Background: an optimization exercise with open tools, aiming at small area. Do not read the settings as production practice.
At most, simulation tests tie the RTL to the original design; equivalence was not proved.
Not every run is shown, and edits may drop behaviour that the tests do not exercise.
Only the layout flow was run in run 6; the RTL was not checked for function there.
No activity file was given, so power comes from the tool's default toggle rates.

### flow/run.sh
#!/bin/bash
# synth_recipe.tcl (not shown) runs the flow's synth.tcl, then flattens the netlist and writes it again
# the make line also repeats each setting of config.mk as NAME=value (left out here)
make -C /OpenROAD-flow-scripts/flow DESIGN_CONFIG=/design/flow/config.mk WORK_HOME=/design/flow/orfs CLKGATE_MAP_FILE= SYNTH_SCRIPT=/design/flow/synth_recipe.tcl finish
### flow/config.mk
export PLATFORM = sky130hd
export DESIGN_NAME = uart_fifo_top
export DESIGN_NICKNAME = uart_fifo_top
export VERILOG_FILES = /design/flow/design.v
export SDC_FILE = /design/flow/constraint.sdc
export NUM_CORES = 4
export LEC_CHECK = 0
export CAP_MARGIN = 20
export CORE_MARGIN = 2
export CORE_UTILIZATION = 40
export SLEW_MARGIN = 20
export SYNTH_HIERARCHICAL = 1
export SYNTH_MINIMUM_KEEP_SIZE = 0
### flow/constraint.sdc
create_clock -name core_clock -period 10.0 [get_ports {clk}]
set_input_delay 2.0000 -clock core_clock [delete_from_list [all_inputs] [get_ports {clk}]]
set_output_delay 2.0000 -clock core_clock [all_outputs]
set_load 0.01 [all_outputs]
### flow/design.v
module fifo_row #(
    parameter WIDTH = 8
)(
    input   logic                       clk,
    input   logic                       i_we,
    input   logic                       i_keep,
    input   logic [WIDTH-1:0]           i_d,
    output  logic [WIDTH-1:0]           o_q
);
    always_ff @ (posedge clk)
        o_q <= ({WIDTH{i_we}} & i_d) | ({WIDTH{i_keep}} & o_q);
endmodule
module fifo_wdec (
    input   logic [5:0]                 i_ptr,
    input   logic                       i_en,
    output  logic [63:0]                o_we,
    output  logic [63:0]                o_keep
);
    always_comb begin
        for (int k = 0; k < 64; k++) begin
            o_we[k]   = i_en & (i_ptr == k);
            o_keep[k] = ~(i_en & (i_ptr == k));
        end
    end
endmodule
module fifo_sel8 #(
    parameter WIDTH = 8
)(
    input   logic [7:0]                 i_sel_n,
    input   logic [8*WIDTH-1:0]         i_d,
    output  logic [WIDTH-1:0]           o_y
);
    logic [8*WIDTH-1:0] t;
    genvar k;
    generate
        for (k = 0; k < 8; k++) begin : g_t
            assign t[k*WIDTH +: WIDTH] = {WIDTH{i_sel_n[k]}} | i_d[k*WIDTH +: WIDTH];
        end
    endgenerate
    assign o_y = t[0*WIDTH +: WIDTH] & t[1*WIDTH +: WIDTH] & t[2*WIDTH +: WIDTH] & t[3*WIDTH +: WIDTH]
               & t[4*WIDTH +: WIDTH] & t[5*WIDTH +: WIDTH] & t[6*WIDTH +: WIDTH] & t[7*WIDTH +: WIDTH];
endmodule
module fifo #(
    parameter WIDTH         = 32,
    parameter DEPTH         = 64
)(
    input   logic                       clk,
    input   logic                       i_push,
    input   logic [WIDTH-1:0]           i_wdata,
    input   logic                       i_pop,
    output  logic [WIDTH-1:0]           o_rdata,
    output  logic                       o_full,
    output  logic                       o_empty,
    input   logic                       rst_n
);
    localparam  PTR_W   = 6;
    logic [PTR_W:0]                 wptr, rptr;
    logic [WIDTH*64-1:0]            mem;
    logic                           same;
    assign same     = (wptr[PTR_W-1:0] == rptr[PTR_W-1:0]);
    assign o_full   = same & (wptr[PTR_W] ^ rptr[PTR_W]);
    assign o_empty  = same & ~(wptr[PTR_W] ^ rptr[PTR_W]);
    logic                           wen, ren;
    assign wen      = i_push & ~o_full;
    assign ren      = i_pop & ~o_empty;
    logic [63:0]                    we, keep;
    fifo_wdec u_wdec (.i_ptr(wptr[PTR_W-1:0]), .i_en(wen), .o_we(we), .o_keep(keep));
    genvar i;
    generate
        for (i = 0; i < 64; i++) begin : g_row
            fifo_row #(.WIDTH(WIDTH)) u_row (
                .clk    (clk),
                .i_we   (we[i]),
                .i_keep (keep[i]),
                .i_d    (i_wdata),
                .o_q    (mem[i*WIDTH +: WIDTH])
            );
        end
    endgenerate
    logic [7:0]                     rlo_n, rhi_n;
    always_comb begin
        for (int k = 0; k < 8; k++) begin
            rlo_n[k] = (rptr[2:0] != k);
            rhi_n[k] = (rptr[5:3] != k);
        end
    end
    logic [8*WIDTH-1:0]             part;
    generate
        for (i = 0; i < 8; i++) begin : g_grp
            fifo_sel8 #(.WIDTH(WIDTH)) u_sel (
                .i_sel_n(rlo_n),
                .i_d    (mem[i*8*WIDTH +: 8*WIDTH]),
                .o_y    (part[i*WIDTH +: WIDTH])
            );
        end
    endgenerate
    fifo_sel8 #(.WIDTH(WIDTH)) u_sel_top (.i_sel_n(rhi_n), .i_d(part), .o_y(o_rdata));
    always_ff @ (posedge clk, negedge rst_n) begin
        if (~rst_n)     wptr <= '0;
        else if (wen)   wptr <= wptr + 1'b1;
    end
    always_ff @ (posedge clk, negedge rst_n) begin
        if (~rst_n)     rptr <= '0;
        else if (ren)   rptr <= rptr + 1'b1;
    end
endmodule
module uart_tx #(
    parameter DATA_WIDTH    = 8
)(
    input   logic                       clk,
    input   logic                       i_tx_en,
    input   logic [DATA_WIDTH-1:0]      i_tx_data,
    input   logic                       i_cfg_parity,
    input   logic [1:0]                 i_cfg_bits,
    input   logic [1:0]                 i_cfg_baud,
    output  logic                       o_tx_serial,
    output  logic                       o_tx_busy,
    output  logic                       o_tx_done,
    input   logic                       rst_n
);
    localparam logic [2:0] IDLE = 3'd0, START = 3'd1, DATA = 3'd2, PARITY = 3'd3, STOP = 3'd4;
    logic [2:0]     state;
    logic [13:0]    baud_cnt;
    logic [2:0]     bit_cnt;
    logic [7:0]     tx_data_reg;
    logic           tx_parity_reg;
    logic           tick;
    always_comb begin
        case (i_cfg_baud)
            2'd0:    tick = (baud_cnt == 14'd867);
            2'd1:    tick = (baud_cnt == 14'd5207);
            2'd2:    tick = (baud_cnt == 14'd10415);
            default: tick = 1'b1;
        endcase
    end
    logic           last_bit;
    assign last_bit = bit_cnt[2] & (bit_cnt[1:0] == i_cfg_bits);
    logic           cur_bit;
    assign cur_bit  = tx_data_reg[bit_cnt];
    assign o_tx_busy = (state != IDLE);
    always_comb begin
        case (state)
            START:   o_tx_serial = 1'b0;
            DATA:    o_tx_serial = cur_bit;
            PARITY:  o_tx_serial = tx_parity_reg;
            default: o_tx_serial = 1'b1;
        endcase
    end
    always_ff @ (posedge clk, negedge rst_n) begin
        if (~rst_n) begin
            state           <= IDLE;
            baud_cnt        <= '0;
            bit_cnt         <= '0;
            tx_data_reg     <= '0;
            tx_parity_reg   <= 1'b0;
            o_tx_done       <= 1'b0;
        end else begin
            o_tx_done       <= (state == STOP) & tick;
            if (state == IDLE || tick) baud_cnt <= '0;
            else                       baud_cnt <= baud_cnt + 1'b1;
            case (state)
                IDLE: begin
                    if (i_tx_en) begin
                        tx_data_reg     <= i_tx_data;
                        tx_parity_reg   <= 1'b0;
                        state           <= START;
                    end
                end
                START: begin
                    if (tick) state <= DATA;
                end
                DATA: begin
                    if (tick) begin
                        tx_parity_reg   <= tx_parity_reg ^ cur_bit;
                        if (last_bit) begin
                            bit_cnt     <= '0;
                            state       <= i_cfg_parity ? PARITY : STOP;
                        end else begin
                            bit_cnt     <= bit_cnt + 1'b1;
                        end
                    end
                end
                PARITY: begin
                    if (tick) state <= STOP;
                end
                default: begin
                    if (tick) state <= IDLE;
                end
            endcase
        end
    end
endmodule
module uart_rx #(
    parameter DATA_WIDTH    = 8
)(
    input   logic                       clk,
    input   logic                       i_rx_en,
    input   logic                       i_rx_serial,
    input   logic                       i_cfg_parity,
    input   logic [1:0]                 i_cfg_bits,
    input   logic [1:0]                 i_cfg_baud,
    output  logic [DATA_WIDTH-1:0]      o_rx_data,
    output  logic                       o_rx_busy,
    output  logic                       o_rx_done,
    input   logic                       rst_n
);
    localparam logic [2:0] IDLE = 3'd0, START = 3'd1, DATA = 3'd2, PARITY = 3'd3, STOP = 3'd4;
    logic [2:0]     state;
    logic [13:0]    baud_cnt;
    logic [2:0]     bit_cnt;
    logic           tick;
    always_comb begin
        tick = 1'b1;
        case (i_cfg_baud)
            2'd0: case (state)
                    START:   tick = (baud_cnt == 14'd433);
                    STOP:    tick = (baud_cnt == 14'd1300);
                    default: tick = (baud_cnt == 14'd867);
                  endcase
            2'd1: case (state)
                    START:   tick = (baud_cnt == 14'd2603);
                    STOP:    tick = (baud_cnt == 14'd7810);
                    default: tick = (baud_cnt == 14'd5207);
                  endcase
            2'd2: case (state)
                    START:   tick = (baud_cnt == 14'd5207);
                    STOP:    tick = (baud_cnt == 14'd15622);
                    default: tick = (baud_cnt == 14'd10415);
                  endcase
            default: tick = 1'b1;
        endcase
    end
    logic           last_bit;
    assign last_bit = bit_cnt[2] & (bit_cnt[1:0] == i_cfg_bits);
    assign o_rx_busy = (state != IDLE);
    always_ff @ (posedge clk, negedge rst_n) begin
        if (~rst_n) begin
            state           <= IDLE;
            baud_cnt        <= '0;
            bit_cnt         <= '0;
            o_rx_data       <= '0;
            o_rx_done       <= 1'b0;
        end else begin
            o_rx_done       <= (state == STOP) & tick;
            if (state == IDLE || tick) baud_cnt <= '0;
            else                       baud_cnt <= baud_cnt + 1'b1;
            case (state)
                IDLE: begin
                    if (i_rx_en && ~i_rx_serial) state <= START;
                end
                START: begin
                    if (tick && ~i_rx_serial) state <= DATA;
                end
                DATA: begin
                    if (tick) begin
                        o_rx_data[bit_cnt] <= i_rx_serial;
                        if (last_bit) begin
                            bit_cnt     <= '0;
                            state       <= i_cfg_parity ? PARITY : STOP;
                        end else begin
                            bit_cnt     <= bit_cnt + 1'b1;
                        end
                    end
                end
                PARITY: begin
                    if (tick) state <= STOP;
                end
                default: begin
                    if (tick) state <= IDLE;
                end
            endcase
        end
    end
endmodule
module uart_fifo_top (
    input  logic        clk,
    input  logic        rst_n,
    input  logic        cfg_parity,
    input  logic [1:0]  cfg_bits,
    input  logic [1:0]  cfg_baud,
    input  logic        tx_push,
    input  logic [7:0]  tx_wdata,
    output logic        tx_full,
    output logic        tx_empty,
    output logic        tx_serial,
    output logic        tx_busy,
    output logic        tx_done,
    input  logic        rx_en,
    input  logic        rx_serial,
    input  logic        rx_pop,
    output logic [7:0]  rx_rdata,
    output logic        rx_full,
    output logic        rx_empty,
    output logic        rx_busy,
    output logic        rx_done
);
    logic [7:0] tx_fifo_rdata;
    logic       tx_start;
    logic [7:0] rx_data;
    assign tx_start = ~tx_empty & ~tx_busy;
    fifo #(.WIDTH(8), .DEPTH(64)) u_tx_fifo (
        .clk     (clk),
        .i_push  (tx_push),
        .i_wdata (tx_wdata),
        .i_pop   (tx_start),
        .o_rdata (tx_fifo_rdata),
        .o_full  (tx_full),
        .o_empty (tx_empty),
        .rst_n   (rst_n)
    );
    uart_tx #(.DATA_WIDTH(8)) u_uart_tx (
        .clk          (clk),
        .i_tx_en      (tx_start),
        .i_tx_data    (tx_fifo_rdata),
        .i_cfg_parity (cfg_parity),
        .i_cfg_bits   (cfg_bits),
        .i_cfg_baud   (cfg_baud),
        .o_tx_serial  (tx_serial),
        .o_tx_busy    (tx_busy),
        .o_tx_done    (tx_done),
        .rst_n        (rst_n)
    );
    uart_rx #(.DATA_WIDTH(8)) u_uart_rx (
        .clk          (clk),
        .i_rx_en      (rx_en),
        .i_rx_serial  (rx_serial),
        .i_cfg_parity (cfg_parity),
        .i_cfg_bits   (cfg_bits),
        .i_cfg_baud   (cfg_baud),
        .o_rx_data    (rx_data),
        .o_rx_busy    (rx_busy),
        .o_rx_done    (rx_done),
        .rst_n        (rst_n)
    );
    fifo #(.WIDTH(8), .DEPTH(64)) u_rx_fifo (
        .clk     (clk),
        .i_push  (rx_done),
        .i_wdata (rx_data),
        .i_pop   (rx_pop),
        .o_rdata (rx_rdata),
        .o_full  (rx_full),
        .o_empty (rx_empty),
        .rst_n   (rst_n)
    );
endmodule
==> summary.txt, run 1 <==
Max Root-Sink Buffers - 3
VDD IR max - 0.236 mV
Final Skew - 0.0331 ns
worst-path maximum fanout - 33
Reg2Reg Launch Point - u_tx_fifo.rptr[2]
sum of buffers and inverters on the critical path - 4
status - no timing/DRC/antenna violations
die height - 341 um
Synth async-reset ratio - 7.83%
Area Growth Syn to Fin - 6.48%
Congestion Overflow GR - 0
post-synth top area share - 45.1%
cell accounting for the most synthesized area - dfxtp_1
slowest cell on the critical path - clkdlybuf4s50_1
CORE AREA - 0.113 mm2
Worst Path Arrival - 4.68 ns
Register Area - 0.0227 mm2
crit share post-route - 66.8%
GPL Wtd Cong - 0.870
crit-path cells - inv_1, ha_1, inv_2, buf_4, o22ai_1, nor4_2, o22ai_1, nor4_2, clkdlybuf4s50_1
Synth Cell Area - 0.0455 mm2
Initial Utilization - 40.4%
r2r setup slk - 6.23 ns
final hold violation count - 0
RSZ-0062 raised after global routing - no
DR vias - 34500
critical path depth - 9
CTS resizes - 0
CTS Root Cell - clkbuf_16
setup bufs post-CTS - 0
gr usage total - 23.3%
Least-Margin Pin Slew - 1.26 ns
clk slew on worst S/H paths - 0.06 ns
vias in the first global route - 32500
Max-Cap Viols - 0
Layout fillers - 10700
Setup crit start kind - flip-flop
WHS Endpoint - u_tx_fifo.g_row[47].u_row.o_q[0]
## run 1: area by class of cell
class / count / share of cell area, %
repair buffers: 70 / 1.20
inverters: 31 / 0.240
clock inverters: 33 / 0.887
diodes: 1 / 0.00517
clock buffers: 176 / 7.04
flip-flops and latches: 1111 / 46.9
multi-input cells: 2496 / 39.9
well taps: 1500 / 3.88
## run 1: cell usage in the layout, fill, tap and decap left out, types with 14 or more instances in the layout
master,count
xor2_1,37
nand3_1,28
xnor2_1,25
buf_4,40
dfxtp_1,1024
a22o_1,1024
clkbuf_1,33
nand2_1,165
o22ai_1,578
inv_1,27
clkinv_2,14
ha_1,24
nor3_1,18
clkbuf_8,26
clkdlybuf4s50_1,26
clkbuf_16,117
nor4_2,146
dfrtp_1,78
nor2_1,189
## run 1: per-module statistics from Yosys, one instance, submodules excluded, a selection
module | times used | cells | flip-flops and latches | cell area [um2]
uart_fifo_top | 1 | 1 | 0 | 3.75
fifo_wdec | 2 | 195 | 0 | 1070
## run 1: stage by stage
step / worst slack [ns] / hold slack [ns] / total power [mW] / instance area [um2]
2_1_floorplan: 6.01 / 0.440 / 10.1 / 45500
3_3_place_gp: 4.21 / 0.452 / 11.6 / 44600
3_5_place_dp: 4.19 / 0.454 / 11.7 / 44600
4_1_cts: 3.42 / 0.473 / 16.1 / 48400
5_1_grt: 3.22 / 0.478 / 16.8 / 48400
6_report: 3.32 / 0.471 / 16.1 / 48400
## run 1: layer usage
layer / track usage (%) / routed length (um)
met5: 0 / 0
met4: 9.46 / 5920
met3: 3.87 / 10900
met2: 34.9 / 61200
met1: 33.3 / 63300
## run 1: logic make-up after synthesis
group	count (synthesis)	synth area share [%]
compound gates	1668	28.9
buf+inv	512	7.79
simple gates	717	10.8
flops	1111	49.9
mux	21	0.575
xor+xnor	66	1.34
fa+ha+maj	24	0.661
## run 1: report_power, final
| group | internal, mW | switching, mW |
|---|---|---|
| combinational | 2.24 | 3.40 |
| clock | 2.55 | 1.81 |
| sequential | 5.40 | 0.730 |
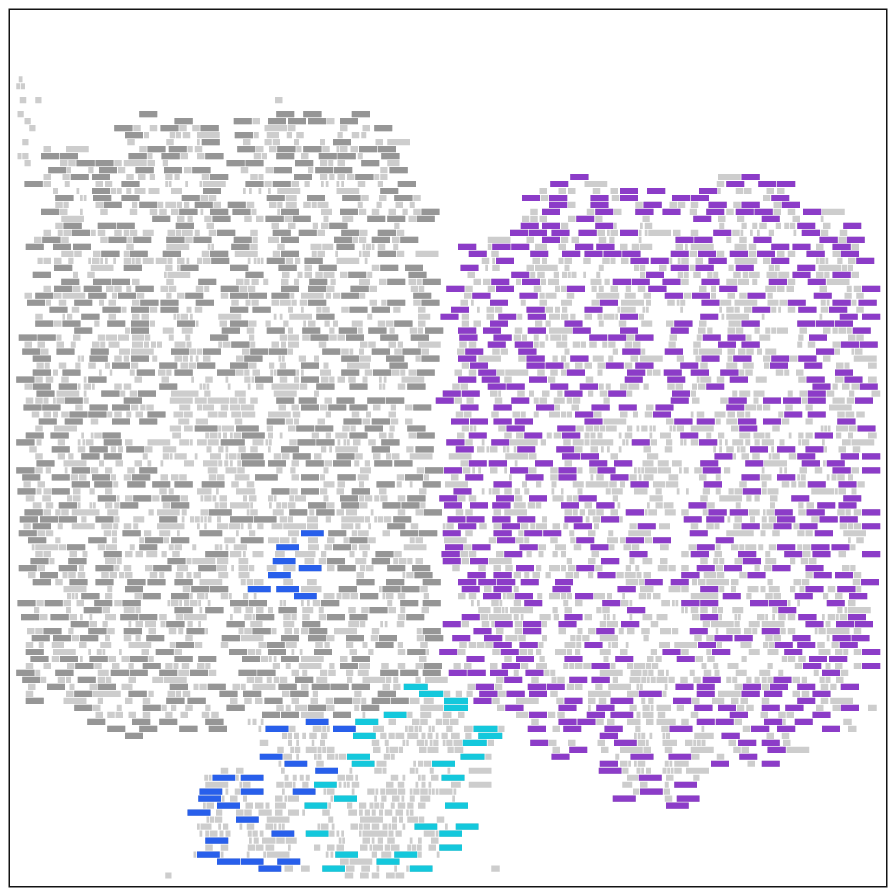
run_1/blocks.png
Other sequential cells in the stronger grey, the rest of the logic in the fainter grey.
[u_uart_rx] cyan | sequential cells: 29 | where: bottom centre
[u_rx_fifo] purple | sequential cells: 526
[u_uart_tx] blue | sequential cells: 30
not coloured: 526

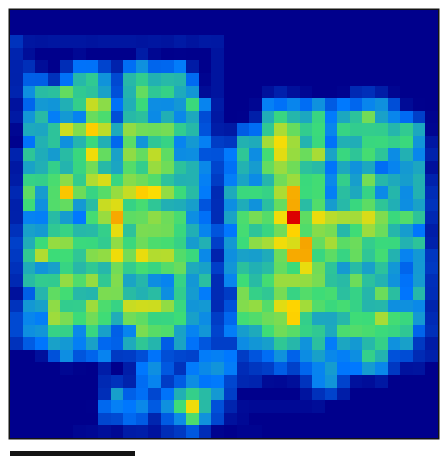
run_1/route_heat.png
Scale bar: 100 um. The die is cut into 34 by 34 equal tiles; dark blue is low, red is high, scaled to the fullest tile. Values are wire area over tile area, all layers added.
fullest tile: 0.73
tiles over half the peak: 18%
nearly empty tiles: 25%

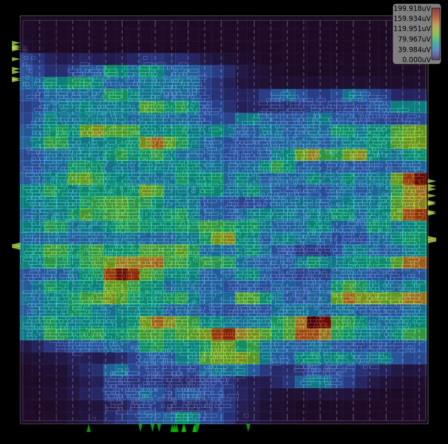
run_1/ir_map.png
Tot Pwr: 16.1 mW
P per Cell Area: 333 mW/mm2
Pint: 10.2 mW
Psw: 5.94 mW

run_1/clock_wires.png
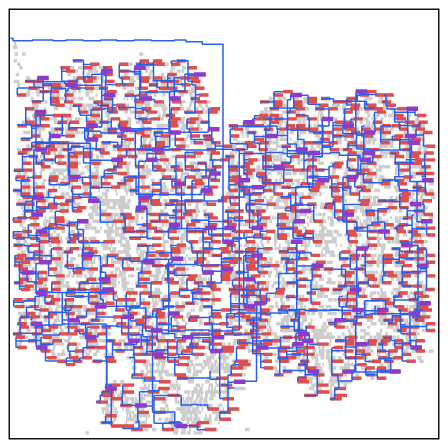

==> run 1 -> run 2 <==
--- a/flow/config.mk
+++ b/flow/config.mk
@@ -10,2 +10,3 @@
 export CORE_UTILIZATION = 40
+export CTS_BUF_LIST = sky130_fd_sc_hd__clkbuf_4
 export SLEW_MARGIN = 20
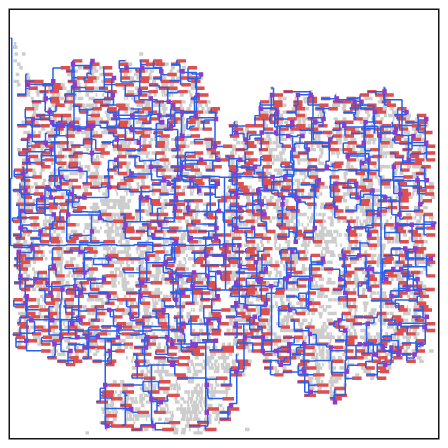
run_2/clock_wires.png
[clock-net drivers] purple | count: 304
[flip-flops] red | count: 1111
[clock wires] blue | length: 15100 um
routed clock nets: 305
worst skew pair latency: 1.18 ns
Final Skew: 0.0930 ns

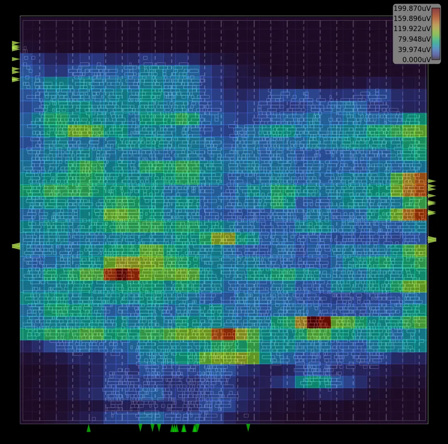
run_2/ir_map.png
Psw: 5.96 mW
Tot Pwr: 15.6 mW
Pint: 9.69 mW

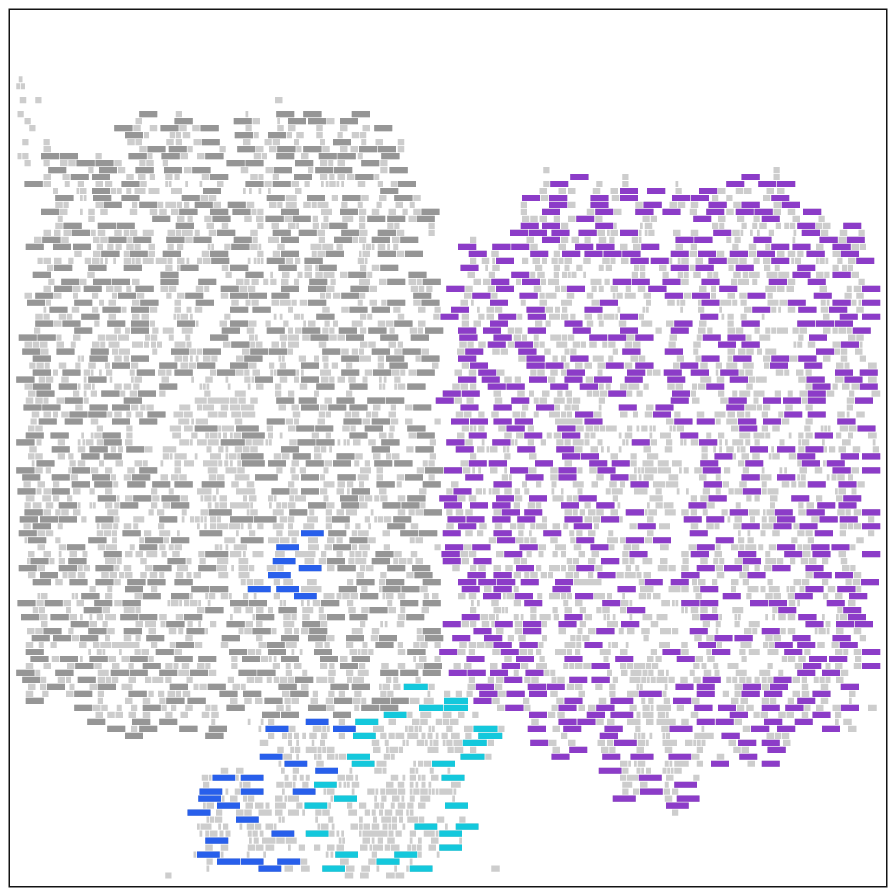
run_2/blocks.png
Other sequential cells in the stronger grey, the rest of the logic in the fainter grey.
[u_uart_tx] blue | sequential cells: 30
[u_uart_rx] cyan | sequential cells: 29 | where: bottom centre
[u_rx_fifo] purple | sequential cells: 526

==> run 2 against run 1 <==
Routed wire length increased by 1.0%. Flip-flop and latch count stayed put. Setup slack got worse by 0.34 ns. Non-clock buffer count did not move. Via count is 3.6% higher. Die area is the same. Critical path type unchanged. Hold slack got worse by 0.00065 ns. Still clean.
==> summary.txt, run 2 <==
Max Root-Sink Buffers - 4 (+1)
comb_multi_in - 2496 (unchanged)
Clock-cell share - 7.37% (-0.56 points)
CORE AREA - 0.113 mm2 (unchanged)
most frequent cells in the layout - a22o_1, dfxtp_1, o22ai_1
sequential cell area share - 47.1% (+0.28 points)
Max-Cap Viols - 0 (unchanged)
worst-path maximum fanout - 33 (unchanged)
cell accounting for the most synthesized area - dfxtp_1
crit share post-route - 70.2% (+3.4 points)
Register Area - 0.0227 mm2 (unchanged)
dpl cell area - 0.0446 mm2 (unchanged)
Initial Utilization - 40.4% (unchanged)
CTS resizes - 0 (unchanged)
GPL Wtd Cong - 0.870 (unchanged)
Worst Path Arrival - 5.02 ns (+0.34 ns)
status - no timing/DRC/antenna violations
setup bufs post-CTS - 0 (unchanged)
clkbuf count - 434 (+150%)
Synth async-reset ratio - 7.83% (unchanged)
CTS Root Cell - clkbuf_4
Congestion Overflow GR - 0 (unchanged)
cell area after layout - 0.0481 mm2 (-0.59%)
Least-Margin Pin Slew - 1.23 ns (-0.0310 ns)
Tap Count - 1500 (unchanged)
multi-input logic portion of the cell area - 40.1% (+0.24 points)
die height - 341 um (unchanged)
DR vias - 35800 (+3.6%)
Layout fillers - 10900 (+1.8%)
Synth Cell Area - 0.0455 mm2 (unchanged)
post-synth top area share - 45.1% (unchanged)
Setup crit start kind - flip-flop
RSZ-0062 raised after global routing - no
flip-flop and latch count - 1111 (unchanged)
[run 2: cell counts after synthesis]
No cell type changed its count.
[run 2: cells by family (layout without fill, tap and decap cells)]
family,after synthesis,count (layout),share of synthesized area [%]
other cells,0,3,0
buf+inv,512,589,7.79
xor+xnor,66,66,1.34
fa+ha+maj,24,24,0.661
compound gates,1668,1668,28.9
mux,21,21,0.575
simple gates,717,717,10.8
flops,1111,1111,49.9
[run 2: layer usage]
metal | vias to the layer above | part of all wire, % | global-route usage [%]
met5 | - | 0 | 0
met4 | 0 | 4.0 | 11.5
met3 | 313 | 8.3 | 4.86
met2 | 1841 | 43 | 34.8
met1 | 17600 | 44 | 33.1
li1 | 16000 | - | -
[run 2: power breakdown]
part | internal (mW) | switching, mW | total [mW]
combinational | 2.24 | 3.39 | 5.64
sequential | 5.39 | 0.730 | 6.12
clock | 2.05 | 1.83 | 3.88
[run 2: through the flow]
stage,setup WS (ns),power [mW],utilization (%),hold WS [ns]
3_3_place_gp,4.21,11.6,39.5,0.452
2_1_floorplan,6.01,10.1,-,0.440
6_report,2.98,15.6,42.7,0.470
5_1_grt,2.73,16.4,42.7,0.480
4_1_cts,2.90,15.6,42.7,0.472
3_5_place_dp,4.19,11.7,39.6,0.454
[run 2: worst max-delay path: stages, from the launching register on]
cell and delay [ns]:
dfrtp_1 0.56, inv_1 0.19, ha_1 0.24, inv_2 0.42
buf_4 0.50, o22ai_1 0.16, nor4_2 0.44, o22ai_1 0.25
nor4_2 0.51, clkdlybuf4s50_1 0.63
[run 2: worst paths after layout]
check | startpoint | endpoint | slack [ns]
worst max-delay path | u_rx_fifo.rptr[2] | rx_rdata[4] | 2.98
worst min-delay path | u_tx_fifo.g_row[41].u_row.o_q[2] | u_tx_fifo.g_row[41].u_row.o_q[2] | 0.47
worst max register to register | u_tx_fifo.rptr[2] | u_uart_tx.tx_data_reg[0] | 6.27
worst min register to register | u_tx_fifo.g_row[41].u_row.o_q[2] | u_tx_fifo.g_row[41].u_row.o_q[2] | 0.47
max in group asynchronous | rst_n | u_uart_rx.o_rx_data[2] | 8.03
min in group asynchronous | rst_n | u_tx_fifo.rptr[6] | 0.83
[run 2: modules after synthesis, one instance, submodules excluded, a selection]
module,cells inside,times used
fifo_wdec,195,2
uart_fifo_top,1,1
run_2/class_map.png
Scale bar: 100 um.
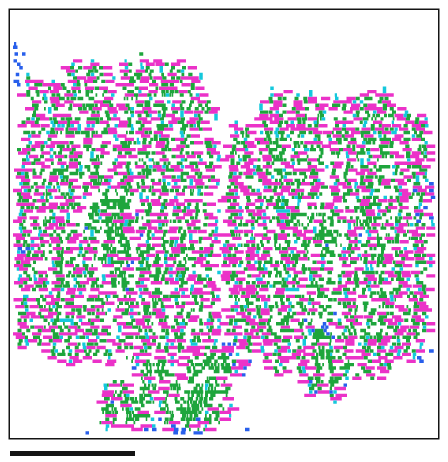

==> run 2 -> run 3 <==
--- a/flow/design.v
+++ b/flow/design.v
@@ -122,3 +122,3 @@
     logic [2:0]     state;
-    logic [13:0]    baud_cnt;
+    logic [13:0]    baud_cnt;        
     logic [2:0]     bit_cnt;
@@ -126,2 +126,5 @@
     logic           tx_parity_reg;
+    function automatic logic has(input logic [13:0] c, input logic [13:0] v);
+        has = ((c & v) == v);
+    endfunction
     logic           tick;
@@ -129,5 +132,5 @@
         case (i_cfg_baud)
-            2'd0:    tick = (baud_cnt == 14'd867);
-            2'd1:    tick = (baud_cnt == 14'd5207);
-            2'd2:    tick = (baud_cnt == 14'd10415);
+            2'd0:    tick = has(baud_cnt, 14'd867);
+            2'd1:    tick = has(baud_cnt, 14'd5207);
+            2'd2:    tick = has(baud_cnt, 14'd10415);
             default: tick = 1'b1;
@@ -148,2 +151,12 @@
     end
+    always_ff @ (posedge clk) begin
+        if (state == IDLE || tick) baud_cnt <= '0;
+        else                       baud_cnt <= baud_cnt + 1'b1;
+        if (state == IDLE) begin
+            tx_data_reg     <= i_tx_data;
+            tx_parity_reg   <= 1'b0;
+        end else if (state == DATA && tick) begin
+            tx_parity_reg   <= tx_parity_reg ^ cur_bit;
+        end
+    end
     always_ff @ (posedge clk, negedge rst_n) begin
@@ -151,6 +164,3 @@
             state           <= IDLE;
-            baud_cnt        <= '0;
             bit_cnt         <= '0;
-            tx_data_reg     <= '0;
-            tx_parity_reg   <= 1'b0;
             o_tx_done       <= 1'b0;
@@ -158,11 +168,5 @@
             o_tx_done       <= (state == STOP) & tick;
-            if (state == IDLE || tick) baud_cnt <= '0;
-            else                       baud_cnt <= baud_cnt + 1'b1;
             case (state)
                 IDLE: begin
-                    if (i_tx_en) begin
-                        tx_data_reg     <= i_tx_data;
-                        tx_parity_reg   <= 1'b0;
-                        state           <= START;
-                    end
+                    if (i_tx_en) state <= START;
                 end
@@ -173,3 +177,2 @@
                     if (tick) begin
-                        tx_parity_reg   <= tx_parity_reg ^ cur_bit;
                         if (last_bit) begin
@@ -208,4 +211,10 @@
     logic [2:0]     state;
-    logic [13:0]    baud_cnt;
+    logic [13:0]    baud_cnt;        
     logic [2:0]     bit_cnt;
+    logic [4:0]     data_lo;         
+    logic [7:5]     data_hi;         
+    assign o_rx_data = {data_hi, data_lo};
+    function automatic logic has(input logic [13:0] c, input logic [13:0] v);
+        has = ((c & v) == v);
+    endfunction
     logic           tick;
@@ -215,15 +224,15 @@
             2'd0: case (state)
-                    START:   tick = (baud_cnt == 14'd433);
-                    STOP:    tick = (baud_cnt == 14'd1300);
-                    default: tick = (baud_cnt == 14'd867);
+                    START:   tick = has(baud_cnt, 14'd433);
+                    STOP:    tick = has(baud_cnt, 14'd1300);
+                    default: tick = has(baud_cnt, 14'd867);
                   endcase
             2'd1: case (state)
-                    START:   tick = (baud_cnt == 14'd2603);
-                    STOP:    tick = (baud_cnt == 14'd7810);
-                    default: tick = (baud_cnt == 14'd5207);
+                    START:   tick = has(baud_cnt, 14'd2603);
+                    STOP:    tick = has(baud_cnt, 14'd7810);
+                    default: tick = has(baud_cnt, 14'd5207);
                   endcase
             2'd2: case (state)
-                    START:   tick = (baud_cnt == 14'd5207);
-                    STOP:    tick = (baud_cnt == 14'd15622);
-                    default: tick = (baud_cnt == 14'd10415);
+                    START:   tick = has(baud_cnt, 14'd5207);
+                    STOP:    tick = has(baud_cnt, 14'd15622);
+                    default: tick = has(baud_cnt, 14'd10415);
                   endcase
@@ -235,2 +244,8 @@
     assign o_rx_busy = (state != IDLE);
+    always_ff @ (posedge clk) begin
+        if (state == IDLE || tick) baud_cnt <= '0;
+        else                       baud_cnt <= baud_cnt + 1'b1;
+        for (int k = 0; k < 5; k++)
+            if (state == DATA && tick && bit_cnt == k) data_lo[k] <= i_rx_serial;
+    end
     always_ff @ (posedge clk, negedge rst_n) begin
@@ -238,5 +253,4 @@
             state           <= IDLE;
-            baud_cnt        <= '0;
             bit_cnt         <= '0;
-            o_rx_data       <= '0;
+            data_hi         <= '0;
             o_rx_done       <= 1'b0;
@@ -244,4 +258,2 @@
             o_rx_done       <= (state == STOP) & tick;
-            if (state == IDLE || tick) baud_cnt <= '0;
-            else                       baud_cnt <= baud_cnt + 1'b1;
             case (state)
@@ -255,3 +267,4 @@
                     if (tick) begin
-                        o_rx_data[bit_cnt] <= i_rx_serial;
+                        for (int k = 5; k < 8; k++)
+                            if (bit_cnt == k) data_hi[k] <= i_rx_serial;
                         if (last_bit) begin
--- a/flow/config.mk
+++ b/flow/config.mk
@@ -10,3 +10,5 @@
 export CORE_UTILIZATION = 40
-export CTS_BUF_LIST = sky130_fd_sc_hd__clkbuf_4
+export CTS_BUF_LIST = sky130_fd_sc_hd__clkbuf_16
+export CTS_CLUSTER_DIAMETER = 100
+export CTS_CLUSTER_SIZE = 30
 export SLEW_MARGIN = 20
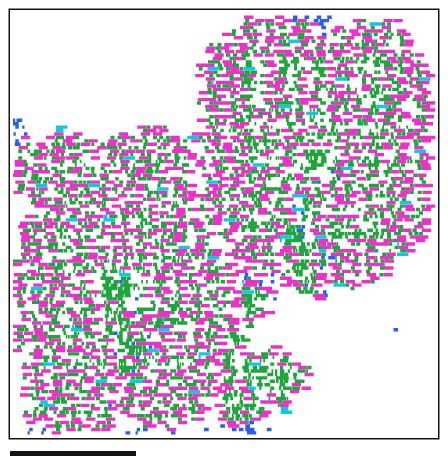
run_3/class_map.png
Scale bar: 100 um.
[remaining logic cells] green | cells: 2464 | share of their area: 44%
[remaining buffers and delay cells] blue | cells: 78 | share of their area: 1.5%
[registers] magenta | cells: 1111 | share of their area: 52%
[clock drivers and dummy loads] cyan | cells: 62 | share of their area: 2.9%

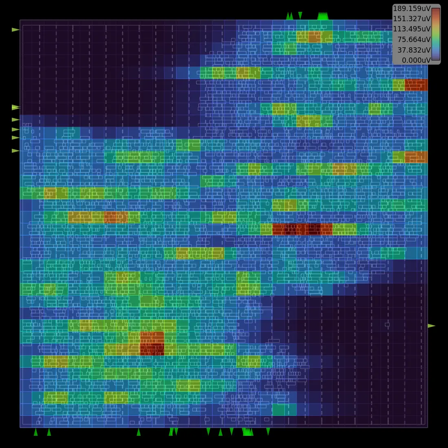
run_3/ir_map.png
P per Cell Area: 304 mW/mm2
Psw: 5.25 mW
Pint: 8.52 mW
Tot Pwr: 13.8 mW

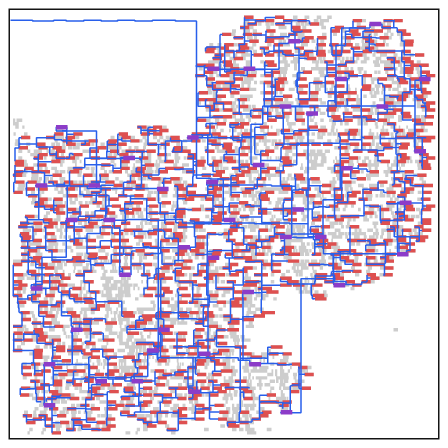
run_3/clock_wires.png
[clock-net drivers] purple | count: 44
[clock wires] blue | length: 11900 um
[flip-flops] red | count: 1111
flops lie: spread over the die
Clock power frac: 16.6%
clk pwr: 2.29 mW
Final Skew: 0.0272 ns
worst skew pair latency: 0.68 ns

==> run 3 against run 2 <==
Combinational power is 4.4% lower. Design area is 5.9% lower. Still clean on timing, DRC and antenna. Critical path depth stayed put. Setup slack better by 0.40 ns. Clock power is 41% lower. Clock-buffer cell count is 390 lower. Via count is 6.7% lower. Clock skew is 0.066 ns lower. Routed wire length is 3.9% lower. Power is 12% lower. Utilization is 1.9 points lower.
==> summary.txt, run 3 <==
RSZ-0062 raised after global routing - no
CORE AREA - 0.111 mm2 (-1.5%)
most frequent cells in the layout - dfxtp_1, a22o_1, o22ai_1
Synth Cell Area - 0.0449 mm2 (-1.3%)
dpl cell area - 0.0440 mm2 (-1.2%)
Least-Margin Pin Slew - 1.24 ns (+0.0100 ns)
WHS Endpoint - u_uart_tx.baud_cnt[0]
Synth async-reset ratio - 4.05% (-3.8 points)
cell area after layout - 0.0453 mm2 (-5.9%)
Setup crit start kind - flip-flop
CTS resizes - 0 (unchanged)
worst slack, placed - 4.20 ns (+0.0158 ns)
RR Endpoint - u_tx_fifo.g_row[9].u_row.o_q[5]
Initial Utilization - 40.4% (+0.076 points)
r2r setup slk - 6.44 ns (+0.17 ns)
crit share post-route - 66.2% (-4.0 points)
status - no timing/DRC/antenna violations
setup bufs post-CTS - 0 (unchanged)
slowest cell on the critical path - clkdlybuf4s50_1
crit-path max cell delay - 0.61 ns (-0.02 ns)
Worst Path Arrival - 4.62 ns (-0.40 ns)
Hold Crit Start - u_uart_tx.baud_cnt[0]
worst-path maximum fanout - 33 (unchanged)
die height - 339 um (-0.65%)
Reg2Reg Launch Point - u_tx_fifo.wptr[0]
cell accounting for the most synthesized area - dfxtp_1
Rel. slew slack - 17.4%
DR vias - 33400 (-6.7%)
Congestion Overflow GR - 0 (unchanged)
crit-path cells - inv_1, ha_1, inv_2, buf_4, o22ai_1, nor4_2, o22ai_1, nor4_2, clkdlybuf4s50_1
CTS Root Cell - clkbuf_16
Final WS setup - 3.38 ns (+0.402 ns)
==> run 3: cell count changes in the layout (fill, tap and decap cells not counted), sizes merged, moves of 13 or more <==
cell and change:
clkbuf -390, dfrtp -42, clkinv -41, dfxtp +29
edfxtp +13
==> run 3: layout make-up <==
cell class | count | area (um2)
clock buffers | 44 | 1100
clock inverters | 18 | 163
fillers | 10600 | 65700
inverters | 26 | 97.6
multi-input cells | 2438 | 18800
flip-flops and latches | 1111 | 22600
well taps | 1488 | 1860
repair buffers | 78 | 636
==> run 3: worst max path at each step <==
stage,startpoint,end,slack [ns],depth (start not counted)
detailed placement,u_rx_fifo.rptr[2],rx_rdata[4],4.20,9
CTS,u_rx_fifo.rptr[2],rx_rdata[4],3.46,9
global route,u_rx_fifo.rptr[2],rx_rdata[0],3.28,9
floorplan,u_rx_fifo.rptr[0],rx_rdata[0],6.01,8
finish,u_rx_fifo.rptr[2],rx_rdata[4],3.38,9
global placement,u_rx_fifo.rptr[2],rx_rdata[4],4.24,9
==> run 3: layer usage <==
layer | track usage, % | vias to the layer above | part of all wire [%]
met3 | 3.39 | 261 | 7.0
met1 | 32.0 | 16700 | 45
met2 | 35.0 | 1394 | 44
li1 | - | 15000 | -
met4 | 9.28 | 2 | 4.2
met5 | 0.625 | - | 0.042
==> run 3: through the flow <==
| stage | util [%] | hold WS [ns] | power, mW |
|---|---|---|---|
| finish | 40.8 | 0.453 | 13.8 |
| global route | 40.8 | 0.480 | 14.4 |
| CTS | 40.8 | 0.459 | 13.7 |
| detailed placement | 39.7 | 0.441 | 11.5 |
| global placement | 39.7 | 0.437 | 11.4 |
| floorplan | - | 0.418 | 9.98 |
==> run 3: cell families after synthesis <==
group	Yosys count	synth area share, %
compound gates	1648	28.9
xor+xnor	64	1.32
fa+ha+maj	23	0.641
buf+inv	498	7.75
flops	1111	50.4
mux	17	0.513
simple gates	686	10.5
==> run 3: critical path, delay by kind of cell, from the launching register on <==
kind                       cells  cell delay, ns
buffers and inverters          4            1.74
and+or+nand+nor                2            0.91
DFF                            1            0.58
AOI/OAI and AO/OA              2            0.45
adders and majority gates      1            0.25
==> run 3: report_power, final <==
group          switching [mW]  internal (mW)  total [mW]
clock                    1.44          0.850        2.29
combinational            3.14           2.24        5.39
sequential              0.671           5.43        6.10
total                    5.25           8.52        13.8
run_3/top_view.png
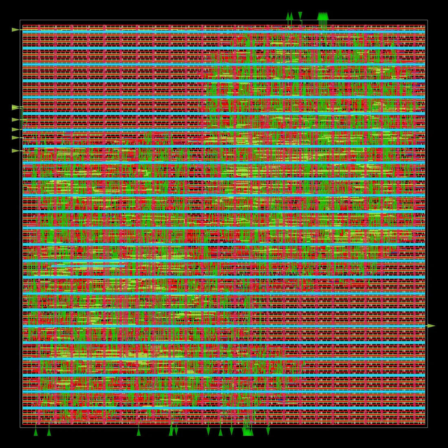

==> run 3 -> run 4 <==
--- a/flow/config.mk
+++ b/flow/config.mk
@@ -12,3 +12,3 @@
 export CTS_CLUSTER_DIAMETER = 100
-export CTS_CLUSTER_SIZE = 30
+export CTS_CLUSTER_SIZE = 24
 export SLEW_MARGIN = 20
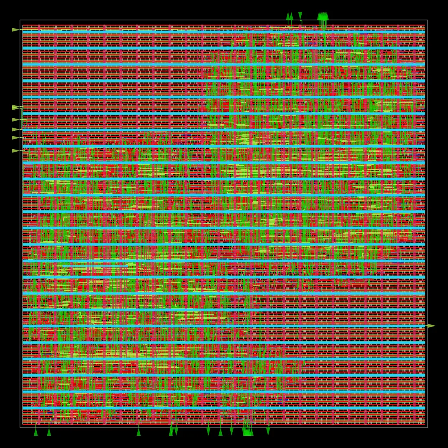
run_4/top_view.png
die height: 339 um
fin cells: 5211

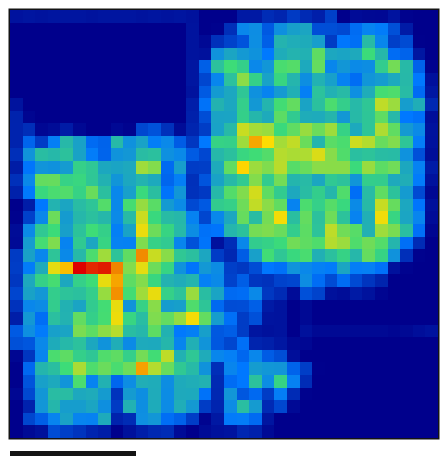
run_4/route_heat.png
Scale bar: 100 um. The die is cut into 34 by 34 equal tiles; dark blue is low, red is high, scaled to the fullest tile. Values are wire area over tile area, all layers added.
mean over tiles: 0.20
nearly empty tiles: 25%
emptiest ninth of the die: lower right

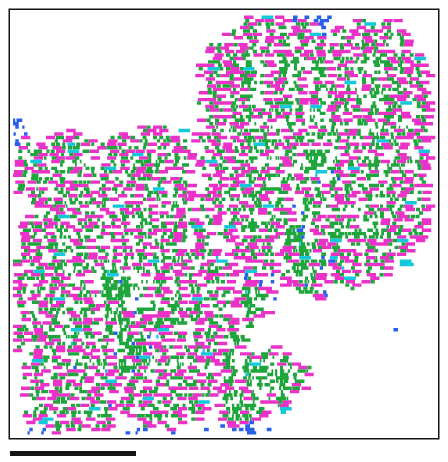
run_4/class_map.png
Scale bar: 100 um.
[remaining logic cells] green | cells: 2464 | share of their area: 43%
[remaining buffers and delay cells] blue | cells: 78 | share of their area: 1.5%
[clock drivers and dummy loads] cyan | cells: 70 | share of their area: 3.4%
[registers] magenta | cells: 1111 | share of their area: 52%

==> run 4 against run 3 <==
Via count up 0.24%. Synthesized cell count unchanged. First-iteration DRC count down 0.89%. Critical path type unchanged. Final cell count up 0.15%. Design area up 0.50%. Fmax up 0.52%. Die area unchanged. Utilization up 0.20 points. Flip-flop and latch count unchanged. Clock power up 8%. Setup slack better by 0.034 ns. Sequential power about the same.
==> summary.txt, run 4 <==
slowest cell on the critical path - clkdlybuf4s50_1
Clock power frac - 17.7% (+1.1 points)
status - no timing/DRC/antenna violations
Pint - 8.66 mW (+1.7%)
Util after Layout - 41.0% (+0.20 points)
Rel. slew slack - 20.2% (+2.8 points)
cell area after layout - 0.0455 mm2 (+0.50%)
Biggest Area Class - sequential cells
Worst Path Arrival - 4.59 ns (-0.03 ns)
crit-path cells - inv_1, ha_1, inv_2, buf_4, o22ai_1, nor4_2, o22ai_1, nor4_2, clkdlybuf4s50_1
Final Skew - 0.0405 ns (+0.0132 ns)
Tap Count - 1488 (unchanged)
RSZ-0062 raised after global routing - no
Synth Cell Area - 0.0449 mm2 (unchanged)
CTS resizes - 0 (unchanged)
invs w/o clock - 26 (unchanged)
sequential cell area share - 49.7% (-0.25 points)
Logic pwr share - 38.6% (-0.5 points)
hold_ws - 0.451 ns (-0.00252 ns)
dpl cell area - 0.0440 mm2 (unchanged)
cell accounting for the most synthesized area - dfxtp_1
Layout fillers - 10600 (-0.12%)
comb_multi_in - 2438 (unchanged)
most frequent cells in the layout - dfxtp_1, a22o_1, o22ai_1
DR vias - 33400 (+0.24%)
crit share post-route - 65.9% (-0.34 points)
-- run 4: cell counts after synthesis --
Identical to the previous run, type by type.
-- run 4: power groups by stage --
stage          combinational (mW)  clock (mW)  sequential (mW)
4_1_cts                      5.32        2.52             6.07
5_1_grt                      5.72        2.67             6.20
6_report                     5.39        2.47             6.10
3_3_place_gp                 5.24           0             6.15
3_5_place_dp                 5.32           0             6.15
2_1_floorplan                4.01           0             5.97
-- run 4: per-layer routing --
metal	routed length (um)	part of all wire, %	vias to the layer above	GRT usage, %
li1	-	-	15000	-
met1	60900	44	16700	31.9
met2	60700	44	1454	35.3
met3	10600	7.7	262	3.80
met4	5490	4.0	2	8.94
met5	52	0.038	-	0.292
-- run 4: metrics by stage --
| step | power (mW) | setup slack (ns) |
|---|---|---|
| 3_5_place_dp | 11.5 | 4.20 |
| 3_3_place_gp | 11.4 | 4.24 |
| 6_report | 14.0 | 3.41 |
| 4_1_cts | 13.9 | 3.45 |
| 2_1_floorplan | 9.98 | 6.01 |
| 5_1_grt | 14.6 | 3.29 |
-- run 4: cells by family (layout without fill, tap and decap cells) --
family / after synthesis / count (layout) / synth area share, %
and+or+nand+nor: 686 / 686 / 10.5
AOI/OAI and AO/OA: 1648 / 1648 / 28.9
adders and majority gates: 23 / 23 / 0.641
xor gates and xnor gates: 64 / 64 / 1.32
muxes: 17 / 17 / 0.513
DFF: 1111 / 1111 / 50.4
buffers and inverters: 498 / 174 / 7.75
-- run 4: Yosys stat by module (local to each module, per instance), a selection --
module | flops+latches | copies in the design | cells | cell area (um2)
fifo_wdec | 0 | 2 | 195 | 1070
uart_fifo_top | 0 | 1 | 1 | 3.75
-- run 4: path summary, 6_finish.rpt --
check,startpoint,end,slack [ns],cells past startpoint
setup / recovery,u_rx_fifo.rptr[2],rx_rdata[7],3.41,9
hold / removal,u_uart_tx.baud_cnt[0],u_uart_tx.baud_cnt[0],0.45,1
setup reg to reg,u_tx_fifo.wptr[0],u_tx_fifo.g_row[9].u_row.o_q[1],6.39,7
hold reg to reg,u_uart_tx.baud_cnt[0],u_uart_tx.baud_cnt[0],0.45,1
max in group asynchronous,rst_n,u_uart_rx.data_hi[7],8.05,2
min in group asynchronous,rst_n,u_tx_fifo.rptr[6],1.39,2
run_4/ir_map.png
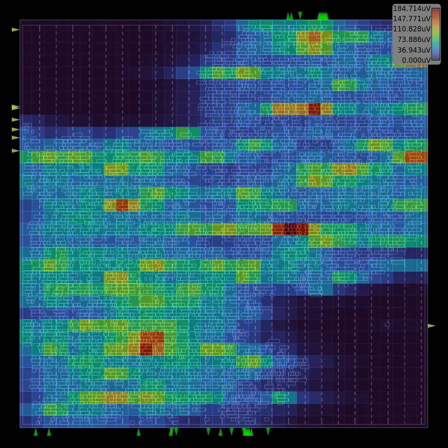

==> run 4 -> run 5 <==
--- a/flow/config.mk
+++ b/flow/config.mk
@@ -10,5 +10,5 @@
 export CORE_UTILIZATION = 40
-export CTS_BUF_LIST = sky130_fd_sc_hd__clkbuf_16
-export CTS_CLUSTER_DIAMETER = 100
-export CTS_CLUSTER_SIZE = 24
+export CTS_BUF_LIST = sky130_fd_sc_hd__clkbuf_8
+export CTS_CLUSTER_DIAMETER = 80
+export CTS_CLUSTER_SIZE = 16
 export SLEW_MARGIN = 20
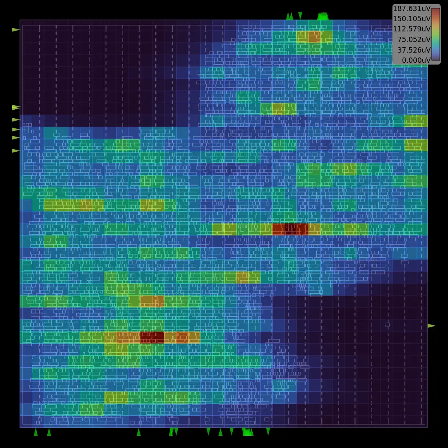
run_5/ir_map.png
P per Cell Area: 303 mW/mm2
Tot Pwr: 13.7 mW

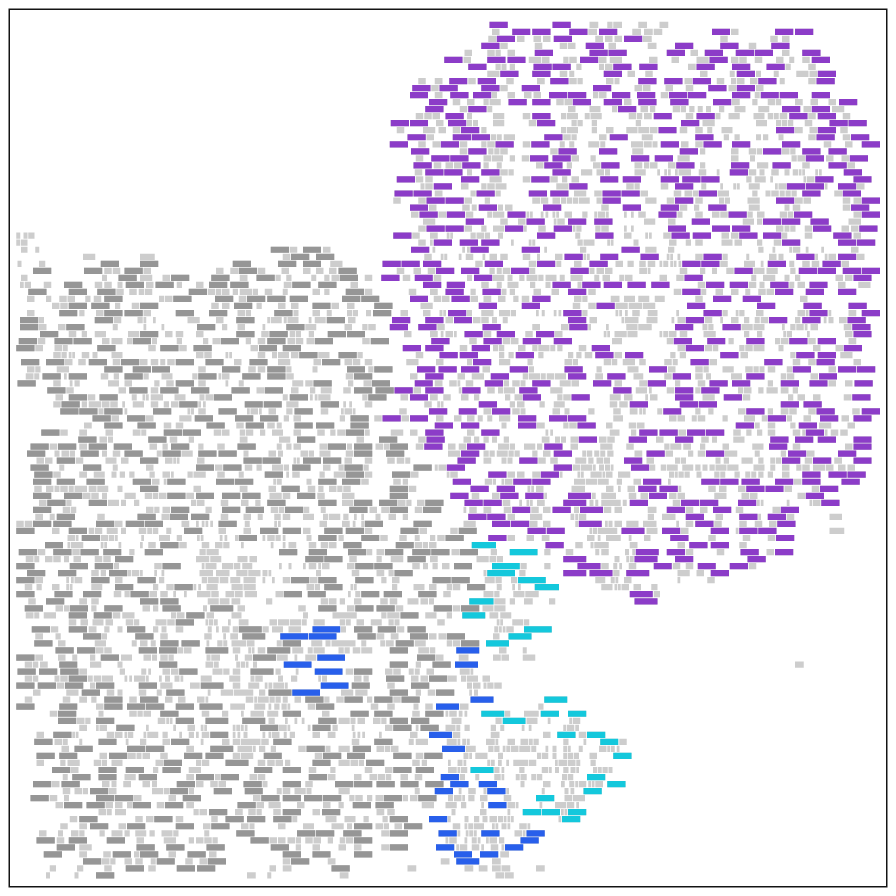
run_5/blocks.png
Other sequential cells in the stronger grey, the rest of the logic in the fainter grey.
[u_uart_rx] cyan | sequential cells: 29 | where: bottom centre
[u_rx_fifo] purple | sequential cells: 526
[u_uart_tx] blue | sequential cells: 30 | where: bottom centre
not coloured: 526
fin cells: 5245
die area: 0.115 mm2
Util after Layout: 40.8%

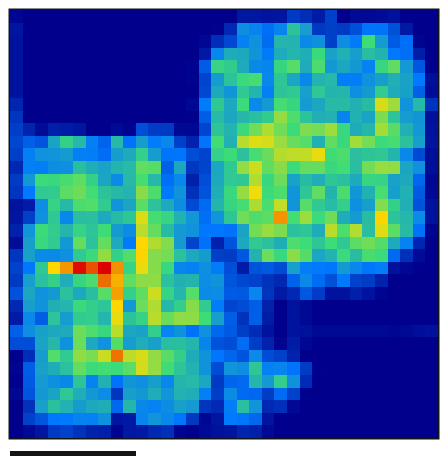
run_5/route_heat.png
Scale bar: 100 um. The die is cut into 34 by 34 equal tiles; dark blue is low, red is high, scaled to the fullest tile. Values are wire area over tile area, all layers added.
nearly empty tiles: 26%
tiles over half the peak: 14%
fullest tile: 0.78
emptiest ninth of the die: lower right
mean over tiles: 0.20
densest ninth of the die: middle left
gr usage total: 23.0%
DR vias: 33600
Routed WL: 138 mm

==> run 5 against run 4 <==
First-iteration DRC count down 2.6%. Utilization down 0.21 points. Hold slack about the same. Combinational power about the same. Setup slack lost 0.090 ns. Still clean on timing, DRC and antenna. Die area unchanged. Non-clock buffer count stayed put.
==> summary.txt, run 5 <==
Hold-fix buffers, CTS - 0
Pint - 8.43 mW (-2.7%)
crit-path cells - inv_1, ha_1, inv_2, buf_4, o22ai_1, nor4_2, o22ai_1, nor4_2, clkdlybuf4s50_1
final hold violation count - 0
Least-Margin Pin Slew - 1.30 ns
RSZ-0062 raised after global routing - no
cell accounting for the most synthesized area - dfxtp_1
Reg2Reg Launch Point - u_tx_fifo.wptr[0]
post-synth top area share - 47.0%
Area Growth Syn to Fin - 0.906%
Final Skew - 0.0554 ns (+0.0149 ns)
Sw Ratio - 38.5%
crit share post-route - 66.8% (+0.90 points)
CTS Root Cell - clkbuf_8
CTS resizes - 0 (unchanged)
slowest cell on the critical path - clkdlybuf4s50_1
crit-path max cell delay - 0.61 ns
WHS Endpoint - u_uart_tx.baud_cnt[0]
top cells by area, synth - dfxtp_1, a22o_1, o22ai_1, nor4_2, buf_6
Logic pwr share - 39.3% (+0.7 points)
sum of buffers and inverters on the critical path - 4
leakage power - 16.9 nW
commonest non-fill, non-tap cell in the layout - dfxtp_1
fin. max-slew vios - 0
critical path depth - 9 (unchanged)
share of cells above drive strength 1 - 10.2%
Clock power frac - 16.2% (-1.5 points)
RR Endpoint - u_tx_fifo.g_row[9].u_row.o_q[1]
VDD IR max - 0.176 mV
R2R cell count - 7 (unchanged)
final setup fails - 0
status - no timing/DRC/antenna violations
Synth Cell Area - 0.0449 mm2 (unchanged)
worst skew pair latency - 0.76 ns
die height - 339 um (unchanged)
Worst Path Arrival - 4.68 ns (+0.09 ns)
clk slew on worst S/H paths - 0.12 ns
IO Pins - 36
Hold Crit Start - u_uart_tx.baud_cnt[0]
hold-critical path depth - 1 (unchanged)
CTS buffer count - 81
Layout fillers - 10700 (+0.66%)
r2r setup slk - 6.36 ns (-0.03 ns)
Rel. slew slack - 13.0% (-7.2 points)
# rows - 122
most frequent cells in the layout - dfxtp_1, a22o_1, o22ai_1
## run 5: cell type report
cell class              count  share of cell area, %
clock inverters            20                  0.271
multi-input cells        2438                   41.6
flip-flops and latches   1111                   49.9
diodes                      2                 0.0111
repair buffers             78                   1.40
clock buffers              82                   2.49
well taps                1488                   4.11
inverters                  26                  0.216
## run 5: layer usage
layer | up-vias | GRT usage (%) | routed length, um
li1 | 15100 | - | -
met1 | 16700 | 31.9 | 60900
met2 | 1494 | 34.8 | 60300
met3 | 287 | 4.02 | 10400
met4 | 4 | 10.7 | 6390
met5 | - | 0.667 | 103
## run 5: cell families after synthesis
group           synth area share [%]
compound gates                  28.9
mux                            0.513
simple gates                    10.5
buf+inv                         7.75
xor+xnor                        1.32
fa+ha+maj                      0.641
flops                           50.4
## run 5: worst max path at each step
| stage | from | end | slack (ns) |
|---|---|---|---|
| after floorplan | u_rx_fifo.rptr[0] | rx_rdata[0] | 6.01 |
| after global placement | u_rx_fifo.rptr[2] | rx_rdata[4] | 4.24 |
| after detailed placement | u_rx_fifo.rptr[2] | rx_rdata[4] | 4.20 |
| after CTS | u_rx_fifo.rptr[2] | rx_rdata[4] | 3.33 |
| after global routing | u_rx_fifo.rptr[2] | rx_rdata[0] | 3.16 |
| final | u_rx_fifo.rptr[2] | rx_rdata[4] | 3.32 |
## run 5: per-stage QoR
stage / power, mW / worst slack [ns] / hold WS (ns) / cell area [um2]
2_1_floorplan: 9.98 / 6.01 / 0.418 / 44900
3_3_place_gp: 11.4 / 4.24 / 0.437 / 44000
3_5_place_dp: 11.5 / 4.20 / 0.441 / 44000
4_1_cts: 13.7 / 3.33 / 0.456 / 45300
5_1_grt: 14.3 / 3.16 / 0.478 / 45300
6_report: 13.7 / 3.32 / 0.451 / 45300
## run 5: per-module statistics from Yosys, one instance, submodules excluded, excerpt
module / flops+latches / times used
uart_fifo_top: 0 / 1
fifo_wdec: 0 / 2
## run 5: power by group through the flow
stage / logic, mW / clock network [mW] / registers, mW
finish: 5.40 / 2.22 / 6.10
global route: 5.71 / 2.44 / 6.20
CTS: 5.32 / 2.28 / 6.07
detailed placement: 5.32 / 0 / 6.15
global placement: 5.24 / 0 / 6.15
floorplan: 4.01 / 0 / 5.97
run_5/clock_wires.png
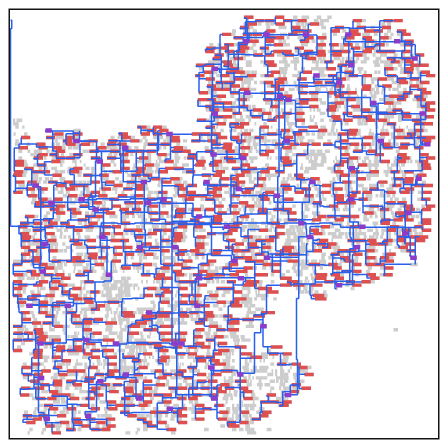

==> run 6: a larger rewrite; changed files in full <==
==> flow/design.v <==
module fifo #(
    parameter WIDTH         = 32,
    parameter DEPTH         = 64
)(
    input   logic                       clk,
    input   logic                       i_push,
    input   logic [WIDTH-1:0]           i_wdata,
    input   logic                       i_pop,
    output  logic [WIDTH-1:0]           o_rdata,
    output  logic                       o_full,
    output  logic                       o_empty,
    input   logic                       rst_n                
);
    localparam  PTR_W   = $clog2(DEPTH);
    logic [WIDTH-1:0]               mem [DEPTH];
    logic [PTR_W:0]                 wptr, rptr;
    always_comb begin
        o_empty     = 0;
        o_full      = 0;
        if (wptr[PTR_W-1:0] == rptr[PTR_W-1:0]) begin
            if (wptr[PTR_W] != rptr[PTR_W]) o_full = 1;
            else                            o_empty = 1;
        end 
    end
    assign o_rdata      = mem[rptr[PTR_W-1:0]];
    always_ff @ (posedge clk, negedge rst_n) begin
        if (~rst_n) begin
            for (int i = 0; i < DEPTH; i++)
                mem[i]                  <= '0;
            wptr                    <= '0;
        end else begin
            if (~o_full && i_push) begin
                mem[wptr[PTR_W-1:0]]    <= i_wdata;
                wptr                    <= wptr + 1'b1;
            end
        end
    end
    always_ff @ (posedge clk, negedge rst_n) begin
        if (~rst_n) begin
            rptr                    <= '0;
        end else begin
            if (~o_empty && i_pop) begin
                rptr                    <= rptr + 1'b1;
            end
        end
    end
endmodule
module uart_tx #(
    parameter DATA_WIDTH    = 8
)(
    input   logic                       clk,
    input   logic                       i_tx_en,
    input   logic [DATA_WIDTH-1:0]      i_tx_data,
    input   logic                       i_cfg_parity,
    input   logic [1:0]                 i_cfg_bits,
    input   logic [1:0]                 i_cfg_baud,
    output  logic                       o_tx_serial,
    output  logic                       o_tx_busy,
    output  logic                       o_tx_done,
    input   logic                       rst_n                
);
    enum {IDLE, START, DATA, PARITY, STOP} state;
    logic [15:0]                    baud_cnt;
    logic [15:0]                    baud_cnt_lmt;
    logic [2:0]                     bit_cnt;
    logic [2:0]                     bit_lmt;
    logic [7:0]                     tx_data_reg;
    logic                           tx_parity_reg;
    always_comb begin
        baud_cnt_lmt        = '0;
        case (i_cfg_baud)
            2'b00: baud_cnt_lmt     = 14'd867;       
            2'b01: baud_cnt_lmt     = 14'd5207;      
            2'b10: baud_cnt_lmt     = 14'd10415;     
        endcase
    end
    always_comb begin
        case (i_cfg_bits)
            2'b00: bit_lmt          = 3'd4;
            2'b01: bit_lmt          = 3'd5;
            2'b10: bit_lmt          = 3'd6;
            2'b11: bit_lmt          = 3'd7;
        endcase
    end
    always_comb begin
        o_tx_serial = 1'b1;
        case (state)
            IDLE:   o_tx_serial = 1'b1;
            START:  o_tx_serial = 1'b0;
            DATA:   o_tx_serial = tx_data_reg[bit_cnt];
            PARITY: o_tx_serial = tx_parity_reg;
            STOP:   o_tx_serial = 1'b1;
        endcase
    end
    assign o_tx_busy    = ~(state == IDLE);
    always_ff @ (posedge clk, negedge rst_n) begin
        if (~rst_n) begin
            state           <= IDLE;
            baud_cnt        <= '0;
            bit_cnt         <= '0;  
            tx_data_reg     <= '0;
            tx_parity_reg   <= 0; 
            o_tx_done       <= 1'b0; 
        end else begin
            case (state)
                IDLE: begin
                    o_tx_done       <= 1'b0;
                    if (~o_tx_busy && i_tx_en) begin
                        tx_data_reg     <= i_tx_data;
                        tx_parity_reg   <= 1'b0;
                        state           <= START;                        
                    end
                end
                START: begin
                    if (baud_cnt == baud_cnt_lmt) begin
                        baud_cnt        <= '0;
                        state           <= DATA;                        
                    end else begin
                        baud_cnt        <= baud_cnt + 1'b1;
                    end
                end
                DATA: begin
                    if (baud_cnt == baud_cnt_lmt) begin
                        baud_cnt        <= '0;
                        tx_parity_reg   <= tx_parity_reg ^ tx_data_reg[bit_cnt];
                        if (bit_cnt == bit_lmt) begin
                            bit_cnt         <= '0;
                            state           <= (i_cfg_parity) ? PARITY : STOP;
                        end else begin
                            bit_cnt         <= bit_cnt +1'b1;
                        end                      
                    end else begin
                        baud_cnt        <= baud_cnt + 1'b1;
                    end
                end
                PARITY: begin
                    if (baud_cnt == baud_cnt_lmt) begin
                        baud_cnt        <= '0;
                        state           <= STOP;                        
                    end else begin
                        baud_cnt        <= baud_cnt + 1'b1;
                    end
                end
                STOP: begin
                    if (baud_cnt == baud_cnt_lmt) begin
                        baud_cnt        <= '0;
                        state           <= IDLE;
                        o_tx_done       <= 1'b1;                        
                    end else begin
                        baud_cnt        <= baud_cnt + 1'b1;
                    end
                end
            endcase
        end
    end
endmodule
module uart_rx #(
    parameter DATA_WIDTH    = 8
)(
    input   logic                       clk,
    input   logic                       i_rx_en,
    input   logic                       i_rx_serial,
    input   logic                       i_cfg_parity,
    input   logic [1:0]                 i_cfg_bits,
    input   logic [1:0]                 i_cfg_baud,
    output  logic [DATA_WIDTH-1:0]      o_rx_data,
    output  logic                       o_rx_busy,
    output  logic                       o_rx_done,
    input   logic                       rst_n                
);
    enum {IDLE, START, DATA, PARITY, STOP} state;
    logic [15:0]                    baud_cnt;
    logic [15:0]                    baud_cnt_lmt;
    logic [2:0]                     bit_cnt;
    logic [2:0]                     bit_lmt;
    logic [7:0]                     rx_data_reg;
    logic                           rx_parity_err;
    always_comb begin
        baud_cnt_lmt        = '0;
        case (i_cfg_baud)
            2'b00: baud_cnt_lmt     = 14'd867;       
            2'b01: baud_cnt_lmt     = 14'd5207;      
            2'b10: baud_cnt_lmt     = 14'd10415;     
        endcase
    end
    always_comb begin
        case (i_cfg_bits)
            2'b00: bit_lmt          = 3'd4;
            2'b01: bit_lmt          = 3'd5;
            2'b10: bit_lmt          = 3'd6;
            2'b11: bit_lmt          = 3'd7;
        endcase
    end
    assign o_rx_busy    = ~(state == IDLE);
    always_ff @ (posedge clk, negedge rst_n) begin
        if (~rst_n) begin
            state           <= IDLE;
            baud_cnt        <= '0;
            bit_cnt         <= '0;  
            o_rx_data         <= '0;
            rx_data_reg     <= '0;
            rx_parity_err   <= 1'b0; 
            o_rx_done       <= 1'b0;
        end else begin
            case (state)
                IDLE: begin
                    rx_parity_err       <= 1'b0;
                    o_rx_done           <= 1'b0;
                    if (~o_rx_busy && i_rx_en && ~i_rx_serial) begin
                        state           <= START;
                    end
                end
                START: begin
                    if (baud_cnt == baud_cnt_lmt[13:1]) begin
                        baud_cnt        <= '0;
                        if (~i_rx_serial) state           <= DATA;
                    end else begin
                        baud_cnt        <= baud_cnt + 1'b1;
                    end
                end
                DATA: begin
                    if (baud_cnt == baud_cnt_lmt) begin
                        baud_cnt        <= '0;
                        rx_data_reg[bit_cnt] <= i_rx_serial;
                        rx_parity_err   <= rx_parity_err ^ i_rx_serial;
                        if (bit_cnt == bit_lmt) begin
                            bit_cnt         <= '0;
                            state           <= (i_cfg_parity) ? PARITY : STOP;
                        end else begin
                            bit_cnt         <= bit_cnt +1'b1;
                        end                      
                    end else begin
                        baud_cnt        <= baud_cnt + 1'b1;
                    end
                end
                PARITY: begin
                    if (baud_cnt == baud_cnt_lmt) begin
                        baud_cnt        <= '0;
                        state           <= STOP;
                        rx_parity_err   <= rx_parity_err ^ i_rx_serial;
                    end else begin
                        baud_cnt        <= baud_cnt + 1'b1;
                    end
                end
                STOP: begin
                    if (baud_cnt == baud_cnt_lmt + baud_cnt_lmt[13:1]) begin
                        baud_cnt        <= '0;
                        state           <= IDLE;
                        o_rx_data       <= rx_data_reg;
                        o_rx_done       <= 1'b1;
                    end else begin
                        baud_cnt        <= baud_cnt + 1'b1;
                    end
                end
            endcase
        end
    end
endmodule
module uart_fifo_top (
    input  logic        clk,
    input  logic        rst_n,
    input  logic        cfg_parity,
    input  logic [1:0]  cfg_bits,
    input  logic [1:0]  cfg_baud,
    input  logic        tx_push,
    input  logic [7:0]  tx_wdata,
    output logic        tx_full,
    output logic        tx_empty,
    output logic        tx_serial,
    output logic        tx_busy,
    output logic        tx_done,
    input  logic        rx_en,
    input  logic        rx_serial,
    input  logic        rx_pop,
    output logic [7:0]  rx_rdata,
    output logic        rx_full,
    output logic        rx_empty,
    output logic        rx_busy,
    output logic        rx_done
);
    logic [7:0] tx_fifo_rdata;
    logic       tx_start;
    logic [7:0] rx_data;
    assign tx_start = ~tx_empty & ~tx_busy;
    fifo #(.WIDTH(8), .DEPTH(64)) u_tx_fifo (
        .clk     (clk),
        .i_push  (tx_push),
        .i_wdata (tx_wdata),
        .i_pop   (tx_start),
        .o_rdata (tx_fifo_rdata),
        .o_full  (tx_full),
        .o_empty (tx_empty),
        .rst_n   (rst_n)
    );
    uart_tx #(.DATA_WIDTH(8)) u_uart_tx (
        .clk          (clk),
        .i_tx_en      (tx_start),
        .i_tx_data    (tx_fifo_rdata),
        .i_cfg_parity (cfg_parity),
        .i_cfg_bits   (cfg_bits),
        .i_cfg_baud   (cfg_baud),
        .o_tx_serial  (tx_serial),
        .o_tx_busy    (tx_busy),
        .o_tx_done    (tx_done),
        .rst_n        (rst_n)
    );
    uart_rx #(.DATA_WIDTH(8)) u_uart_rx (
        .clk          (clk),
        .i_rx_en      (rx_en),
        .i_rx_serial  (rx_serial),
        .i_cfg_parity (cfg_parity),
        .i_cfg_bits   (cfg_bits),
        .i_cfg_baud   (cfg_baud),
        .o_rx_data    (rx_data),
        .o_rx_busy    (rx_busy),
        .o_rx_done    (rx_done),
        .rst_n        (rst_n)
    );
    fifo #(.WIDTH(8), .DEPTH(64)) u_rx_fifo (
        .clk     (clk),
        .i_push  (rx_done),
        .i_wdata (rx_data),
        .i_pop   (rx_pop),
        .o_rdata (rx_rdata),
        .o_full  (rx_full),
        .o_empty (rx_empty),
        .rst_n   (rst_n)
    );
endmodule
==> flow/config.mk <==
export PLATFORM = sky130hd
export DESIGN_NAME = uart_fifo_top
export DESIGN_NICKNAME = uart_fifo_top
export VERILOG_FILES = /design/flow/design.v
export SDC_FILE = /design/flow/constraint.sdc
export NUM_CORES = 4
export LEC_CHECK = 0
export CAP_MARGIN = 20
export CORE_MARGIN = 2
export CORE_UTILIZATION = 40
export SLEW_MARGIN = 20
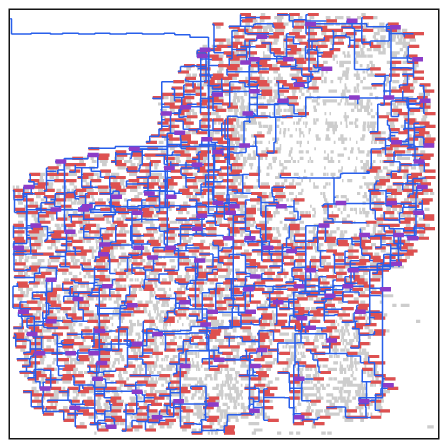
run_6/clock_wires.png
[clock wires] blue | length: 15100 um
[flip-flops] red | count: 1123
[clock-net drivers] purple | count: 117
routed clock nets: 118
flops lie: spread over the die

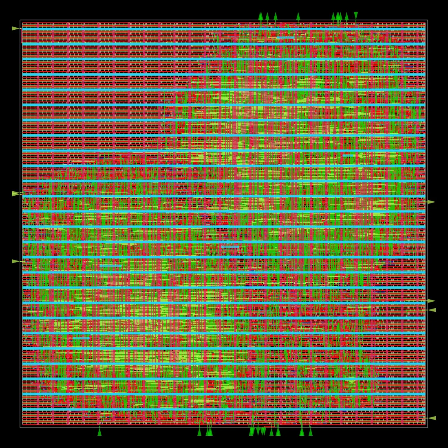
run_6/top_view.png
Die Wd: 364 um
Routed WL: 207 mm
fin cells: 6018

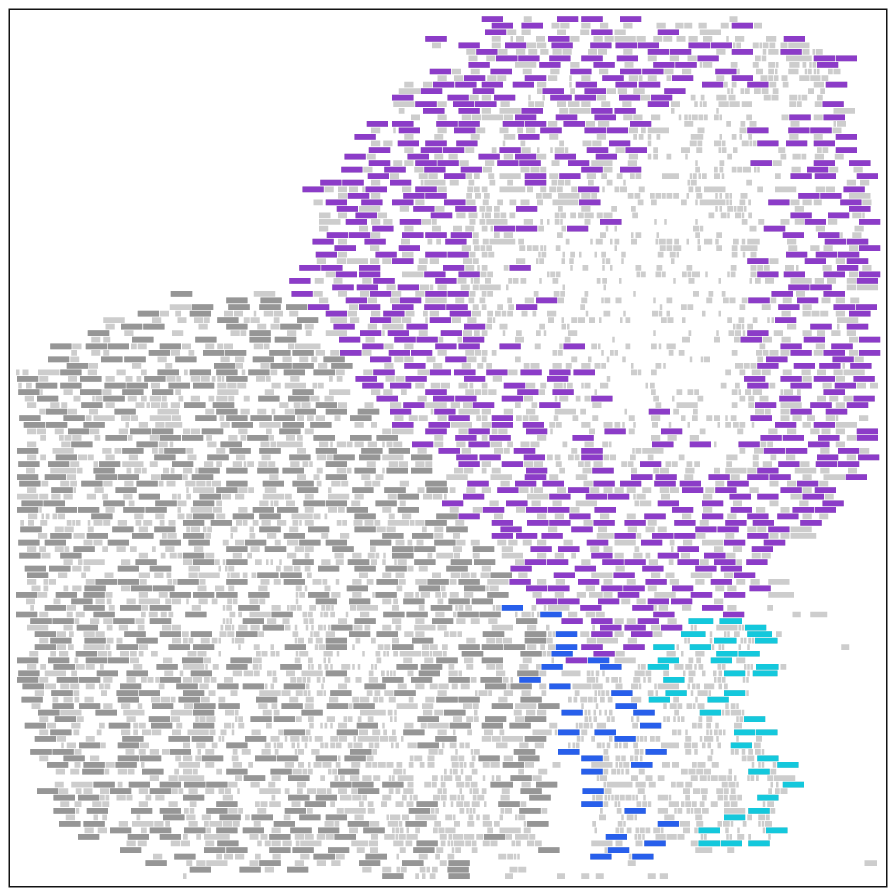
run_6/blocks.png
Other sequential cells in the stronger grey, the rest of the logic in the fainter grey.
[u_uart_tx] blue | sequential cells: 32
[u_rx_fifo] purple | sequential cells: 526
[u_uart_rx] cyan | sequential cells: 39 | where: lower right
not coloured: 526
die area: 0.133 mm2
Util after Layout: 45.4%

==> run 6 against run 5 <==
Fmax fell by 5.3%. Critical path depth did not move. First-iteration DRC count rose by 55%. Sequential power fell by 7.2%. Non-clock buffer count rose by 85. Synthesized cell count rose by 2.2%. Final cell count rose by 15%. Clock-buffer cell count rose by 97. Combinational power fell by 65%. Area after synthesis rose by 16%. Clock power rose by 110%. Critical endpoint is now rx_rdata[2].
==> summary.txt, run 6 <==
status - no timing/DRC/antenna violations
gr usage total - 31.1% (+8.0 points)
slowest cell on the critical path - nor4_1
Hold Crit Start - u_uart_rx.rx_data_reg[4]
post-synth top area share - 54.1% (+7.2 points)
fin. max-slew vios - 0 (unchanged)
P per Cell Area - 209 mW/mm2 (-31%)
f_max - 0.142 GHz
Reg2Reg Launch Point - u_tx_fifo.rptr[0]
Layout fillers - 11800 (+11%)
dpl cell area - 0.0545 mm2 (+24%)
Final WS setup - 2.95 ns (-0.372 ns)
VDD IR max - 0.164 mV (-7.1%)
share of cells above drive strength 1 - 35.2% (+25 points)
worst skew pair latency - 0.80 ns (+0.04 ns)
commonest non-fill, non-tap cell in the layout - dfrtp_1
DRC viols - 0
Rel. slew slack - 16.8% (+3.8 points)
Crit. Startpoint - u_rx_fifo.rptr[4]
leakage power - 27.3 nW (+62%)
CTS resizes - 0 (unchanged)
sum of buffers and inverters on the critical path - 2 (-2)
top cells by area, synth - dfrtp_1, mux2_2, a22oi_1, nor2_1, nand2_1
final setup fails - 0 (unchanged)
cell area after layout - 0.0586 mm2 (+30%)
Final Skew - 0.0449 ns (-0.0105 ns)
Hold-fix buffers, CTS - 0 (unchanged)
largest net degree at the start of global routing - 173
DR vias - 38400 (+14%)
final hold violation count - 0 (unchanged)
crit-path cells - buf_4, nand2b_1, nor2_1, a22oi_1, nand2_1, nor4_1, nand4_1, mux2_2, clkdlybuf4s50_1
most frequent cells in the layout - dfrtp_1, mux2_2, a22oi_1
Synth top cells by count - dfrtp_1, mux2_2, a22oi_1
crit-path max cell delay - 0.69 ns (+0.08 ns)
Final ANT Viol Nets - 0
Worst Path Arrival - 5.05 ns (+0.37 ns)
Synth Cell Area - 0.0519 mm2 (+16%)
RSZ-0062 raised after global routing - no
Least-Margin Pin Slew - 1.22 ns (-0.0852 ns)
clk slew on worst S/H paths - 0.06 ns (-0.06 ns)
# rows - 132 (+8.2%)
cell accounting for the most synthesized area - dfrtp_1
worst slack, placed - 3.93 ns (-0.268 ns)
IO Pins - 36 (unchanged)
crit share post-route - 70.5% (+3.7 points)
Area Growth Syn to Fin - 13.0%
CTS Root Cell - clkbuf_16
CTS buffer count - 117 (+44%)
-- run 6: path summary, 6_finish.rpt --
path	to	slack (ns)	cells after the start
setup / recovery	rx_rdata[2]	2.95	9
hold / removal	u_uart_rx.o_rx_data[4]	0.47	2
setup reg to reg	u_uart_tx.tx_data_reg[6]	5.28	11
hold reg to reg	u_uart_rx.o_rx_data[4]	0.47	2
max in group asynchronous	u_rx_fifo.mem[33][7]	6.57	3
min in group asynchronous	u_uart_rx.baud_cnt[9]	1.25	1
-- run 6: layer usage --
metal,share of wire (%),routed length (um),up-vias,global-route usage [%]
met5,0.031,65,-,0
met4,6.8,14200,10,16.9
met3,9.7,20100,662,7.91
met2,43,89500,2282,46.0
met1,40,83600,20000,41.7
li1,-,-,15500,-
-- run 6: layout make-up --
type                       count  share of cell area (%)
sequential                  1123                    48.0
timing repair buffer         163                    2.30
clock inverter                42                    1.06
multi-input combinational   2729                    38.8
tap                         1742                    3.72
antenna                        2                 0.00853
inverter                      38                   0.243
clock buffer                 179                    5.95
-- run 6: through the flow --
| stage | util, % | hold slack, ns | total power, mW |
|---|---|---|---|
| 6_report | 45.4 | 0.469 | 12.2 |
| 5_1_grt | 45.4 | 0.498 | 12.6 |
| 4_1_cts | 45.4 | 0.477 | 12.2 |
| 3_5_place_dp | 42.2 | 0.462 | 7.57 |
| 3_3_place_gp | 42.2 | 0.460 | 7.51 |
| 2_1_floorplan | - | 0.440 | 6.89 |
-- run 6: logic make-up after synthesis --
| group | synth area share (%) |
|---|---|
| flops | 54.1 |
| mux | 22.9 |
| simple gates | 9.83 |
| compound gates | 8.74 |
| buf+inv | 2.25 |
| xor+xnor | 1.38 |
| fa+ha+maj | 0.699 |
-- run 6: where the power goes --
part	internal (mW)	switching [mW]
registers	5.23	0.423
logic	0.805	1.09
clock network	2.70	1.98
-- run 6: worst reg2reg max path, cell delays in order (launching register included) --
cell and delay (ns):
dfrtp_1 0.44, inv_1 0.12, ha_1 0.21, buf_4 0.21, and3_1 0.49, buf_4 0.39, and3_1 0.27, a2111oi_0 0.55
nand4_1 0.16, nor4_1 0.94, a21oi_1 0.44, a211o_1 0.39

-- separate check: timing with driven ports --
How much do the figures lean on ideal ports? The routed layouts below were timed once more, with nothing changed but the port constraints. Step 1: set_driving_cell puts a clkbuf_16 on clk and a buf_2 on each other input, an assumption about the parent block. Step 2 times the ports against the registers' clock, not the clock port: input delays grow and output delays shrink by t, the midpoint of the rising clock arrivals with the driver on. Slacks: ideal ports / drivers / drivers and shift; pairs: ideal ports / drivers.
run	t, ns	setup WS [ns]	worst slew at a driven data input, ns
run 1	0.779	3.322 / 3.256 / 4.035	0.07
run 2	1.213	2.977 / 2.909 / 4.122	0.07
run 3	0.736	3.378 / 3.310 / 4.047	0.04
run 4	0.742	3.413 / 3.344 / 4.085	0.04
run 5	0.807	3.323 / 3.252 / 4.059	0.04
run 6	0.846	2.951 / 2.877 / 3.723	0.05
After both steps every run listed still meets setup and hold.
